This is an optimization exercise on Yosys and OpenROAD, whose aim is a short achievable clock period and few clock cycles, not a production implementation. The RTL was checked by simulation tests, not by an equivalence proof against the original design. The series may have gaps, and a smaller design here may also do less where the tests do not look.

[flow/design.v]
`timescale 1ns / 1ps
`default_nettype none
module Nbit_reg #(parameter n=1, r=0)
   (input  wire [n-1:0] in,
    output wire [n-1:0] out,
    input  wire         clk,
    input  wire         we,
    input  wire         gwe,
    input  wire         rst
    );
   reg [n-1:0] state;
   assign out = state;
   always @(posedge clk) 
     begin 
       if (gwe & rst) 
         state <= r;
       else if (gwe & we) 
         state <= in; 
     end
endmodule
`timescale 1ns / 1ps
`default_nettype none
module lc4_decoder(input  wire [15:0] insn,                
                   output wire [ 2:0] r1sel,               
                   output wire        r1re,                
                   output wire [ 2:0] r2sel,               
                   output wire        r2re,                
                   output wire [ 2:0] wsel,                
                   output wire        regfile_we,          
                   output wire        nzp_we,              
                   output wire        select_pc_plus_one,  
                   output wire        is_load,             
                   output wire        is_store,            
                   output wire        is_branch,           
                   output wire        is_control_insn      
                   );
   wire [3:0] opcode = insn[15:12];
   assign     is_branch = (opcode == 4'b0000 & insn != 0);
   wire       is_arith = (opcode == 4'b0001);
   wire       is_add = (is_arith & (insn[5:3] == 3'b000));
   wire       is_mul = (is_arith & (insn[5:3] == 3'b001));
   wire       is_sub = (is_arith & (insn[5:3] == 3'b010));
   wire       is_div = (is_arith & (insn[5:3] == 3'b011));
   wire       is_addi = (is_arith & insn[5]);
   wire       is_compare = (opcode == 4'b0010);
   wire       is_cmp = (is_compare & (insn[8:7] == 2'b00));
   wire       is_cmpu = (is_compare & (insn[8:7] == 2'b01));
   wire       is_cmpi = (is_compare & (insn[8:7] == 2'b10));
   wire       is_cmpiu = (is_compare & (insn[8:7] == 2'b11));
   wire       is_jsr = (insn[15:11] == 5'b01001);
   wire       is_jsrr = (insn[15:11] == 5'b01000);
   wire       is_logic = (opcode == 4'b0101);
   wire       is_and = (is_logic & (insn[5:3] == 3'b000));
   wire       is_not = (is_logic & (insn[5:3] == 3'b001));
   wire       is_or = (is_logic & (insn[5:3] == 3'b010));
   wire       is_xor = (is_logic & (insn[5:3] == 3'b011));
   wire       is_andi = (is_logic & insn[5]);
   wire       is_ldr = (opcode == 4'b0110);
   wire       is_str = (opcode == 4'b0111);
   wire       is_rti = (opcode == 4'b1000);
   wire       is_const = (opcode == 4'b1001);
   wire       is_shift = (opcode == 4'b1010);
   wire       is_sll = (is_shift & (insn[5:4] == 2'b00));
   wire       is_sra = (is_shift & (insn[5:4] == 2'b01));
   wire       is_srl = (is_shift & (insn[5:4] == 2'b10));
   wire       is_mod = (is_shift & (insn[5:4] == 2'b11));
   wire       is_jmpr = (insn[15:11] == 5'b11000);
   wire       is_jmp = (insn[15:11] == 5'b11001);
   wire       is_hiconst = (opcode == 4'b1101);
   wire       is_trap = (opcode == 4'b1111);
   assign r1sel = (is_compare | is_hiconst) ? insn[11:9] :   
                  (is_rti) ? 3'd7 : insn[8:6];
   assign r1re = is_arith | 
                 is_compare | 
                 is_jsrr | 
                 is_logic | 
                 is_ldr | 
                 is_str | 
                 is_rti | 
                 is_shift | 
                 is_jmpr |
                 is_hiconst
                 ;
   assign r2sel = (is_str) ? insn[11:9] : insn[2:0];  
   assign r2re = is_add | is_mul |  is_sub | is_div |
                 is_cmp | is_cmpu |
                 is_and | is_or | is_xor |
                 is_str |
                 is_mod;
   assign wsel = (is_jsr | is_jsrr | is_trap) ? 3'd7 : insn[11:9];   
   assign regfile_we = is_arith | is_jsr | is_jsrr | is_logic | is_ldr | is_const | is_shift | is_hiconst | is_trap;
   assign nzp_we = regfile_we | is_compare;
   assign select_pc_plus_one = is_trap | is_jsrr | is_jsr;
   assign is_load = is_ldr;
   assign is_store = is_str;
   assign is_control_insn =  is_jsr | is_jsrr | is_rti | is_jmpr | is_jmp | is_trap;
endmodule
`timescale 1ns / 1ps
`default_nettype none
module lc4_divider(input  wire [15:0] i_dividend,
                   input  wire [15:0] i_divisor,
                   output wire [15:0] o_remainder,
                   output wire [15:0] o_quotient);
      wire [15:0] dvd0, dvd1, dvd2, dvd3, dvd4, dvd5, dvd6, dvd7, dvd8, dvd9, dvd10, dvd11, dvd12, dvd13, dvd14, dvd15;
      wire [15:0] rem0, rem1, rem2, rem3, rem4, rem5, rem6, rem7, rem8, rem9, rem10, rem11, rem12, rem13, rem14, rem15; 
      wire [15:0] quo0, quo1, quo2, quo3, quo4, quo5, quo6, quo7, quo8, quo9, quo10, quo11, quo12, quo13, quo14, quo15; 
      lc4_divider_one_iter div0(.i_dividend(i_dividend), .i_divisor(i_divisor), .i_remainder(16'h0000), .i_quotient(16'h0000), .o_dividend(dvd0), .o_remainder(rem0), .o_quotient(quo0));
      lc4_divider_one_iter div1(.i_dividend(dvd0), .i_divisor(i_divisor), .i_remainder(rem0), .i_quotient(quo0), .o_dividend(dvd1), .o_remainder(rem1), .o_quotient(quo1));
      lc4_divider_one_iter div2(.i_dividend(dvd1), .i_divisor(i_divisor), .i_remainder(rem1), .i_quotient(quo1), .o_dividend(dvd2), .o_remainder(rem2), .o_quotient(quo2));
      lc4_divider_one_iter div3(.i_dividend(dvd2), .i_divisor(i_divisor), .i_remainder(rem2), .i_quotient(quo2), .o_dividend(dvd3), .o_remainder(rem3), .o_quotient(quo3));
      lc4_divider_one_iter div4(.i_dividend(dvd3), .i_divisor(i_divisor), .i_remainder(rem3), .i_quotient(quo3), .o_dividend(dvd4), .o_remainder(rem4), .o_quotient(quo4));
      lc4_divider_one_iter div5(.i_dividend(dvd4), .i_divisor(i_divisor), .i_remainder(rem4), .i_quotient(quo4), .o_dividend(dvd5), .o_remainder(rem5), .o_quotient(quo5));
      lc4_divider_one_iter div6(.i_dividend(dvd5), .i_divisor(i_divisor), .i_remainder(rem5), .i_quotient(quo5), .o_dividend(dvd6), .o_remainder(rem6), .o_quotient(quo6));
      lc4_divider_one_iter div7(.i_dividend(dvd6), .i_divisor(i_divisor), .i_remainder(rem6), .i_quotient(quo6), .o_dividend(dvd7), .o_remainder(rem7), .o_quotient(quo7));
      lc4_divider_one_iter div8(.i_dividend(dvd7), .i_divisor(i_divisor), .i_remainder(rem7), .i_quotient(quo7), .o_dividend(dvd8), .o_remainder(rem8), .o_quotient(quo8));
      lc4_divider_one_iter div9(.i_dividend(dvd8), .i_divisor(i_divisor), .i_remainder(rem8), .i_quotient(quo8), .o_dividend(dvd9), .o_remainder(rem9), .o_quotient(quo9));
      lc4_divider_one_iter div10(.i_dividend(dvd9), .i_divisor(i_divisor), .i_remainder(rem9), .i_quotient(quo9), .o_dividend(dvd10), .o_remainder(rem10), .o_quotient(quo10));
      lc4_divider_one_iter div11(.i_dividend(dvd10), .i_divisor(i_divisor), .i_remainder(rem10), .i_quotient(quo10), .o_dividend(dvd11), .o_remainder(rem11), .o_quotient(quo11));
      lc4_divider_one_iter div12(.i_dividend(dvd11), .i_divisor(i_divisor), .i_remainder(rem11), .i_quotient(quo11), .o_dividend(dvd12), .o_remainder(rem12), .o_quotient(quo12));
      lc4_divider_one_iter div13(.i_dividend(dvd12), .i_divisor(i_divisor), .i_remainder(rem12), .i_quotient(quo12), .o_dividend(dvd13), .o_remainder(rem13), .o_quotient(quo13));
      lc4_divider_one_iter div14(.i_dividend(dvd13), .i_divisor(i_divisor), .i_remainder(rem13), .i_quotient(quo13), .o_dividend(dvd14), .o_remainder(rem14), .o_quotient(quo14));
      lc4_divider_one_iter div15(.i_dividend(dvd14), .i_divisor(i_divisor), .i_remainder(rem14), .i_quotient(quo14), .o_dividend(), .o_remainder(rem15), .o_quotient(quo15));
      assign o_quotient = (i_divisor != 16'h0000) ? quo15 : 16'h0000;
      assign o_remainder = (i_divisor != 16'h0000) ? rem15 : 16'h0000;
endmodule  
module lc4_divider_one_iter(input  wire [15:0] i_dividend,
                            input  wire [15:0] i_divisor,
                            input  wire [15:0] i_remainder,
                            input  wire [15:0] i_quotient,
                            output wire [15:0] o_dividend,
                            output wire [15:0] o_remainder,
                            output wire [15:0] o_quotient);
      wire [15:0] remainder_temp, quotient_temp;
	assign remainder_temp = (i_remainder << 1) | ((i_dividend >> 15)&16'h0001);
	assign quotient_temp = i_quotient << 1;
	assign o_quotient = 	(i_divisor == 16'h0000) ? 16'h0000 :
				(remainder_temp < i_divisor) ? quotient_temp : 
				(quotient_temp | 16'h0001);
	assign o_remainder = 	(i_divisor == 16'h0000) ? 16'h0000 : 
				(remainder_temp < i_divisor) ? remainder_temp : 
				(remainder_temp - i_divisor);
	assign o_dividend = i_dividend << 1;
endmodule
`timescale 1ns / 1ps
`default_nettype none
module lc4_alu(input  wire [15:0] i_insn,
               input wire [15:0]  i_pc,
               input wire [15:0]  i_r1data,
               input wire [15:0]  i_r2data,
               output wire [15:0] o_result);
    wire [3:0] op = i_insn[15:12];
    wire [2:0] func0 = i_insn[5:3];
    wire [1:0] func1 = i_insn[8:7];
    wire func2 = i_insn[11];
    wire [2:0] func3 = i_insn[11:9];
    wire [16:0] zx_r1 = {1'b0, i_r1data};
    wire [16:0] sx_r1 = {{1{i_r1data[15]}}, i_r1data};
    wire [16:0] zx_r2 = {1'b0, i_r2data};
    wire [16:0] sx_r2 = {{1{i_r2data[15]}}, i_r2data};
    wire [4:0] imm5 = i_insn[4:0];
    wire [5:0] imm6 = i_insn[5:0];
    wire [6:0] imm7 = i_insn[6:0];
    wire [8:0] imm9 = i_insn[8:0];
    wire [10:0] imm11 = i_insn[10:0];
    wire [15:0] sx_imm5 = {{11{imm5[4]}}, imm5};
    wire [15:0] sx_imm6 = {{10{imm6[5]}}, imm6};
    wire [15:0] sx_imm7 = {{9{imm7[6]}}, imm7};
    wire [16:0] sx17_imm7 = {{10{imm7[6]}}, imm7};
    wire [15:0] sx_imm9 = {{7{imm9[8]}}, imm9};
    wire [15:0] sx_imm11 = {{5{imm11[10]}}, imm11};
    wire [3:0] uimm4 = i_insn[3:0];
    wire [7:0] uimm8 = i_insn[7:0];
    wire [16:0] zx17_uimm7 = {10'h0, imm7};
    wire [15:0] zx_uimm8 = {8'h0, uimm8};
    wire [15:0] zx_imm11 = {5'h0, imm11};
    wire is_arith = (op == 4'h1);
    wire is_log = (op == 4'h5); 
    wire is_compare = (op == 4'h2); 
    wire is_shift = (op == 4'hA); 
    wire is_branch = (op == 4'h0);
    wire is_jump = (op == 4'hC);
    wire is_jump_sub = (op == 4'h4);
    wire is_ldr = (op == 4'h6);
    wire is_str = (op == 4'h7);
    wire is_rti = (op == 4'h8);
    wire is_trap = (op == 4'hF);
    wire is_const = (op == 4'h9);
    wire is_hiconst = (op == 4'hD);
    wire [15:0] o_div, o_mod, o_sra;
    lc4_divider alu_div(.i_dividend(i_r1data), .i_divisor(i_r2data), .o_remainder(o_mod), .o_quotient(o_div));
    barrel_shift alu_shift(.shift_in(i_r1data), .shift_amt(uimm4), .shift_out(o_sra));
    wire [15:0] o_add = i_r1data + i_r2data;
    wire [15:0] o_mul = i_r1data * i_r2data;
    wire [15:0] o_sub = i_r1data - i_r2data;
    wire [15:0] o_addi = i_r1data + sx_imm5;
    wire [15:0] o_arith = 	(func0 == 3'h0) ? o_add :
                        (func0 == 3'h1) ? o_mul :
                        (func0 == 3'h2) ? o_sub :
                        (func0 == 3'h3) ? o_div :
                        (func0[2] == 3'b1) ? o_addi :
                        16'h0000;
    wire [15:0] o_and = i_r1data & i_r2data;
    wire [15:0] o_not = ~i_r1data;
    wire [15:0] o_or = i_r1data | i_r2data;
    wire [15:0] o_xor = i_r1data ^ i_r2data;
    wire [15:0] o_andi = i_r1data & sx_imm5;
    wire [15:0] o_log = 	(func0 == 3'h0) ? o_and :
                        (func0 == 3'h1) ? o_not :
                        (func0 == 3'h2) ? o_or :
                        (func0 == 3'h3) ? o_xor :
                        (func0[2] == 3'b1) ? o_andi :
                        16'h0000;
    wire [15:0] o_cmp, o_cmpu, o_cmpi, o_cmpiu;
    lc4_comparator lc4_cmp_cmp(.cmp_in1(sx_r1), .cmp_in2(sx_r2), .o_NZP(o_cmp));
    lc4_comparator lc4_cmp_cmpu(.cmp_in1(zx_r1), .cmp_in2(zx_r2), .o_NZP(o_cmpu));
    lc4_comparator lc4_cmp_cmpi(.cmp_in1(sx_r1), .cmp_in2(sx17_imm7), .o_NZP(o_cmpi));
    lc4_comparator lc4_cmp_cmpiu(.cmp_in1(zx_r1), .cmp_in2(zx17_uimm7), .o_NZP(o_cmpiu));
    wire [15:0] o_compare = 	(func1 == 2'h0) ? o_cmp :
                            (func1 == 2'h1) ? o_cmpu :
                            (func1 == 2'h2) ? o_cmpi :
                            (func1 == 2'h3) ? o_cmpiu :
                            16'h0000;	
    wire [15:0] o_sll = i_r1data << uimm4;
    wire [15:0] o_srl = i_r1data >> uimm4;
    wire [15:0] o_shift = 		(func0[2:1] == 2'h0) ? o_sll :
                            (func0[2:1] == 2'h1) ? o_sra :
                            (func0[2:1] == 2'h2) ? o_srl :
                            (func0[2:1] == 2'h3) ? o_mod :
                            16'h0000;
    wire [15:0] o_nop = i_pc + 16'h1 + sx_imm9;
    wire [15:0] o_br = i_pc + 16'h1 + sx_imm9;
    wire [15:0] o_branch = func3 ? o_br : o_nop; 
    wire [15:0] o_jmpr = i_r1data;
    wire [15:0] o_jmp = i_pc + 16'h1 + sx_imm11;
    wire [15:0] o_jump = func2 ? o_jmp : o_jmpr;
    wire [15:0] o_jsrr = i_r1data;
    wire [15:0] o_jsr = (i_pc & 16'h8000) | (zx_imm11 << 4);
    wire [15:0] o_jump_sub = func2 ? o_jsr : o_jsrr;
    wire [15:0] o_ldr = i_r1data + sx_imm6;
    wire [15:0] o_str = i_r1data + sx_imm6; 
    wire [15:0] o_rti = i_r1data;
    wire [15:0] o_trap = (16'h8000 | zx_uimm8);
    wire [15:0] o_const = sx_imm9;
    wire [15:0] o_hiconst = (i_r1data & 16'hFF) | (zx_uimm8 << 8);
    assign o_result = 	is_arith ? o_arith :
                    is_log ? o_log :
                    is_compare ? o_compare :  
                    is_shift ? o_shift :
                    is_branch ? o_branch : 
                    is_jump ? o_jump :
                    is_jump_sub ? o_jump_sub :
                    is_ldr ? o_ldr : 
                    is_str ? o_str :
                    is_rti ? o_rti :
                    is_trap ? o_trap :
                    is_const ? o_const :
                    is_hiconst ? o_hiconst :
                    16'h0000;
    endmodule
    module barrel_shift(input wire [15:0] shift_in,
                input wire [3:0] shift_amt,
                output wire [15:0] shift_out);
    wire [15:0] shift1 = shift_amt[0] ? {{1{shift_in[15]}}, shift_in[15:1]} : shift_in;
    wire [15:0] shift2 = shift_amt[1] ? {{2{shift1[15]}}, shift1[15:2]} : shift1;
    wire [15:0] shift4 = shift_amt[2] ? {{4{shift2[15]}}, shift2[15:4]} : shift2;
    assign shift_out = shift_amt[3] ? {{8{shift4[15]}}, shift4[15:8]} : shift4;
    endmodule			
    module lc4_comparator(	input wire [16:0] cmp_in1,
                input wire [16:0] cmp_in2,
                output wire [15:0] o_NZP);
    wire [16:0] sub_result = cmp_in1 - cmp_in2;
    assign o_NZP = 	(&(~(sub_result))) ? 16'h0 :
                sub_result[16] ? 16'hFFFF :
                16'h0001;
endmodule
`timescale 1ns / 1ps
`default_nettype none
module lc4_regfile_ss #(parameter n = 16)
   (input  wire         clk,
    input  wire         gwe,
    input  wire         rst,
    input  wire [  2:0] i_rs_A,       
    output wire [n-1:0] o_rs_data_A,  
    input  wire [  2:0] i_rt_A,       
    output wire [n-1:0] o_rt_data_A,  
    input  wire [  2:0] i_rs_B,       
    output wire [n-1:0] o_rs_data_B,  
    input  wire [  2:0] i_rt_B,       
    output wire [n-1:0] o_rt_data_B,  
    input  wire [  2:0]  i_rd_A,      
    input  wire [n-1:0]  i_wdata_A,   
    input  wire          i_rd_we_A,   
    input  wire [  2:0]  i_rd_B,      
    input  wire [n-1:0]  i_wdata_B,   
    input  wire          i_rd_we_B    
    );
    wire [n-1:0] r0_in, r1_in, r2_in, r3_in, r4_in, r5_in, r6_in, r7_in;  
    wire [n-1:0] r0_out, r1_out, r2_out, r3_out, r4_out, r5_out, r6_out, r7_out;  
    wire we_0, we_1, we_2, we_3, we_4, we_5, we_6, we_7;  
	assign r0_in = ((i_rd_B == 3'h0) && i_rd_we_B) ? i_wdata_B : i_wdata_A;
	assign r1_in = ((i_rd_B == 3'h1) && i_rd_we_B) ? i_wdata_B : i_wdata_A;
	assign r2_in = ((i_rd_B == 3'h2) && i_rd_we_B) ? i_wdata_B : i_wdata_A;
	assign r3_in = ((i_rd_B == 3'h3) && i_rd_we_B) ? i_wdata_B : i_wdata_A;
	assign r4_in = ((i_rd_B == 3'h4) && i_rd_we_B) ? i_wdata_B : i_wdata_A;
	assign r5_in = ((i_rd_B == 3'h5) && i_rd_we_B) ? i_wdata_B : i_wdata_A;
	assign r6_in = ((i_rd_B == 3'h6) && i_rd_we_B) ? i_wdata_B : i_wdata_A;
	assign r7_in = ((i_rd_B == 3'h7) && i_rd_we_B) ? i_wdata_B : i_wdata_A;
	assign we_0 = ((i_rd_A == 3'h0) & i_rd_we_A) | ((i_rd_B == 3'h0) & i_rd_we_B);
	assign we_1 = ((i_rd_A == 3'h1) & i_rd_we_A) | ((i_rd_B == 3'h1) & i_rd_we_B);
	assign we_2 = ((i_rd_A == 3'h2) & i_rd_we_A) | ((i_rd_B == 3'h2) & i_rd_we_B);
	assign we_3 = ((i_rd_A == 3'h3) & i_rd_we_A) | ((i_rd_B == 3'h3) & i_rd_we_B);
	assign we_4 = ((i_rd_A == 3'h4) & i_rd_we_A) | ((i_rd_B == 3'h4) & i_rd_we_B);
	assign we_5 = ((i_rd_A == 3'h5) & i_rd_we_A) | ((i_rd_B == 3'h5) & i_rd_we_B);
	assign we_6 = ((i_rd_A == 3'h6) & i_rd_we_A) | ((i_rd_B == 3'h6) & i_rd_we_B);
	assign we_7 = ((i_rd_A == 3'h7) & i_rd_we_A) | ((i_rd_B == 3'h7) & i_rd_we_B);
    Nbit_reg #(.n(n), .r(16'd0)) r0 (.in(r0_in), .out(r0_out), .clk(clk), .we(we_0), .gwe(gwe), .rst(rst));
    Nbit_reg #(.n(n), .r(16'd0)) r1 (.in(r1_in), .out(r1_out), .clk(clk), .we(we_1), .gwe(gwe), .rst(rst));
    Nbit_reg #(.n(n), .r(16'd0)) r2 (.in(r2_in), .out(r2_out), .clk(clk), .we(we_2), .gwe(gwe), .rst(rst));
    Nbit_reg #(.n(n), .r(16'd0)) r3 (.in(r3_in), .out(r3_out), .clk(clk), .we(we_3), .gwe(gwe), .rst(rst));
    Nbit_reg #(.n(n), .r(16'd0)) r4 (.in(r4_in), .out(r4_out), .clk(clk), .we(we_4), .gwe(gwe), .rst(rst));
    Nbit_reg #(.n(n), .r(16'd0)) r5 (.in(r5_in), .out(r5_out), .clk(clk), .we(we_5), .gwe(gwe), .rst(rst));
    Nbit_reg #(.n(n), .r(16'd0)) r6 (.in(r6_in), .out(r6_out), .clk(clk), .we(we_6), .gwe(gwe), .rst(rst));
    Nbit_reg #(.n(n), .r(16'd0)) r7 (.in(r7_in), .out(r7_out), .clk(clk), .we(we_7), .gwe(gwe), .rst(rst));
	assign o_rs_data_A = 	((i_rs_A == i_rd_B) && i_rd_we_B) ? i_wdata_B :  
							((i_rs_A == i_rd_A) && i_rd_we_A) ? i_wdata_A :  
							(i_rs_A == 3'h0) ? r0_out :
							(i_rs_A == 3'h1) ? r1_out :
							(i_rs_A == 3'h2) ? r2_out :
							(i_rs_A == 3'h3) ? r3_out :
							(i_rs_A == 3'h4) ? r4_out :
							(i_rs_A == 3'h5) ? r5_out :
							(i_rs_A == 3'h6) ? r6_out :
							r7_out; 
	assign o_rt_data_A = 	((i_rt_A == i_rd_B) && i_rd_we_B) ? i_wdata_B :  
							((i_rt_A == i_rd_A) && i_rd_we_A) ? i_wdata_A :  
							(i_rt_A == 3'h0) ? r0_out :
							(i_rt_A == 3'h1) ? r1_out :
							(i_rt_A == 3'h2) ? r2_out :
							(i_rt_A == 3'h3) ? r3_out :
							(i_rt_A == 3'h4) ? r4_out :
							(i_rt_A == 3'h5) ? r5_out :
							(i_rt_A == 3'h6) ? r6_out :
							r7_out;
	assign o_rs_data_B = 	((i_rs_B == i_rd_B) && i_rd_we_B) ? i_wdata_B :  
							((i_rs_B == i_rd_A) && i_rd_we_A) ? i_wdata_A :  
							(i_rs_B == 3'h0) ? r0_out :
							(i_rs_B == 3'h1) ? r1_out :
							(i_rs_B == 3'h2) ? r2_out :
							(i_rs_B == 3'h3) ? r3_out :
							(i_rs_B == 3'h4) ? r4_out :
							(i_rs_B == 3'h5) ? r5_out :
							(i_rs_B == 3'h6) ? r6_out :
							r7_out; 
	assign o_rt_data_B = 	((i_rt_B == i_rd_B) && i_rd_we_B) ? i_wdata_B :  
							((i_rt_B == i_rd_A) && i_rd_we_A) ? i_wdata_A :  
							(i_rt_B == 3'h0) ? r0_out :
							(i_rt_B == 3'h1) ? r1_out :
							(i_rt_B == 3'h2) ? r2_out :
							(i_rt_B == 3'h3) ? r3_out :
							(i_rt_B == 3'h4) ? r4_out :
							(i_rt_B == 3'h5) ? r5_out :
							(i_rt_B == 3'h6) ? r6_out :
							r7_out; 
endmodule
`timescale 1ns / 1ps
`default_nettype none
module lc4_processor(input wire         clk,              
                     input wire         rst,              
                     input wire         gwe,              
                     output wire [15:0] o_cur_pc,         
                     input wire [15:0]  i_cur_insn_A,     
                     input wire [15:0]  i_cur_insn_B,     
                     output wire [15:0] o_dmem_addr,      
                     input wire [15:0]  i_cur_dmem_data,  
                     output wire        o_dmem_we,        
                     output wire [15:0] o_dmem_towrite,   
                     output wire [ 1:0] test_stall_A,         
                     output wire [ 1:0] test_stall_B,         
                     output wire [15:0] test_cur_pc_A,        
                     output wire [15:0] test_cur_pc_B,
                     output wire [15:0] test_cur_insn_A,      
                     output wire [15:0] test_cur_insn_B,
                     output wire        test_regfile_we_A,    
                     output wire        test_regfile_we_B,
                     output wire [ 2:0] test_regfile_wsel_A,  
                     output wire [ 2:0] test_regfile_wsel_B,
                     output wire [15:0] test_regfile_data_A,  
                     output wire [15:0] test_regfile_data_B,
                     output wire        test_nzp_we_A,        
                     output wire        test_nzp_we_B,
                     output wire [ 2:0] test_nzp_new_bits_A,  
                     output wire [ 2:0] test_nzp_new_bits_B,
                     output wire        test_dmem_we_A,       
                     output wire        test_dmem_we_B,
                     output wire [15:0] test_dmem_addr_A,     
                     output wire [15:0] test_dmem_addr_B,
                     output wire [15:0] test_dmem_data_A,     
                     output wire [15:0] test_dmem_data_B
                     );
   wire [1:0] stall_A, stall_B;
   wire swap, flush, flush_A, flush_B;
   wire [15:0] F_pc_reg_out;
   wire [15:0] F_pc_A = swap ? D_IR_pc_B : F_pc_reg_out;
   wire [15:0] F_pc_B = F_pc_A + 16'h1;  
   wire [15:0] F_next_pc = flush_A ? X_alu_result_A : flush_B ? X_alu_result_B : F_pc_A + 16'h2;  
   wire F_we = flush | (~load_use_A);  
   Nbit_reg #(16, 16'h8200) pc_reg (.in(F_next_pc), .out(F_pc_reg_out), .clk(clk), .we(F_we), .gwe(gwe), .rst(rst));  
   wire [15:0] F_insn_A =  flush ? 16'h0 : i_cur_insn_A;
   wire [15:0] F_insn_B =  flush ? 16'h0 : i_cur_insn_B;
   assign o_cur_pc = F_pc_A;
   wire [1:0] F_stall = flush ? 2'h2 : 2'h0;
    wire [15:0] D_IR_pc_A;
    wire [15:0] D_IR_insn_A;
    wire [1:0] D_IR_stall_A;
    Nbit_reg #(16, 16'h0) FD_pc_A (.in(F_pc_A), .out(D_IR_pc_A), .clk(clk), .we(F_we), .gwe(gwe), .rst(rst));
    Nbit_reg #(16, 16'h0) FD_insn_A (.in(F_insn_A), .out(D_IR_insn_A), .clk(clk), .we(F_we), .gwe(gwe), .rst(rst));
    Nbit_reg #(2, 2'h2) FD_stall_A (.in(F_stall), .out(D_IR_stall_A), .clk(clk), .we(F_we), .gwe(gwe), .rst(rst));
    wire [15:0] D_IR_pc_B;
    wire [15:0] D_IR_insn_B;
    wire [1:0] D_IR_stall_B;
    Nbit_reg #(16, 16'h0) FD_pc_B (.in(F_pc_B), .out(D_IR_pc_B), .clk(clk), .we(F_we), .gwe(gwe), .rst(rst));
    Nbit_reg #(16, 16'h0) FD_insn_B (.in(F_insn_B), .out(D_IR_insn_B), .clk(clk), .we(F_we), .gwe(gwe), .rst(rst));
    Nbit_reg #(2, 2'h2) FD_stall_B (.in(F_stall), .out(D_IR_stall_B), .clk(clk), .we(F_we), .gwe(gwe), .rst(rst));
    wire [2:0] D_stall_r1_A;
    wire [2:0] D_stall_r2_A;
    wire [2:0] D_stall_rd_A;
    wire D_stall_r1re_A;
    wire D_stall_r2re_A;
    wire D_stall_is_load_A;
    wire D_stall_is_store_A;
    wire D_stall_is_branch_A;
    wire D_stall_regfile_we_A;
    wire [2:0] D_stall_r1_B;
    wire [2:0] D_stall_r2_B;
    wire [2:0] D_stall_rd_B;
    wire D_stall_r1re_B;
    wire D_stall_r2re_B;
    wire D_stall_is_load_B;
    wire D_stall_is_store_B;
    wire D_stall_is_branch_B;
    wire D_stall_regfile_we_B;
    wire D_stall_nzp_we_A;
    lc4_decoder stall_decoder_A(.insn(D_IR_insn_A), .r1sel(D_stall_r1_A), .r1re(D_stall_r1re_A), .r2sel(D_stall_r2_A), .r2re(D_stall_r2re_A), .wsel(D_stall_rd_A), 
    .regfile_we(D_stall_regfile_we_A), .nzp_we(D_stall_nzp_we_A), .select_pc_plus_one(), .is_load(D_stall_is_load_A), .is_store(D_stall_is_store_A), .is_branch(D_stall_is_branch_A), .is_control_insn());
    lc4_decoder stall_decoder_B(.insn(D_IR_insn_B), .r1sel(D_stall_r1_B), .r1re(D_stall_r1re_B), .r2sel(D_stall_r2_B), .r2re(D_stall_r2re_B), .wsel(D_stall_rd_B),
    .regfile_we(D_stall_regfile_we_B), .nzp_we(), .select_pc_plus_one(), .is_load(D_stall_is_load_B), .is_store(D_stall_is_store_B), .is_branch(D_stall_is_branch_B), .is_control_insn());
    wire load_use_A =   (    
                            X_IR_is_load_A &  
                            (
                                ((D_stall_r1_A == X_IR_rd_A) & D_stall_r1re_A) |  
                                ((D_stall_r2_A == X_IR_rd_A) & D_stall_r2re_A & ~D_stall_is_store_A) |  
                                (D_stall_is_branch_A & ~X_IR_nzp_we_B) 
                            ) 
                        ) |
                        (    
                            X_IR_is_load_B &  
                            (
                                ((D_stall_r1_A == X_IR_rd_B) & D_stall_r1re_A) |  
                                ((D_stall_r2_A == X_IR_rd_B) & D_stall_r2re_A & ~D_stall_is_store_A) |  
                                D_stall_is_branch_A  
                            )
                        );
    wire load_use_B =   (    
                            X_IR_is_load_A &  
                            (
                                ((D_stall_r1_B == X_IR_rd_A) & D_stall_r1re_B) |  
                                ((D_stall_r2_B == X_IR_rd_A) & D_stall_r2re_B & ~D_stall_is_store_B) |  
                                (D_stall_is_branch_B & ~X_IR_nzp_we_B)  
                            ) 
                        ) |
                        (    
                            X_IR_is_load_B &  
                            (
                                ((D_stall_r1_B == X_IR_rd_B) & D_stall_r1re_B) |  
                                ((D_stall_r2_B == X_IR_rd_B) & D_stall_r2re_B & ~D_stall_is_store_B) |  
                                D_stall_is_branch_B  
                            )
                        );
    wire ss_stall = (    
                        D_stall_regfile_we_A &
                        (
                            ((D_stall_rd_A == D_stall_r1_B) & D_stall_r1re_B) |
                            ((D_stall_rd_A == D_stall_r2_B) & D_stall_r2re_B & ~D_stall_is_store_B)
                        )
                    ) |
                    (D_stall_is_load_A & D_stall_is_load_B) |
                    (D_stall_is_load_A & D_stall_is_store_B) |
                    (D_stall_is_store_A & D_stall_is_load_B) |
                    (D_stall_is_store_A & D_stall_is_store_B) |
                    (D_stall_nzp_we_A & D_stall_is_branch_B);
    assign swap = ss_stall | load_use_B;
    wire [1:0] D_stall_A = flush ? 2'h2 : load_use_A ? 2'h3 : D_IR_stall_A;
    wire [1:0] D_stall_B = flush ? 2'h2 : (ss_stall | load_use_A) ? 2'h1 : load_use_B ? 2'h3 : D_IR_stall_B;
    wire [2:0] D_r1_A;
    wire [2:0] D_r2_A;
    wire [2:0] D_rd_A;
    wire D_r1re_A;
    wire D_r2re_A;
    wire D_select_pc_plus_one_A;
    wire D_is_load_A;
    wire D_is_store_A;
    wire D_is_branch_A;
    wire D_is_control_insn_A;
    wire D_regfile_we_A;
    wire D_nzp_we_A;
    wire [2:0] D_r1_B;
    wire [2:0] D_r2_B;
    wire [2:0] D_rd_B;
    wire D_r1re_B;
    wire D_r2re_B;
    wire D_select_pc_plus_one_B;
    wire D_is_load_B;
    wire D_is_store_B;
    wire D_is_branch_B;
    wire D_is_control_insn_B;
    wire D_regfile_we_B;
    wire D_nzp_we_B;
    wire [15:0] D_insn_A = (flush | load_use_A) ? 16'h0 : D_IR_insn_A;
    wire [15:0] D_insn_B = (flush | load_use_A | swap) ? 16'h0 : D_IR_insn_B; 
    lc4_decoder decoder_A (.insn(D_insn_A), .r1sel(D_r1_A), .r1re(D_r1re_A), .r2sel(D_r2_A), .r2re(D_r2re_A), .wsel(D_rd_A), .regfile_we(D_regfile_we_A), .nzp_we(D_nzp_we_A), .select_pc_plus_one(D_select_pc_plus_one_A),
                            .is_load(D_is_load_A), .is_store(D_is_store_A), .is_branch(D_is_branch_A), .is_control_insn(D_is_control_insn_A));
    lc4_decoder decoder_B (.insn(D_insn_B), .r1sel(D_r1_B), .r1re(D_r1re_B), .r2sel(D_r2_B), .r2re(D_r2re_B), .wsel(D_rd_B), .regfile_we(D_regfile_we_B), .nzp_we(D_nzp_we_B), .select_pc_plus_one(D_select_pc_plus_one_B),
                            .is_load(D_is_load_B), .is_store(D_is_store_B), .is_branch(D_is_branch_B), .is_control_insn(D_is_control_insn_B));
    wire [15:0] D_r1_data_A, D_r2_data_A, D_r1_data_B, D_r2_data_B;  
    lc4_regfile_ss regfile(.i_rs_A(D_r1_A), .i_rt_A(D_r2_A), .i_rd_A(W_IR_rd_A), .i_rd_we_A(W_IR_regfile_we_A), .i_wdata_A(W_rd_data_A), .o_rs_data_A(D_r1_data_A), .o_rt_data_A(D_r2_data_A),
                            .i_rs_B(D_r1_B), .i_rt_B(D_r2_B), .i_rd_B(W_IR_rd_B), .i_rd_we_B(W_IR_regfile_we_B), .i_wdata_B(W_rd_data_B), .o_rs_data_B(D_r1_data_B), .o_rt_data_B(D_r2_data_B),
                            .clk(clk) , .gwe(gwe), .rst(rst));  
    wire [15:0] X_IR_r1_data_A;
    wire [15:0] X_IR_r2_data_A;
    wire [2:0] X_IR_r1_A;
    wire [2:0] X_IR_r2_A;
    wire [2:0] X_IR_rd_A;
    wire X_IR_r1re_A;
    wire X_IR_r2re_A;
    wire X_IR_select_pc_plus_one_A;
    wire X_IR_is_load_A;
    wire X_IR_is_store_A;
    wire X_IR_is_branch_A;
    wire X_IR_is_control_insn_A;
    wire X_IR_regfile_we_A;
    wire X_IR_nzp_we_A;
    wire [1:0] X_IR_stall_A;
    wire [15:0] X_IR_pc_A;
    wire [15:0] X_IR_insn_A;
    wire [15:0] X_IR_r1_data_B;
    wire [15:0] X_IR_r2_data_B;
    wire [2:0] X_IR_r1_B;
    wire [2:0] X_IR_r2_B;
    wire [2:0] X_IR_rd_B;
    wire X_IR_r1re_B;
    wire X_IR_r2re_B;
    wire X_IR_select_pc_plus_one_B;
    wire X_IR_is_load_B;
    wire X_IR_is_store_B;
    wire X_IR_is_branch_B;
    wire X_IR_is_control_insn_B;
    wire X_IR_regfile_we_B;
    wire X_IR_nzp_we_B;
    wire [1:0] X_IR_stall_B;
    wire [15:0] X_IR_pc_B;
    wire [15:0] X_IR_insn_B;
    Nbit_reg #(16, 16'h0) DX_r1_data_A (.in(D_r1_data_A), .out(X_IR_r1_data_A), .clk(clk), .we(1'b1), .gwe(gwe), .rst(rst));
    Nbit_reg #(16, 16'h0) DX_r2_data_A (.in(D_r2_data_A), .out(X_IR_r2_data_A), .clk(clk), .we(1'b1), .gwe(gwe), .rst(rst));
    Nbit_reg #(3, 3'h0) DX_r1_A (.in(D_r1_A), .out(X_IR_r1_A), .clk(clk), .we(1'b1), .gwe(gwe), .rst(rst));
    Nbit_reg #(3, 3'h0) DX_r2_A (.in(D_r2_A), .out(X_IR_r2_A), .clk(clk), .we(1'b1), .gwe(gwe), .rst(rst));
    Nbit_reg #(3, 3'h0) DX_rd_A (.in(D_rd_A), .out(X_IR_rd_A), .clk(clk), .we(1'b1), .gwe(gwe), .rst(rst));
    Nbit_reg #(1, 1'h0) DX_r1re_A (.in(D_r1re_A), .out(X_IR_r1re_A), .clk(clk), .we(1'b1), .gwe(gwe), .rst(rst));
    Nbit_reg #(1, 1'h0) DX_r2re_A (.in(D_r2re_A), .out(X_IR_r2re_A), .clk(clk), .we(1'b1), .gwe(gwe), .rst(rst));
    Nbit_reg #(1, 1'h0) DX_select_pc_plus_one_A (.in(D_select_pc_plus_one_A), .out(X_IR_select_pc_plus_one_A), .clk(clk), .we(1'b1), .gwe(gwe), .rst(rst));
    Nbit_reg #(1, 1'h0) DX_is_load_A (.in(D_is_load_A), .out(X_IR_is_load_A), .clk(clk), .we(1'b1), .gwe(gwe), .rst(rst));
    Nbit_reg #(1, 1'h0) DX_is_store_A (.in(D_is_store_A), .out(X_IR_is_store_A), .clk(clk), .we(1'b1), .gwe(gwe), .rst(rst));
    Nbit_reg #(1, 1'h0) DX_is_branch_A (.in(D_is_branch_A), .out(X_IR_is_branch_A), .clk(clk), .we(1'b1), .gwe(gwe), .rst(rst));
    Nbit_reg #(1, 1'h0) DX_is_control_insn_A (.in(D_is_control_insn_A), .out(X_IR_is_control_insn_A), .clk(clk), .we(1'b1), .gwe(gwe), .rst(rst));
    Nbit_reg #(1, 1'h0) DX_regfile_we_A (.in(D_regfile_we_A), .out(X_IR_regfile_we_A), .clk(clk), .we(1'b1), .gwe(gwe), .rst(rst));
    Nbit_reg #(1, 1'h0) DX_nzp_we_A (.in(D_nzp_we_A), .out(X_IR_nzp_we_A), .clk(clk), .we(1'b1), .gwe(gwe), .rst(rst));
    Nbit_reg #(16, 16'h0) DX_pc_A (.in(D_IR_pc_A), .out(X_IR_pc_A), .clk(clk), .we(1'b1), .gwe(gwe), .rst(rst));
    Nbit_reg #(16, 16'h0) DX_insn_A (.in(D_insn_A), .out(X_IR_insn_A), .clk(clk), .we(1'b1), .gwe(gwe), .rst(rst));
    Nbit_reg #(2, 2'h2) DX_stall_A (.in(D_stall_A), .out(X_IR_stall_A), .clk(clk), .we(1'b1), .gwe(gwe), .rst(rst));
    Nbit_reg #(16, 16'h0) DX_r1_data_B (.in(D_r1_data_B), .out(X_IR_r1_data_B), .clk(clk), .we(1'b1), .gwe(gwe), .rst(rst));
    Nbit_reg #(16, 16'h0) DX_r2_data_B (.in(D_r2_data_B), .out(X_IR_r2_data_B), .clk(clk), .we(1'b1), .gwe(gwe), .rst(rst));
    Nbit_reg #(3, 3'h0) DX_r1_B (.in(D_r1_B), .out(X_IR_r1_B), .clk(clk), .we(1'b1), .gwe(gwe), .rst(rst));
    Nbit_reg #(3, 3'h0) DX_r2_B (.in(D_r2_B), .out(X_IR_r2_B), .clk(clk), .we(1'b1), .gwe(gwe), .rst(rst));
    Nbit_reg #(3, 3'h0) DX_rd_B (.in(D_rd_B), .out(X_IR_rd_B), .clk(clk), .we(1'b1), .gwe(gwe), .rst(rst));
    Nbit_reg #(1, 1'h0) DX_r1re_B (.in(D_r1re_B), .out(X_IR_r1re_B), .clk(clk), .we(1'b1), .gwe(gwe), .rst(rst));
    Nbit_reg #(1, 1'h0) DX_r2re_B (.in(D_r2re_B), .out(X_IR_r2re_B), .clk(clk), .we(1'b1), .gwe(gwe), .rst(rst));
    Nbit_reg #(1, 1'h0) DX_select_pc_plus_one_B (.in(D_select_pc_plus_one_B), .out(X_IR_select_pc_plus_one_B), .clk(clk), .we(1'b1), .gwe(gwe), .rst(rst));
    Nbit_reg #(1, 1'h0) DX_is_load_B (.in(D_is_load_B), .out(X_IR_is_load_B), .clk(clk), .we(1'b1), .gwe(gwe), .rst(rst));
    Nbit_reg #(1, 1'h0) DX_is_store_B (.in(D_is_store_B), .out(X_IR_is_store_B), .clk(clk), .we(1'b1), .gwe(gwe), .rst(rst));
    Nbit_reg #(1, 1'h0) DX_is_branch_B (.in(D_is_branch_B), .out(X_IR_is_branch_B), .clk(clk), .we(1'b1), .gwe(gwe), .rst(rst));
    Nbit_reg #(1, 1'h0) DX_is_control_insn_B (.in(D_is_control_insn_B), .out(X_IR_is_control_insn_B), .clk(clk), .we(1'b1), .gwe(gwe), .rst(rst));
    Nbit_reg #(1, 1'h0) DX_regfile_we_B (.in(D_regfile_we_B), .out(X_IR_regfile_we_B), .clk(clk), .we(1'b1), .gwe(gwe), .rst(rst));
    Nbit_reg #(1, 1'h0) DX_nzp_we_B (.in(D_nzp_we_B), .out(X_IR_nzp_we_B), .clk(clk), .we(1'b1), .gwe(gwe), .rst(rst));
    Nbit_reg #(16, 16'h0) DX_pc_B (.in(D_IR_pc_B), .out(X_IR_pc_B), .clk(clk), .we(1'b1), .gwe(gwe), .rst(rst));
    Nbit_reg #(16, 16'h0) DX_insn_B (.in(D_insn_B), .out(X_IR_insn_B), .clk(clk), .we(1'b1), .gwe(gwe), .rst(rst));
    Nbit_reg #(2, 2'h2) DX_stall_B (.in(D_stall_B), .out(X_IR_stall_B), .clk(clk), .we(1'b1), .gwe(gwe), .rst(rst));
    wire [15:0] X_r1_data_A = ((X_IR_r1_A == M_IR_rd_B) & M_IR_regfile_we_B & X_IR_r1re_A) ? M_IR_rd_data_B : 
                              ((X_IR_r1_A == M_IR_rd_A) & M_IR_regfile_we_A & X_IR_r1re_A) ? M_IR_rd_data_A :
                              ((X_IR_r1_A == W_IR_rd_B) & W_IR_regfile_we_B & X_IR_r1re_A) ? W_rd_data_B : 
                              ((X_IR_r1_A == W_IR_rd_A) & W_IR_regfile_we_A & X_IR_r1re_A) ? W_rd_data_A :
                              X_IR_r1_data_A;
    wire [15:0] X_r2_data_A = ((X_IR_r2_A == M_IR_rd_B) & M_IR_regfile_we_B & X_IR_r2re_A) ? M_IR_rd_data_B :
                              ((X_IR_r2_A == M_IR_rd_A) & M_IR_regfile_we_A & X_IR_r2re_A) ? M_IR_rd_data_A : 
                              ((X_IR_r2_A == W_IR_rd_B) & W_IR_regfile_we_B & X_IR_r2re_A) ? W_rd_data_B :
                              ((X_IR_r2_A == W_IR_rd_A) & W_IR_regfile_we_A & X_IR_r2re_A) ? W_rd_data_A :
                              X_IR_r2_data_A;
    wire [15:0] X_r1_data_B =   ((X_IR_r1_B == M_IR_rd_B) & M_IR_regfile_we_B & X_IR_r1re_B) ? M_IR_rd_data_B :
                                ((X_IR_r1_B == M_IR_rd_A) & M_IR_regfile_we_A & X_IR_r1re_B) ? M_IR_rd_data_A :
                                ((X_IR_r1_B == W_IR_rd_B) & W_IR_regfile_we_B & X_IR_r1re_B) ? W_rd_data_B : 
                                ((X_IR_r1_B == W_IR_rd_A) & W_IR_regfile_we_A & X_IR_r1re_B) ? W_rd_data_A :
                                X_IR_r1_data_B;
    wire [15:0] X_r2_data_B =   ((X_IR_r2_B == M_IR_rd_B) & M_IR_regfile_we_B & X_IR_r2re_B) ? M_IR_rd_data_B :
                                ((X_IR_r2_B == M_IR_rd_A) & M_IR_regfile_we_A & X_IR_r2re_B) ? M_IR_rd_data_A :
                                ((X_IR_r2_B == W_IR_rd_B) & W_IR_regfile_we_B & X_IR_r2re_B) ? W_rd_data_B : 
                                ((X_IR_r2_B == W_IR_rd_A) & W_IR_regfile_we_A & X_IR_r2re_B) ? W_rd_data_A :
                                X_IR_r2_data_B;
    wire [15:0] X_alu_result_A, X_alu_result_B;
    lc4_alu alu_A(.i_insn(X_IR_insn_A), .i_pc(X_IR_pc_A), .i_r1data(X_r1_data_A), .i_r2data(X_r2_data_A), .o_result(X_alu_result_A));
    wire [15:0] X_rd_data_A = X_IR_select_pc_plus_one_A ? (X_IR_pc_A+16'b1) : X_alu_result_A;
    lc4_alu alu_B(.i_insn(X_IR_insn_B), .i_pc(X_IR_pc_B), .i_r1data(X_r1_data_B), .i_r2data(X_r2_data_B), .o_result(X_alu_result_B));
    wire [15:0] X_rd_data_B = X_IR_select_pc_plus_one_B ? (X_IR_pc_B+16'b1) : X_alu_result_B;
    wire [15:0] X_nzp_in =  M_IR_nzp_we_B ? M_IR_rd_data_B :
                            M_IR_nzp_we_A ? M_IR_rd_data_A :
                            W_IR_nzp_we_B ? W_rd_data_B :
                            W_rd_data_A;
    wire [2:0] X_nzp_new_bits = X_nzp_in[15] ? 3'h4 : (X_nzp_in == 16'h0) ? 3'h2 : 3'h1;
    wire [2:0] X_nzp_bits = (M_IR_nzp_we_A | W_IR_nzp_we_A | M_IR_nzp_we_B | W_IR_nzp_we_B) ? X_nzp_new_bits : X_nzp_reg_out;
    wire [2:0] X_nzp_reg_out;
    Nbit_reg #(3, 3'b000) NZP_reg (.in(X_nzp_new_bits), .out(X_nzp_reg_out), .clk(clk), .we(W_IR_nzp_we_A | W_IR_nzp_we_B), .gwe(gwe), .rst(rst));
    wire X_p = X_nzp_bits[0];
    wire X_z = X_nzp_bits[1];
    wire X_n = X_nzp_bits[2];
    wire [2:0] X_nzp_se_A = X_IR_insn_A[11:9];
    wire X_bre_A =      X_nzp_se_A == 3'h0 ? 1'b0 :
                        X_nzp_se_A == 3'h1 ? X_p :
                        X_nzp_se_A == 3'h2 ? X_z :
                        X_nzp_se_A == 3'h3 ? X_z | X_p :
                        X_nzp_se_A == 3'h4 ? X_n :
                        X_nzp_se_A == 3'h5 ? X_n | X_p :
                        X_nzp_se_A == 3'h6 ? X_n | X_z :
                        X_n | X_z | X_p ;
    wire [2:0] X_nzp_se_B = X_IR_insn_B[11:9];
    wire X_bre_B =      X_nzp_se_B == 3'h0 ? 1'b0 :
                        X_nzp_se_B == 3'h1 ? X_p :
                        X_nzp_se_B == 3'h2 ? X_z :
                        X_nzp_se_B == 3'h3 ? X_z | X_p :
                        X_nzp_se_B == 3'h4 ? X_n :
                        X_nzp_se_B == 3'h5 ? X_n | X_p :
                        X_nzp_se_B == 3'h6 ? X_n | X_z :
                        X_n | X_z | X_p ;
    assign flush_A = (X_bre_A & X_IR_is_branch_A) | X_IR_is_control_insn_A;
    assign flush_B = ~flush_A & ((X_bre_B & X_IR_is_branch_B) | X_IR_is_control_insn_B);
    assign flush = (flush_A | flush_B);
    wire [1:0] X_stall_B = flush_A ? 2'h2 : X_IR_stall_B;
    wire [15:0] M_IR_alu_result_A;
    wire [15:0] M_IR_rd_data_A;
    wire [15:0] M_IR_r1_data_A;
    wire [15:0] M_IR_r2_data_A;
    wire [2:0] M_IR_r1_A;
    wire [2:0] M_IR_r2_A;
    wire [2:0] M_IR_rd_A;
    wire M_IR_r1re_A;
    wire M_IR_r2re_A;
    wire M_IR_select_pc_plus_one_A;
    wire M_IR_is_load_A;
    wire M_IR_is_store_A;
    wire M_IR_is_branch_A;
    wire M_IR_is_control_insn_A;
    wire M_IR_regfile_we_A;
    wire M_IR_nzp_we_A;
    wire [15:0] M_IR_pc_A;
    wire [15:0] M_IR_insn_A;
    wire [1:0] M_IR_stall_A;
    wire [15:0] M_IR_alu_result_B;
    wire [15:0] M_IR_rd_data_B;
    wire [15:0] M_IR_r1_data_B;
    wire [15:0] M_IR_r2_data_B;
    wire [2:0] M_IR_r1_B;
    wire [2:0] M_IR_r2_B;
    wire [2:0] M_IR_rd_B;
    wire M_IR_r1re_B;
    wire M_IR_r2re_B;
    wire M_IR_select_pc_plus_one_B;
    wire M_IR_is_load_B;
    wire M_IR_is_store_B;
    wire M_IR_is_branch_B;
    wire M_IR_is_control_insn_B;
    wire M_IR_regfile_we_B;
    wire M_IR_nzp_we_B;
    wire [15:0] M_IR_pc_B;
    wire [15:0] M_IR_insn_B;
    wire [1:0] M_IR_stall_B;
    Nbit_reg #(16, 16'h0) XM_alu_result_A (.in(X_alu_result_A), .out(M_IR_alu_result_A), .clk(clk), .we(1'b1), .gwe(gwe), .rst(rst));
    Nbit_reg #(16, 16'h0) XM_rd_data_A (.in(X_rd_data_A), .out(M_IR_rd_data_A), .clk(clk), .we(1'b1), .gwe(gwe), .rst(rst));
    Nbit_reg #(16, 16'h0) XM_r1_data_A (.in(X_r1_data_A), .out(M_IR_r1_data_A), .clk(clk), .we(1'b1), .gwe(gwe), .rst(rst));
    Nbit_reg #(16, 16'h0) XM_r2_data_A (.in(X_r2_data_A), .out(M_IR_r2_data_A), .clk(clk), .we(1'b1), .gwe(gwe), .rst(rst));
    Nbit_reg #(3, 3'h0) XM_r1_A (.in(X_IR_r1_A), .out(M_IR_r1_A), .clk(clk), .we(1'b1), .gwe(gwe), .rst(rst));
    Nbit_reg #(3, 3'h0) XM_r2_A (.in(X_IR_r2_A), .out(M_IR_r2_A), .clk(clk), .we(1'b1), .gwe(gwe), .rst(rst));
    Nbit_reg #(3, 3'h0) XM_rd_A (.in(X_IR_rd_A), .out(M_IR_rd_A), .clk(clk), .we(1'b1), .gwe(gwe), .rst(rst));
    Nbit_reg #(1, 1'h0) XM_r1re_A (.in(X_IR_r1re_A), .out(M_IR_r1re_A), .clk(clk), .we(1'b1), .gwe(gwe), .rst(rst));
    Nbit_reg #(1, 1'h0) XM_r2re_A (.in(X_IR_r2re_A), .out(M_IR_r2re_A), .clk(clk), .we(1'b1), .gwe(gwe), .rst(rst));
    Nbit_reg #(1, 1'h0) XM_select_pc_plus_one_A (.in(X_IR_select_pc_plus_one_A), .out(M_IR_select_pc_plus_one_A), .clk(clk), .we(1'b1), .gwe(gwe), .rst(rst));
    Nbit_reg #(1, 1'h0) XM_is_load_A (.in(X_IR_is_load_A), .out(M_IR_is_load_A), .clk(clk), .we(1'b1), .gwe(gwe), .rst(rst));
    Nbit_reg #(1, 1'h0) XM_is_store_A (.in(X_IR_is_store_A), .out(M_IR_is_store_A), .clk(clk), .we(1'b1), .gwe(gwe), .rst(rst));
    Nbit_reg #(1, 1'h0) XM_is_branch_A (.in(X_IR_is_branch_A), .out(M_IR_is_branch_A), .clk(clk), .we(1'b1), .gwe(gwe), .rst(rst));
    Nbit_reg #(1, 1'h0) XM_is_control_insn_A (.in(X_IR_is_control_insn_A), .out(M_IR_is_control_insn_A), .clk(clk), .we(1'b1), .gwe(gwe), .rst(rst));
    Nbit_reg #(1, 1'h0) XM_regfile_we_A (.in(X_IR_regfile_we_A), .out(M_IR_regfile_we_A), .clk(clk), .we(1'b1), .gwe(gwe), .rst(rst));
    Nbit_reg #(1, 1'h0) XM_nzp_we_A (.in(X_IR_nzp_we_A), .out(M_IR_nzp_we_A), .clk(clk), .we(1'b1), .gwe(gwe), .rst(rst));
    Nbit_reg #(16, 16'h0) XM_pc_A (.in(X_IR_pc_A), .out(M_IR_pc_A), .clk(clk), .we(1'b1), .gwe(gwe), .rst(rst));
    Nbit_reg #(16, 16'h0) XM_insn_A (.in(X_IR_insn_A), .out(M_IR_insn_A), .clk(clk), .we(1'b1), .gwe(gwe), .rst(rst));
    Nbit_reg #(2, 2'h2) XM_stall_A (.in(X_IR_stall_A), .out(M_IR_stall_A), .clk(clk), .we(1'b1), .gwe(gwe), .rst(rst));
    Nbit_reg #(16, 16'h0) XM_alu_result_B (.in(flush_A ? 16'h0 : X_alu_result_B), .out(M_IR_alu_result_B), .clk(clk), .we(1'b1), .gwe(gwe), .rst(rst));
    Nbit_reg #(16, 16'h0) XM_rd_data_B (.in(flush_A ? 16'h0 : X_rd_data_B), .out(M_IR_rd_data_B), .clk(clk), .we(1'b1), .gwe(gwe), .rst(rst));
    Nbit_reg #(16, 16'h0) XM_r1_data_B (.in(flush_A ? 16'h0 : X_r1_data_B), .out(M_IR_r1_data_B), .clk(clk), .we(1'b1), .gwe(gwe), .rst(rst));
    Nbit_reg #(16, 16'h0) XM_r2_data_B (.in(flush_A ? 16'h0 : X_r2_data_B), .out(M_IR_r2_data_B), .clk(clk), .we(1'b1), .gwe(gwe), .rst(rst));
    Nbit_reg #(3, 3'h0) XM_r1_B (.in(flush_A ? 3'h0 : X_IR_r1_B), .out(M_IR_r1_B), .clk(clk), .we(1'b1), .gwe(gwe), .rst(rst));
    Nbit_reg #(3, 3'h0) XM_r2_B (.in(flush_A ? 3'h0 : X_IR_r2_B), .out(M_IR_r2_B), .clk(clk), .we(1'b1), .gwe(gwe), .rst(rst));
    Nbit_reg #(3, 3'h0) XM_rd_B (.in(flush_A ? 3'h0 : X_IR_rd_B), .out(M_IR_rd_B), .clk(clk), .we(1'b1), .gwe(gwe), .rst(rst));
    Nbit_reg #(1, 1'h0) XM_r1re_B (.in(flush_A ? 1'h0 : X_IR_r1re_B), .out(M_IR_r1re_B), .clk(clk), .we(1'b1), .gwe(gwe), .rst(rst));
    Nbit_reg #(1, 1'h0) XM_r2re_B (.in(flush_A ? 1'h0 : X_IR_r2re_B), .out(M_IR_r2re_B), .clk(clk), .we(1'b1), .gwe(gwe), .rst(rst));
    Nbit_reg #(1, 1'h0) XM_select_pc_plus_one_B (.in(flush_A ? 1'h0 : X_IR_select_pc_plus_one_B), .out(M_IR_select_pc_plus_one_B), .clk(clk), .we(1'b1), .gwe(gwe), .rst(rst));
    Nbit_reg #(1, 1'h0) XM_is_load_B (.in(flush_A ? 1'h0 : X_IR_is_load_B), .out(M_IR_is_load_B), .clk(clk), .we(1'b1), .gwe(gwe), .rst(rst));
    Nbit_reg #(1, 1'h0) XM_is_store_B (.in(flush_A ? 1'h0 : X_IR_is_store_B), .out(M_IR_is_store_B), .clk(clk), .we(1'b1), .gwe(gwe), .rst(rst));
    Nbit_reg #(1, 1'h0) XM_is_branch_B (.in(flush_A ? 1'h0 : X_IR_is_branch_B), .out(M_IR_is_branch_B), .clk(clk), .we(1'b1), .gwe(gwe), .rst(rst));
    Nbit_reg #(1, 1'h0) XM_is_control_insn_B (.in(flush_A ? 1'h0 : X_IR_is_control_insn_B), .out(M_IR_is_control_insn_B), .clk(clk), .we(1'b1), .gwe(gwe), .rst(rst));
    Nbit_reg #(1, 1'h0) XM_regfile_we_B (.in(flush_A ? 1'h0 : X_IR_regfile_we_B), .out(M_IR_regfile_we_B), .clk(clk), .we(1'b1), .gwe(gwe), .rst(rst));
    Nbit_reg #(1, 1'h0) XM_nzp_we_B (.in(flush_A ? 1'h0 : X_IR_nzp_we_B), .out(M_IR_nzp_we_B), .clk(clk), .we(1'b1), .gwe(gwe), .rst(rst));
    Nbit_reg #(16, 16'h0) XM_pc_B (.in(flush_A ? 16'h0 : X_IR_pc_B), .out(M_IR_pc_B), .clk(clk), .we(1'b1), .gwe(gwe), .rst(rst));
    Nbit_reg #(16, 16'h0) XM_insn_B (.in(flush_A ? 16'h0 : X_IR_insn_B), .out(M_IR_insn_B), .clk(clk), .we(1'b1), .gwe(gwe), .rst(rst));
    Nbit_reg #(2, 2'h2) XM_stall_B (.in(X_stall_B), .out(M_IR_stall_B), .clk(clk), .we(1'b1), .gwe(gwe), .rst(rst));
    wire [15:0] M_dmem_addr_A = (M_IR_is_load_A | M_IR_is_store_A) ? M_IR_alu_result_A : 16'h0; 
    wire [15:0] M_dmem_addr_B = (M_IR_is_load_B | M_IR_is_store_B) ? M_IR_alu_result_B : 16'h0; 
    wire [15:0] M_dmem_wdata_A =    ~M_IR_is_store_A ? 16'h0 :
                                    ((M_IR_r2_A == W_IR_rd_B) & W_IR_regfile_we_B) ? W_rd_data_B :  
                                    ((M_IR_r2_A == W_IR_rd_A) & W_IR_regfile_we_A) ? W_rd_data_A : 
                                    M_IR_r2_data_A;
    wire [15:0] M_dmem_wdata_B =    ~M_IR_is_store_B ? 16'h0 :
                                    ((M_IR_r2_B == M_IR_rd_A) & M_IR_regfile_we_A) ? M_IR_rd_data_A :
                                    ((M_IR_r2_B == W_IR_rd_B) & W_IR_regfile_we_B) ? W_rd_data_B:  
                                    ((M_IR_r2_B == W_IR_rd_A) & W_IR_regfile_we_A) ? W_rd_data_A: 
                                    M_IR_r2_data_B;
    wire [15:0] M_dmem_rdata_A = M_IR_is_load_A ? i_cur_dmem_data : 16'h0;  
    wire [15:0] M_dmem_rdata_B = M_IR_is_load_B ? i_cur_dmem_data : 16'h0;
    assign o_dmem_towrite = M_IR_is_store_A ? M_dmem_wdata_A : M_dmem_wdata_B;
    assign o_dmem_we = M_IR_is_store_A | M_IR_is_store_B;
    assign o_dmem_addr =    (M_IR_is_load_A | M_IR_is_store_A) ? M_IR_alu_result_A : 
                            (M_IR_is_load_B | M_IR_is_store_B) ? M_IR_alu_result_B :
                            16'h0;
    wire [15:0] W_IR_dmem_addr_A;
    wire [15:0] W_IR_dmem_wdata_A;
    wire [15:0] W_IR_dmem_rdata_A;
    wire [15:0] W_IR_alu_result_A;
    wire [15:0] W_IR_rd_data_A;
    wire [15:0] W_IR_r1_data_A;
    wire [15:0] W_IR_r2_data_A;
    wire [2:0] W_IR_r1_A;
    wire [2:0] W_IR_r2_A;
    wire [2:0] W_IR_rd_A;
    wire W_IR_r1re_A;
    wire W_IR_r2re_A;
    wire W_IR_select_pc_plus_one_A;
    wire W_IR_is_load_A;
    wire W_IR_is_store_A;
    wire W_IR_is_branch_A;
    wire W_IR_is_control_insn_A;
    wire W_IR_regfile_we_A;
    wire W_IR_nzp_we_A;
    wire [15:0] W_IR_pc_A;
    wire [15:0] W_IR_insn_A;
    wire [1:0] W_IR_stall_A;
    wire [15:0] W_IR_dmem_addr_B;
    wire [15:0] W_IR_dmem_wdata_B;
    wire [15:0] W_IR_dmem_rdata_B;
    wire [15:0] W_IR_alu_result_B;
    wire [15:0] W_IR_rd_data_B;
    wire [15:0] W_IR_r1_data_B;
    wire [15:0] W_IR_r2_data_B;
    wire [2:0] W_IR_r1_B;
    wire [2:0] W_IR_r2_B;
    wire [2:0] W_IR_rd_B;
    wire W_IR_r1re_B;
    wire W_IR_r2re_B;
    wire W_IR_select_pc_plus_one_B;
    wire W_IR_is_load_B;
    wire W_IR_is_store_B;
    wire W_IR_is_branch_B;
    wire W_IR_is_control_insn_B;
    wire W_IR_regfile_we_B;
    wire W_IR_nzp_we_B;
    wire [15:0] W_IR_pc_B;
    wire [15:0] W_IR_insn_B;
    wire [1:0] W_IR_stall_B;
    Nbit_reg #(16, 16'h0) MW_dmem_addr_A (.in(M_dmem_addr_A), .out(W_IR_dmem_addr_A), .clk(clk), .we(1'b1), .gwe(gwe), .rst(rst));
    Nbit_reg #(16, 16'h0) MW_dmem_wdata_A (.in(M_dmem_wdata_A), .out(W_IR_dmem_wdata_A), .clk(clk), .we(1'b1), .gwe(gwe), .rst(rst));
    Nbit_reg #(16, 16'h0) MW_dmem_rdata_A (.in(M_dmem_rdata_A), .out(W_IR_dmem_rdata_A), .clk(clk), .we(1'b1), .gwe(gwe), .rst(rst));
    Nbit_reg #(16, 16'h0) MW_alu_result_A (.in(M_IR_alu_result_A), .out(W_IR_alu_result_A), .clk(clk), .we(1'b1), .gwe(gwe), .rst(rst));
    Nbit_reg #(16, 16'h0) MW_rd_data_A (.in(M_IR_rd_data_A), .out(W_IR_rd_data_A), .clk(clk), .we(1'b1), .gwe(gwe), .rst(rst));
    Nbit_reg #(16, 16'h0) MW_r1_data_A (.in(M_IR_r1_data_A), .out(W_IR_r1_data_A), .clk(clk), .we(1'b1), .gwe(gwe), .rst(rst));
    Nbit_reg #(16, 16'h0) MW_r2_data_A (.in(M_IR_r2_data_A), .out(W_IR_r2_data_A), .clk(clk), .we(1'b1), .gwe(gwe), .rst(rst));
    Nbit_reg #(3, 3'h0) MW_r1_A (.in(M_IR_r1_A), .out(W_IR_r1_A), .clk(clk), .we(1'b1), .gwe(gwe), .rst(rst));
    Nbit_reg #(3, 3'h0) MW_r2_A (.in(M_IR_r2_A), .out(W_IR_r2_A), .clk(clk), .we(1'b1), .gwe(gwe), .rst(rst));
    Nbit_reg #(3, 3'h0) MW_rd_A (.in(M_IR_rd_A), .out(W_IR_rd_A), .clk(clk), .we(1'b1), .gwe(gwe), .rst(rst));
    Nbit_reg #(1, 1'h0) MW_r1re_A (.in(M_IR_r1re_A), .out(W_IR_r1re_A), .clk(clk), .we(1'b1), .gwe(gwe), .rst(rst));
    Nbit_reg #(1, 1'h0) MW_r2re_A (.in(M_IR_r2re_A), .out(W_IR_r2re_A), .clk(clk), .we(1'b1), .gwe(gwe), .rst(rst));
    Nbit_reg #(1, 1'h0) MW_select_pc_plus_one_A (.in(M_IR_select_pc_plus_one_A), .out(W_IR_select_pc_plus_one_A), .clk(clk), .we(1'b1), .gwe(gwe), .rst(rst));
    Nbit_reg #(1, 1'h0) MW_is_load_A (.in(M_IR_is_load_A), .out(W_IR_is_load_A), .clk(clk), .we(1'b1), .gwe(gwe), .rst(rst));
    Nbit_reg #(1, 1'h0) MW_is_store_A (.in(M_IR_is_store_A), .out(W_IR_is_store_A), .clk(clk), .we(1'b1), .gwe(gwe), .rst(rst));
    Nbit_reg #(1, 1'h0) MW_is_branch_A (.in(M_IR_is_branch_A), .out(W_IR_is_branch_A), .clk(clk), .we(1'b1), .gwe(gwe), .rst(rst));
    Nbit_reg #(1, 1'h0) MW_is_control_insn_A (.in(M_IR_is_control_insn_A), .out(W_IR_is_control_insn_A), .clk(clk), .we(1'b1), .gwe(gwe), .rst(rst));
    Nbit_reg #(1, 1'h0) MW_regfile_we_A (.in(M_IR_regfile_we_A), .out(W_IR_regfile_we_A), .clk(clk), .we(1'b1), .gwe(gwe), .rst(rst));
    Nbit_reg #(1, 1'h0) MW_nzp_we_A (.in(M_IR_nzp_we_A), .out(W_IR_nzp_we_A), .clk(clk), .we(1'b1), .gwe(gwe), .rst(rst));
    Nbit_reg #(16, 16'h0) MW_pc_A (.in(M_IR_pc_A), .out(W_IR_pc_A), .clk(clk), .we(1'b1), .gwe(gwe), .rst(rst));
    Nbit_reg #(16, 16'h0) MW_insn_A (.in(M_IR_insn_A), .out(W_IR_insn_A), .clk(clk), .we(1'b1), .gwe(gwe), .rst(rst));
    Nbit_reg #(2, 2'h2) MW_stall_A (.in(M_IR_stall_A), .out(W_IR_stall_A), .clk(clk), .we(1'b1), .gwe(gwe), .rst(rst));
    Nbit_reg #(16, 16'h0) MW_dmem_addr_B (.in(M_dmem_addr_B), .out(W_IR_dmem_addr_B), .clk(clk), .we(1'b1), .gwe(gwe), .rst(rst));
    Nbit_reg #(16, 16'h0) MW_dmem_wdata_B (.in(M_dmem_wdata_B), .out(W_IR_dmem_wdata_B), .clk(clk), .we(1'b1), .gwe(gwe), .rst(rst));
    Nbit_reg #(16, 16'h0) MW_dmem_rdata_B (.in(M_dmem_rdata_B), .out(W_IR_dmem_rdata_B), .clk(clk), .we(1'b1), .gwe(gwe), .rst(rst));
    Nbit_reg #(16, 16'h0) MW_alu_result_B (.in(M_IR_alu_result_B), .out(W_IR_alu_result_B), .clk(clk), .we(1'b1), .gwe(gwe), .rst(rst));
    Nbit_reg #(16, 16'h0) MW_rd_data_B (.in(M_IR_rd_data_B), .out(W_IR_rd_data_B), .clk(clk), .we(1'b1), .gwe(gwe), .rst(rst));
    Nbit_reg #(16, 16'h0) MW_r1_data_B (.in(M_IR_r1_data_B), .out(W_IR_r1_data_B), .clk(clk), .we(1'b1), .gwe(gwe), .rst(rst));
    Nbit_reg #(16, 16'h0) MW_r2_data_B (.in(M_IR_r2_data_B), .out(W_IR_r2_data_B), .clk(clk), .we(1'b1), .gwe(gwe), .rst(rst));
    Nbit_reg #(3, 3'h0) MW_r1_B (.in(M_IR_r1_B), .out(W_IR_r1_B), .clk(clk), .we(1'b1), .gwe(gwe), .rst(rst));
    Nbit_reg #(3, 3'h0) MW_r2_B (.in(M_IR_r2_B), .out(W_IR_r2_B), .clk(clk), .we(1'b1), .gwe(gwe), .rst(rst));
    Nbit_reg #(3, 3'h0) MW_rd_B (.in(M_IR_rd_B), .out(W_IR_rd_B), .clk(clk), .we(1'b1), .gwe(gwe), .rst(rst));
    Nbit_reg #(1, 1'h0) MW_r1re_B (.in(M_IR_r1re_B), .out(W_IR_r1re_B), .clk(clk), .we(1'b1), .gwe(gwe), .rst(rst));
    Nbit_reg #(1, 1'h0) MW_r2re_B (.in(M_IR_r2re_B), .out(W_IR_r2re_B), .clk(clk), .we(1'b1), .gwe(gwe), .rst(rst));
    Nbit_reg #(1, 1'h0) MW_select_pc_plus_one_B (.in(M_IR_select_pc_plus_one_B), .out(W_IR_select_pc_plus_one_B), .clk(clk), .we(1'b1), .gwe(gwe), .rst(rst));
    Nbit_reg #(1, 1'h0) MW_is_load_B (.in(M_IR_is_load_B), .out(W_IR_is_load_B), .clk(clk), .we(1'b1), .gwe(gwe), .rst(rst));
    Nbit_reg #(1, 1'h0) MW_is_store_B (.in(M_IR_is_store_B), .out(W_IR_is_store_B), .clk(clk), .we(1'b1), .gwe(gwe), .rst(rst));
    Nbit_reg #(1, 1'h0) MW_is_branch_B (.in(M_IR_is_branch_B), .out(W_IR_is_branch_B), .clk(clk), .we(1'b1), .gwe(gwe), .rst(rst));
    Nbit_reg #(1, 1'h0) MW_is_control_insn_B (.in(M_IR_is_control_insn_B), .out(W_IR_is_control_insn_B), .clk(clk), .we(1'b1), .gwe(gwe), .rst(rst));
    Nbit_reg #(1, 1'h0) MW_regfile_we_B (.in(M_IR_regfile_we_B), .out(W_IR_regfile_we_B), .clk(clk), .we(1'b1), .gwe(gwe), .rst(rst));
    Nbit_reg #(1, 1'h0) MW_nzp_we_B (.in(M_IR_nzp_we_B), .out(W_IR_nzp_we_B), .clk(clk), .we(1'b1), .gwe(gwe), .rst(rst));
    Nbit_reg #(16, 16'h0) MW_pc_B (.in(M_IR_pc_B), .out(W_IR_pc_B), .clk(clk), .we(1'b1), .gwe(gwe), .rst(rst));
    Nbit_reg #(16, 16'h0) MW_insn_B (.in(M_IR_insn_B), .out(W_IR_insn_B), .clk(clk), .we(1'b1), .gwe(gwe), .rst(rst));
    Nbit_reg #(2, 2'h2) MW_stall_B (.in(M_IR_stall_B), .out(W_IR_stall_B), .clk(clk), .we(1'b1), .gwe(gwe), .rst(rst));
    wire [15:0] W_rd_data_A = W_IR_is_load_A ? W_IR_dmem_rdata_A : W_IR_rd_data_A;  
    wire [15:0] W_rd_data_B = W_IR_is_load_B ? W_IR_dmem_rdata_B : W_IR_rd_data_B;  
    assign test_stall_A = W_IR_stall_A;
    assign test_cur_pc_A = W_IR_pc_A;
    assign test_cur_insn_A = W_IR_insn_A;
    assign test_regfile_we_A = W_IR_regfile_we_A; 
    assign test_regfile_wsel_A = W_IR_rd_A;
    assign test_regfile_data_A = W_rd_data_A;
    assign test_nzp_we_A = W_IR_nzp_we_A;
    assign test_nzp_new_bits_A = (W_rd_data_A[15] == 1) ? 3'b100 : (W_rd_data_A == 16'b0) ? 3'b010 : 3'b001;
    assign test_dmem_we_A = W_IR_is_store_A;
    assign test_dmem_addr_A = W_IR_dmem_addr_A;
    assign test_dmem_data_A = W_IR_is_store_A ? W_IR_dmem_wdata_A : W_IR_dmem_rdata_A;
    assign test_stall_B = W_IR_stall_B;
    assign test_cur_pc_B = W_IR_pc_B;
    assign test_cur_insn_B = W_IR_insn_B;
    assign test_regfile_we_B = W_IR_regfile_we_B; 
    assign test_regfile_wsel_B = W_IR_rd_B;
    assign test_regfile_data_B = W_rd_data_B;
    assign test_nzp_we_B = W_IR_nzp_we_B;
    assign test_nzp_new_bits_B = (W_rd_data_B[15] == 1) ? 3'b100 : (W_rd_data_B == 16'b0) ? 3'b010 : 3'b001;
    assign test_dmem_we_B = W_IR_is_store_B;
    assign test_dmem_addr_B = W_IR_dmem_addr_B;
    assign test_dmem_data_B = W_IR_is_store_B ? W_IR_dmem_wdata_B : W_IR_dmem_rdata_B;
endmodule
[flow/config.mk]
export PLATFORM = sky130hd
export DESIGN_NAME = lc4_processor
export DESIGN_NICKNAME = lc4_processor
export VERILOG_FILES = /design/flow/design.v
export SDC_FILE = /design/flow/constraint.sdc
export NUM_CORES = 4
export LEC_CHECK = 0
export CAP_MARGIN = 20
export CORE_MARGIN = 2
export CORE_UTILIZATION = 40
export SLEW_MARGIN = 20
[flow/constraint.sdc]
create_clock -name core_clock -period 40.0 [get_ports {clk}]
set_input_delay 8.0000 -clock core_clock [delete_from_list [all_inputs] [get_ports {clk}]]
set_output_delay 8.0000 -clock core_clock [all_outputs]
set_load 0.01 [all_outputs]
[flow/run.sh]
#!/bin/bash
# synth_recipe.tcl (not shown) runs the flow's synth.tcl, then flattens the netlist and writes it again
# the make line also repeats each setting of config.mk as NAME=value (left out here)
make -C /OpenROAD-flow-scripts/flow DESIGN_CONFIG=/design/flow/config.mk WORK_HOME=/design/flow/orfs CLKGATE_MAP_FILE= SYNTH_SCRIPT=/design/flow/synth_recipe.tcl finish
Figure 1. Finished layout with every layer on (run 1).
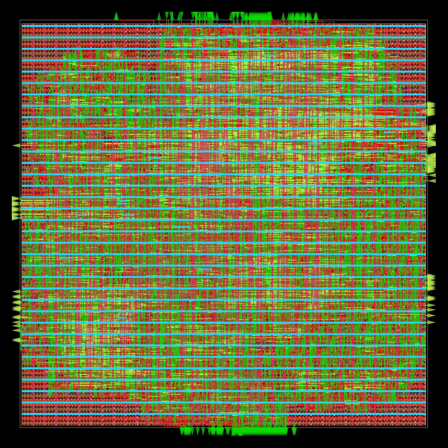
final wirelength: 487900 um
fin cells: 16207
overall die height: 485.9 um
row count: 176
post-layout util: 47.30%

Figure 2. I/O pins on the die edge (run 1).
Drawn at 1 px/um. Pins as bars across the die edge, other pins in gray.
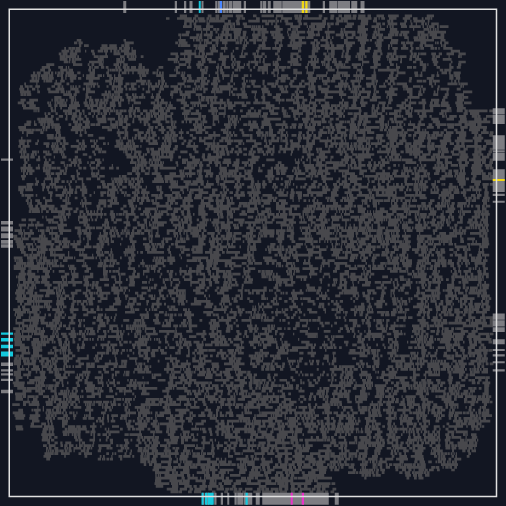
port	color	pins	direction	edge
`test_cur_insn_B`	cyan	16	output	8 west, 7 south, 1 north
`test_nzp_new_bits_B`	yellow	3	output	2 north, 1 east
`test_stall_A`	magenta	2	output	south
`test_regfile_we_B`	blue	1	output	north
all pins by edge	103 south, 89 north, 62 east, 28 west
Port Buffers: 281
Die Wd: 485.9 um

==> flow_summary.ini, run 1 <==
[status]
status = timing/DRC/antenna clean

[critical_path]
cp.buffers_inverters = 21
cp_common_cell = buf_4
cp-start-kind = register
crit_family = compound AO/OA/AOI/OAI gates
critPathRequiredTime_ns = 40.74
crit_fanout = 23
end_kind = register
cp_slowest_stage_delay_ns = 0.61
arrival_ns = 38.60
cpMaxStageDelayCell = or4b_2
crit_type = reg2reg

[cts]
tritoncts = yes
clk_root_buffer_cell = clkbuf_16
ctsHoldBuffers = 0
clk_pin_slew_ns = 0.07
cts_buffers = 94
cts_sinks = 774
h-tree-depth = 3
cts_buffer_depth = 3
clock_latency_ns = 0.82

[place]
post-place-ws_ns = -0.4121
place_congestion = 1.068
place_inst = 16001
hpwl_um = 368700

[flow_run]
max-cap-violations = 0

[global_routing]
grt_start_max_net_pins = 95
first_global_vias = 102012
grt_pass1_wl_um = 701300
antenna_found_initial = 22
grt.total_usage_pct = 39.44
grt_overflow = 0

[yosys]
syn_inst = 12479
ys.flop_type = dfxtp_1
avgSynthCellArea_um2 = 7.442
synth_edf_count = 0
synth_warnings = 5
ys_seq_area_share_pct = 16.68
ys_ff_latch = 774
synth_cell_types = 112
synth_area_um2 = 92870
async_reset_ff_share_pct = 0

[hold_path]
hold_path_class = reg2reg

[sta]
final-max-slew-violation-count = 0
fin_crit_ns = 37.86
worstMarginPinSlew_ns = 1.220
tns_ns = 0
final-hold-violation-count = 0
fin_skew_ns = 0.06176
period_share_pct = 94.64
relSlewSlack_pct = 17.05
fmax_mhz = 26.42
setup_viol = 0
finalWorstSetupSlack_ns = 2.144
timing.hold.ws_ns = 0.4366

[routing]
drt_iter0_markers = 13241
viasPerCell = 6.578
vias = 106614
drtAntennaViolNets = 0
dr.pass1.iters = 10
wl_per_cell_um = 30.11
drc_errors = 0

[floorplan]
coreArea_um2 = 230300
dieArea_um2 = 236100
start_util_pct = 40.32
boundaryPins = 282

[cells_and_area]
area_growth_pct = 17.31
mostFrequentLayoutCells = nor2_1, nand2_1, buf_4, a21oi_1, ha_1
fin_nets = 14178
drive_above_1_share_pct = 13.30
Testbench counts for the RTL of run 1, summed over its fixed seeds: cycles 26,228.
Figure 3. Selected gate families (run 1).
Drawn at 1.5 px/um.
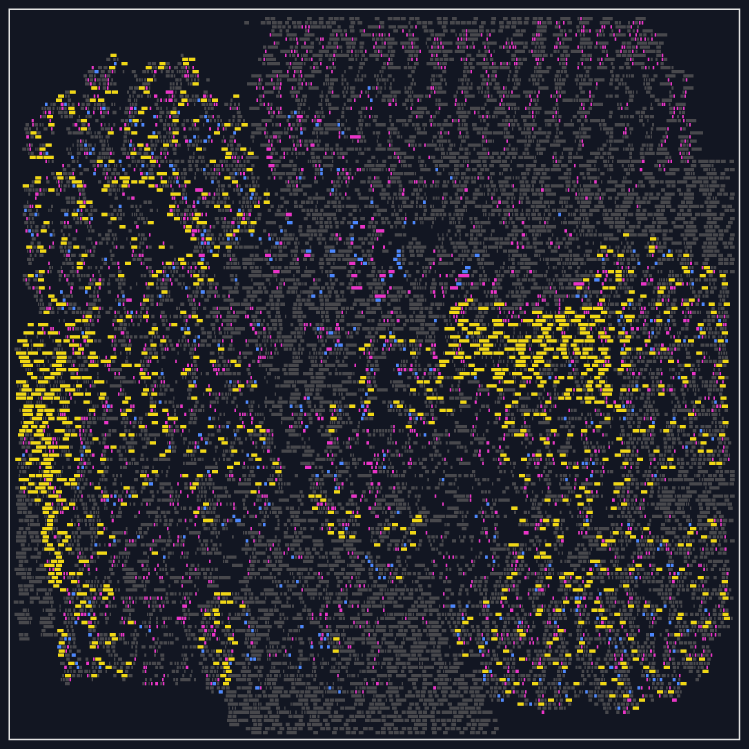
family	color	cells
nor cells	magenta	1879
and/or cells	blue	399
fa/ha/maj cells	yellow	1039
fraction of area in multi-input gates: 66.77%
commonest non-fill, non-tap cell in the layout: nor2_1

-- run 1: timing repair --
action,CTS,global route
endpoints found under the setup margin,60,80
setup buffers,2,14
gates resized for setup,7,187
pin swaps,1,8
-- run 1: tightest hold or removal path, delay by kind of cell, from the launching register on --
| family | cells | cell delay [ns] |
|---|---|---|
| AOI/OAI and AO/OA | 1 | 0.05 |
| DFF | 1 | 0.31 |
| and+or+nand+nor | 1 | 0.06 |
-- run 1: synthesized netlist by cell type (68+ instances only) --
| library cell | instances | area share [%] |
|---|---|---|
| nand3_1 | 236 | 1.3 |
| o211ai_1 | 121 | 0.98 |
| a21o_1 | 172 | 1.4 |
| a21oi_1 | 946 | 5.1 |
| clkbuf_1 | 739 | 3.0 |
| a211oi_1 | 346 | 2.8 |
| nand2b_1 | 116 | 0.78 |
| nor4_1 | 85 | 0.57 |
| a22oi_1 | 79 | 0.64 |
| nor2b_1 | 85 | 0.57 |
| mux2_2 | 68 | 0.82 |
| a22o_1 | 215 | 2.0 |
| nor3_1 | 241 | 1.3 |
| nor2_1 | 1421 | 5.7 |
| o22ai_1 | 132 | 0.89 |
| a31oi_1 | 120 | 0.81 |
| o21a_1 | 168 | 1.4 |
| mux2i_1 | 259 | 2.8 |
| fa_1 | 200 | 4.3 |
| inv_1 | 599 | 2.4 |
| xor2_1 | 234 | 2.2 |
| nand2_1 | 1207 | 4.9 |
| xnor2_1 | 414 | 3.9 |
| o221ai_1 | 121 | 1.1 |
| o21ai_0 | 670 | 3.6 |
| o2bb2ai_1 | 260 | 2.5 |
| nand4_1 | 68 | 0.46 |
| ha_1 | 838 | 11 |
| o31ai_1 | 79 | 0.64 |
| or3_1 | 91 | 0.61 |
| and3_1 | 88 | 0.59 |
| and2_1 | 109 | 0.73 |
| dfxtp_1 | 774 | 17 |
-- run 1: area by class of cell --
class / count / area (um2)
timing repair buffer: 1368 / 11060
fill: 22917 / 121400
multi-input combinational: 10200 / 72740
sequential: 774 / 15530
clock buffer: 122 / 2577
inverter: 651 / 2467
tap: 3026 / 3786
clock inverter: 55 / 754.5
antenna: 11 / 27.53
-- run 1: per-layer routing --
layer	wire, um	up-vias	track usage, %
met1	189000	51502	49.10
met3	50510	1680	9.102
met2	208500	6488	60.48
met4	39800	24	26.66
met5	144	-	0
li1	-	46920	-
-- run 1: per-stage QoR --
step                instance area, um2
floorplan                        92920
global placement                104700
detailed placement              104700
CTS                             108100
global route                    108900
finish                          108900
-- run 1: logic make-up (layout without fill, tap and decap cells) --
group                    after synthesis  in the layout  share of synthesized area (%)
AO/OA/AOI/OAI                       4157           4157                          30.73
AND/OR/NAND/NOR                     3937           3937                          19.10
buffers and inverters               1518           2196                          6.285
XOR/XNOR                             659            659                          6.371
multiplexers                         394            394                          5.219
flip-flops                           774            774                          16.68
adder cells (fa/ha/maj)             1039           1039                          15.61
other                                  1             25                       0.004038
-- run 1: worst paths after layout --
check | startpoint | depth (start not counted) | slack, ns | end
setup / recovery | MW_rd_B.state[0]$_SDFFE_PP0P_ | 160 | 2.14 | pc_reg.state[15]$_SDFFE_PP1P_
hold / removal | XM_pc_B.state[11]$_SDFFE_PP0P_ | 2 | 0.44 | MW_pc_B.state[11]$_SDFFE_PP0P_
setup reg to reg | MW_rd_B.state[0]$_SDFFE_PP0P_ | 160 | 2.14 | pc_reg.state[15]$_SDFFE_PP1P_
hold reg to reg | XM_pc_B.state[11]$_SDFFE_PP0P_ | 2 | 0.44 | MW_pc_B.state[11]$_SDFFE_PP0P_
## Run 2: large edit since run 1, in outline
flow/design.v: 860 -> 632 lines; modules unchanged: 1
  lc4_decoder: edited, 75 -> 52 lines
  lc4_divider: edited, 26 -> 64 lines
  lc4_alu: edited, 114 -> 54 lines
  lc4_regfile_ss: edited, 87 -> 49 lines
  lc4_processor: edited, 494 -> 383 lines
  removed: lc4_divider_one_iter, barrel_shift, lc4_comparator
==> module lc4_regfile_ss as of run 2 <==
module lc4_regfile_ss #(parameter n = 16)
   (input  wire         clk,
    input  wire         gwe,
    input  wire         rst,
    input  wire [  2:0] i_rs_A,
    output wire [n-1:0] o_rs_data_A,
    input  wire [  2:0] i_rt_A,
    output wire [n-1:0] o_rt_data_A,
    input  wire [  2:0] i_rs_B,
    output wire [n-1:0] o_rs_data_B,
    input  wire [  2:0] i_rt_B,
    output wire [n-1:0] o_rt_data_B,
    input  wire [  2:0] i_rd_A,
    input  wire [n-1:0] i_wdata_A,
    input  wire         i_rd_we_A,
    input  wire [  2:0] i_rd_B,
    input  wire [n-1:0] i_wdata_B,
    input  wire         i_rd_we_B);
   reg [n-1:0] r [0:7];
   integer i;
   always @(posedge clk) begin
      if (gwe) begin
         for (i = 0; i < 8; i = i + 1) begin
            if (rst) r[i] <= {n{1'b0}};
            else if (i_rd_we_B && i_rd_B == i) r[i] <= i_wdata_B;
            else if (i_rd_we_A && i_rd_A == i) r[i] <= i_wdata_A;
         end
      end
   end
   wire [n-1:0] q0 = r[0], q1 = r[1], q2 = r[2], q3 = r[3], q4 = r[4], q5 = r[5], q6 = r[6], q7 = r[7];
   function [n-1:0] rd;
      input [2:0] s;
      input weA, weB;
      input [2:0] dA, dB;
      input [n-1:0] wA, wB, v0, v1, v2, v3, v4, v5, v6, v7;
      begin
         if (weB && dB == s) rd = wB;
         else if (weA && dA == s) rd = wA;
         else case (s)
           3'd0: rd = v0; 3'd1: rd = v1; 3'd2: rd = v2; 3'd3: rd = v3;
           3'd4: rd = v4; 3'd5: rd = v5; 3'd6: rd = v6; default: rd = v7;
         endcase
      end
   endfunction
   assign o_rs_data_A = rd(i_rs_A, i_rd_we_A, i_rd_we_B, i_rd_A, i_rd_B, i_wdata_A, i_wdata_B, q0, q1, q2, q3, q4, q5, q6, q7);
   assign o_rt_data_A = rd(i_rt_A, i_rd_we_A, i_rd_we_B, i_rd_A, i_rd_B, i_wdata_A, i_wdata_B, q0, q1, q2, q3, q4, q5, q6, q7);
   assign o_rs_data_B = rd(i_rs_B, i_rd_we_A, i_rd_we_B, i_rd_A, i_rd_B, i_wdata_A, i_wdata_B, q0, q1, q2, q3, q4, q5, q6, q7);
   assign o_rt_data_B = rd(i_rt_B, i_rd_we_A, i_rd_we_B, i_rd_A, i_rd_B, i_wdata_A, i_wdata_B, q0, q1, q2, q3, q4, q5, q6, q7);
endmodule
==> module lc4_divider as of run 2 <==
module lc4_divider
  (input  wire        clk,
   input  wire        gwe,
   input  wire        start,
   input  wire [15:0] i_dividend,
   input  wire [15:0] i_divisor,
   output wire [15:0] o_remainder,
   output wire [15:0] o_quotient);
   reg [15:0] s_rem, s_dvd, s_dsr;
   reg [17:0] s_dsr3;
   function [31:0] step4;
      input [31:0] st;
      input [15:0] d;
      input [17:0] d3;
      reg [17:0] r4;
      reg [18:0] t1, t2, t3;
      begin
         r4 = {st[31:16], st[15:14]};
         t1 = {1'b0, r4} - {3'b000, d};
         t2 = {1'b0, r4} - {2'b00, d, 1'b0};
         t3 = {1'b0, r4} - {1'b0, d3};
         if (!t3[18])      step4 = {t3[15:0], st[13:0], 2'd3};
         else if (!t2[18]) step4 = {t2[15:0], st[13:0], 2'd2};
         else if (!t1[18]) step4 = {t1[15:0], st[13:0], 2'd1};
         else              step4 = {r4[15:0], st[13:0], 2'd0};
      end
   endfunction
   wire [0:0] fr1;
   wire [1:0] fr2;
   wire [2:0] fr3;
   wire [3:0] fr4;
   wire [3:0] fq;
   wire       g1 = (i_divisor[15:1] == 15'd0) & ({i_dividend[15]} >= i_divisor[0:0]);
   assign fr1 = g1 ? {i_dividend[15]} - i_divisor[0:0] : {i_dividend[15]};
   wire [1:0] c2 = {fr1, i_dividend[14]};
   wire       g2 = (i_divisor[15:2] == 14'd0) & (c2 >= i_divisor[1:0]);
   assign fr2 = g2 ? c2 - i_divisor[1:0] : c2;
   wire [2:0] c3 = {fr2, i_dividend[13]};
   wire       g3 = (i_divisor[15:3] == 13'd0) & (c3 >= i_divisor[2:0]);
   assign fr3 = g3 ? c3 - i_divisor[2:0] : c3;
   wire [3:0] c4 = {fr3, i_dividend[12]};
   wire       g4 = (i_divisor[15:4] == 12'd0) & (c4 >= i_divisor[3:0]);
   assign fr4 = g4 ? c4 - i_divisor[3:0] : c4;
   assign fq = {g1, g2, g3, g4};
   wire [31:0] f4 = {12'h000, fr4, i_dividend[11:0], fq};
   wire [31:0] n1 = step4({s_rem, s_dvd}, s_dsr, s_dsr3);
   wire [31:0] n2 = step4(n1, s_dsr, s_dsr3);
   always @(posedge clk) begin
      if (gwe) begin
         if (start) begin
            s_rem  <= f4[31:16];
            s_dvd  <= f4[15:0];
            s_dsr  <= i_divisor;
            s_dsr3 <= {2'b00, i_divisor} + {1'b0, i_divisor, 1'b0};
         end else begin
            s_rem <= n2[31:16];
            s_dvd <= n2[15:0];
         end
      end
   end
   wire dz = (s_dsr == 16'h0000);
   assign o_remainder = dz ? 16'h0000 : n2[31:16];
   assign o_quotient  = dz ? 16'h0000 : n2[15:0];
endmodule
==> module lc4_alu as of run 2 <==
module lc4_alu(input  wire [15:0] i_insn,
               input  wire [15:0] i_pcp1,
               input  wire [15:0] i_r1data,
               input  wire [15:0] i_r2data,
               output wire [15:0] o_result,
               output reg  [15:0] o_fast);    
   wire [15:0] rs = i_r1data;
   wire [15:0] rt = i_r2data;
   wire [15:0] sx5 = {{11{i_insn[4]}}, i_insn[4:0]};
   wire        cmp_signed = ~i_insn[7];
   wire [16:0] c1 = {cmp_signed & rs[15], rs};
   wire [16:0] c2 = i_insn[8] ? (cmp_signed ? {{10{i_insn[6]}}, i_insn[6:0]} : {10'h0, i_insn[6:0]})
                              : {cmp_signed & rt[15], rt};
   wire [16:0] cd = c1 - c2;
   wire [15:0] cmp_res = (c1 == c2) ? 16'h0000 : cd[16] ? 16'hFFFF : 16'h0001;
   wire [31:0] sra32 = {{16{rs[15]}}, rs} >> i_insn[3:0];
   wire [15:0] sra = sra32[15:0];
   wire is_mul = (i_insn[15:12] == 4'h1) & (i_insn[5:3] == 3'b001);
   wire [15:0] mul = rs * rt;
   assign o_result = is_mul ? mul : o_fast;
   always @(*) begin
      case (i_insn[15:12])
        4'h1: begin
           if (i_insn[5]) o_fast = rs + sx5;
           else case (i_insn[4:3])
                  2'd0: o_fast = rs + rt;
                  2'd1: o_fast = 16'h0000;
                  2'd2: o_fast = rs - rt;
                  default: o_fast = 16'h0000;
                endcase
        end
        4'h2: o_fast = cmp_res;
        4'h5: begin
           if (i_insn[5]) o_fast = rs & sx5;
           else case (i_insn[4:3])
                  2'd0: o_fast = rs & rt;
                  2'd1: o_fast = ~rs;
                  2'd2: o_fast = rs | rt;
                  default: o_fast = rs ^ rt;
                endcase
        end
        4'h9: o_fast = {{7{i_insn[8]}}, i_insn[8:0]};
        4'hA: case (i_insn[5:4])
                2'd0: o_fast = rs << i_insn[3:0];
                2'd1: o_fast = sra;
                2'd2: o_fast = rs >> i_insn[3:0];
                default: o_fast = 16'h0000;
              endcase
        4'hD: o_fast = {i_insn[7:0], rs[7:0]};
        4'h4, 4'hF: o_fast = i_pcp1;
        default: o_fast = 16'h0000;
      endcase
   end
endmodule
==> module lc4_decoder as of run 2 <==
module lc4_decoder(input  wire [15:0] insn,
                   output wire [ 2:0] r1sel,       
                   output wire        r1re,
                   output wire [ 2:0] r2sel,       
                   output wire        r2re,
                   output wire [ 2:0] wsel,        
                   output wire        regfile_we,
                   output wire        nzp_we,
                   output wire        is_load,
                   output wire        is_store,
                   output wire        is_br,       
                   output wire        is_jdir,     
                   output wire        is_jind,     
                   output wire        is_div,      
                   output wire        is_mul,
                   output wire        is_pcp1      
                   );
   wire [3:0] op = insn[15:12];
   wire is_arith   = (op == 4'h1);
   wire is_cmp     = (op == 4'h2);
   wire is_jsr     = (insn[15:11] == 5'b01001);
   wire is_jsrr    = (insn[15:11] == 5'b01000);
   wire is_logic   = (op == 4'h5);
   wire is_ldr     = (op == 4'h6);
   wire is_str     = (op == 4'h7);
   wire is_rti     = (op == 4'h8);
   wire is_const   = (op == 4'h9);
   wire is_shift   = (op == 4'hA);
   wire is_jmpr    = (insn[15:11] == 5'b11000);
   wire is_jmp     = (insn[15:11] == 5'b11001);
   wire is_hiconst = (op == 4'hD);
   wire is_trap    = (op == 4'hF);
   wire is_mod     = is_shift & (insn[5:4] == 2'b11);
   assign r1sel = (is_cmp | is_hiconst) ? insn[11:9] : is_rti ? 3'd7 : insn[8:6];
   assign r1re  = is_arith | is_cmp | is_jsrr | is_logic | is_ldr | is_str | is_rti |
                  is_shift | is_jmpr | is_hiconst;
   assign r2sel = is_str ? insn[11:9] : insn[2:0];
   assign r2re  = (is_arith & ~insn[5]) | (is_cmp & ~insn[8]) |
                  (is_logic & ~insn[5] & (insn[4:3] != 2'b01)) | is_str | is_mod;
   assign wsel  = (is_jsr | is_jsrr | is_trap) ? 3'd7 : insn[11:9];
   assign regfile_we = is_arith | is_jsr | is_jsrr | is_logic | is_ldr | is_const |
                       is_shift | is_hiconst | is_trap;
   assign nzp_we   = regfile_we | is_cmp;
   assign is_load  = is_ldr;
   assign is_store = is_str;
   assign is_br    = (op == 4'h0) & (insn[11:9] != 3'b000);
   assign is_jdir  = is_jmp | is_jsr | is_trap;
   assign is_jind  = is_jmpr | is_jsrr | is_rti;
   assign is_div   = (is_arith & (insn[5:3] == 3'b011)) | is_mod;
   assign is_mul   = is_arith & (insn[5:3] == 3'b001);
   assign is_pcp1  = is_jsr | is_jsrr | is_trap;
endmodule
Figure 4. Finished layout with every layer on (run 2).
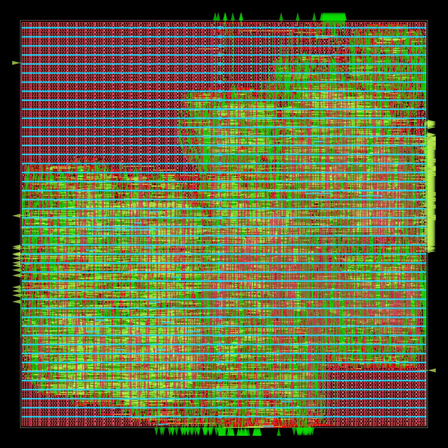
final wirelength: 641400 um
overall die height: 612.3 um
fin cells: 18577

Figure 5. Signal metal coverage by tile (run 2).
Drawn at 0.5 px/um. 31 x 31 tiles, from black (low) to pale yellow (high), scaled to the fullest tile. Values are wire area over tile area, all layers added.
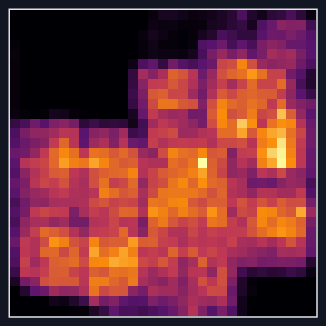
tiles over half the peak	36%
fullest tile	0.84
emptiest ninth of the die	north-west
nearly empty tiles	20%
mean over tiles	0.31
GRT Resource Usage Total: 33.15%
drt wl/cell: 34.53 um
DR vias: 124716

Figure 6. Signal routing as the flow saved it (run 2).
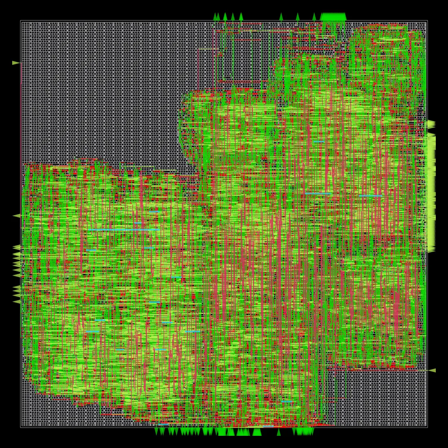
length of routed met3 wiring: 78890 um
Met2 Wirelength: 280900 um
Max Used Layer: met5

==> run 2 against run 1 <==
Still clean. Global-route usage decreased by 6.3 points. Critical path depth decreased by 151.
==> flow_summary.ini, run 2 <==
[sta]
fmax_mhz = 87.94
finalWorstSetupSlack_ns = 28.63
fin_crit_ns = 11.37
relSlewSlack_pct = 17.25
tns_ns = 0
worstMarginPinSlew_ns = 1.233
timing.hold.ws_ns = 0.3570
period_share_pct = 28.43
final-hold-violation-count = 0
fin_skew_ns = 0.1239
setup_viol = 0
rsz0062_at_grt = no
final-max-slew-violation-count = 0

[yosys]
synth_area_leaders = edfxtp_1, mux4_2, mux2i_1, nand2_1, mux2_2
ys_seq_area_share_pct = 39.92
avgSynthCellArea_um2 = 10.81
synth_common_cells = edfxtp_1, nand2_1, clkbuf_1, mux2i_1, a21oi_1
async_reset_ff_share_pct = 0
synth_warnings = 13
ys.flop_type = edfxtp_1
synth_edf_count = 1958
synth_cell_types = 111
yosysTopAreaCell = edfxtp_1
syn_inst = 13699
synth_top_area_share_pct = 39.72
synth_area_um2 = 148000
synth.most_common_cell = edfxtp_1
ys_ff_latch = 1973

[cts]
ctsResizeCount = 0
clock_latency_ns = 1.04
clk_root_buffer_cell = clkbuf_16
tritoncts = yes
cts_sinks = 1973
cts_buffers = 227
h-tree-depth = 4
clk_pin_slew_ns = 0.06
cts_buffer_depth = 4
cts_setup_buffers = 0
ctsHoldBuffers = 0

[place]
place_inst = 18141
place_congestion = 1.028
hpwl_um = 447500
io_buffers = 279
post-place-ws_ns = 27.83

[flow_run]
max-cap-violations = 0

[critical_path]
cp.buffers_inverters = 3
r2r-start = xA_s2[1]$_DFFE_PP_
worstReg2RegEnd = q_insn[2][10]$_DFFE_PP_
cp_slowest_stage_delay_ns = 0.83
reg2reg_slack_ns = 29.08
cp-start-kind = input pin
cpMaxStageDelayCell = nand2_2
crit_chain = buf_8 -> nand2_1 -> inv_1 -> nand4_1 -> a21o_2 -> nor3_4 -> nand2_2 -> o21ai_4 -> buf_16
arrival_ns = 12.02
critPathRequiredTime_ns = 40.65
crit_fanout = 51
crit_family = simple AND/OR/NAND/NOR gates
end_kind = register
crit_type = in2reg
ff2ff_path_depth = 30

[cells_and_area]
nFillCells = 34470
area_growth_pct = 11.24
final_common_cell = edfxtp_1
mostFrequentLayoutCells = edfxtp_1, nand2_1, mux2i_1, a21oi_1, mux4_2
fin_nets = 14115
seq_area_um2 = 59130
largest_reg_flops = 512
final_util_pct = 44.67
drive_above_1_share_pct = 17.72
multi_input_area_um2 = 82940

[routing]
drc_errors = 0
drt_iter0_markers = 19210
dr.pass1.iters = 10
viasPerCell = 6.713
drtAntennaViolNets = 0

[floorplan]
rows = 223
die_w_um = 612.3
start_util_pct = 40.16
dieArea_um2 = 374900
coreArea_um2 = 368600
boundaryPins = 282

[hold_path]
hold_path_class = reg2reg
min_from = mB_pc[2]$_DFFE_PP_
hold_end = wB_pc[2]$_DFFE_PP_
hold_depth = 0

[status]
status = timing/DRC/antenna clean

[global_routing]
antenna_found_initial = 40
grt_pass1_wl_um = 894100
grt_start_max_net_pins = 104
grt_overflow = 0
first_global_vias = 115738

[pwr]
Testbench counts for the RTL of run 2, summed over its fixed seeds: cycles 22,580.
[run 2: changes by cell type in the layout (fill, tap and decap cells not counted), sizes merged, moves of 469 or more]
cell    delta
dfxtp    -759
nor2     -667
nand2    +527
buf      -602
mux2     +469
mux4     +724
edfxtp  +1958
mux2i    +569
[run 2: metal layers]
metal | routed length, um | vias to the layer above | global-route usage, % | part of all wire, %
met1 | 231200 | 62044 | 41.82 | 36
met5 | 393 | - | 0.2196 | 0.061
li1 | - | 51378 | - | -
met3 | 78890 | 2040 | 8.638 | 12
met2 | 280900 | 9216 | 50.43 | 44
met4 | 50050 | 38 | 21.20 | 7.8
[run 2: logic make-up after synthesis]
group / after synthesis / share of synthesized area (%)
AND/OR/NAND/NOR: 3465 / 10.31
AO/OA/AOI/OAI: 3162 / 13.85
multiplexers: 2156 / 21.71
flip-flops: 1973 / 39.92
buffers and inverters: 1795 / 4.874
adder cells (fa/ha/maj): 638 / 6.297
XOR/XNOR: 509 / 3.030
other: 1 / 0.002533
[run 2: layout make-up]
class / instances / share of cell area, %
diodes: 13 / 0.01976
clock buffers: 247 / 3.508
clock inverters: 168 / 1.188
inverters: 531 / 1.215
multi-input cells: 9932 / 50.37
flip-flops and latches: 1973 / 35.91
well taps: 4950 / 3.761
repair buffers: 763 / 4.023
[run 2: worst register-to-register path: cells and delay by family, from the launching register on]
kind	cells	cell delay [ns]
simple gates	10	3.10
buf+inv	7	3.01
compound gates	9	2.78
fa+ha+maj	2	0.81
flops	1	0.39
mux	1	0.17
xor+xnor	1	0.15
[run 2: worst max-delay path by stage]
stage	from	to	slack, ns	depth (start not counted)
after global placement	gwe	btb_tgt[24][13]$_DFFE_PP_	27.86	8
after CTS	gwe	btb_tgt[24][2]$_DFFE_PP_	28.83	9
after global routing	gwe	btb_tgt[24][5]$_DFFE_PP_	28.58	9
final	gwe	btb_tgt[24][2]$_DFFE_PP_	28.63	9
after detailed placement	gwe	btb_tgt[24][2]$_DFFE_PP_	27.83	9
after floorplan	gwe	xA_badnt$_DFFE_PP_	25.62	3
[run 2: through the flow]
stage / cell area (um2)
final: 164700
after global routing: 164600
after CTS: 164400
after detailed placement: 156700
after global placement: 156600
after floorplan: 148000

static timing again, ports no longer ideal:
Ports are ideal in the flow. The routed layouts listed here were re-timed in OpenROAD.
Step 1, drivers: a clkbuf_16 drives clk and a buf_2 each remaining input, both assumed.
Step 2 also shifts input and output timing later by t, the mid clock arrival at the registers, as if the neighbouring blocks saw the same clock.
Three values: no drivers, after step 1, after step 2; two values: the first two.
run | t, ns | setup slack, ns | worst setup path at the end
run 1 | 0.863 | 2.144 / 2.144 / 2.144 | register to register
run 2 | 1.083 | 28.628 / 28.681 / 27.598 | input to register
After both steps setup and hold are still met in every run listed. For run 2, which loses most, drivers alone change the setup slack by +0.053 ns; drivers and shift together by -1.030 ns.
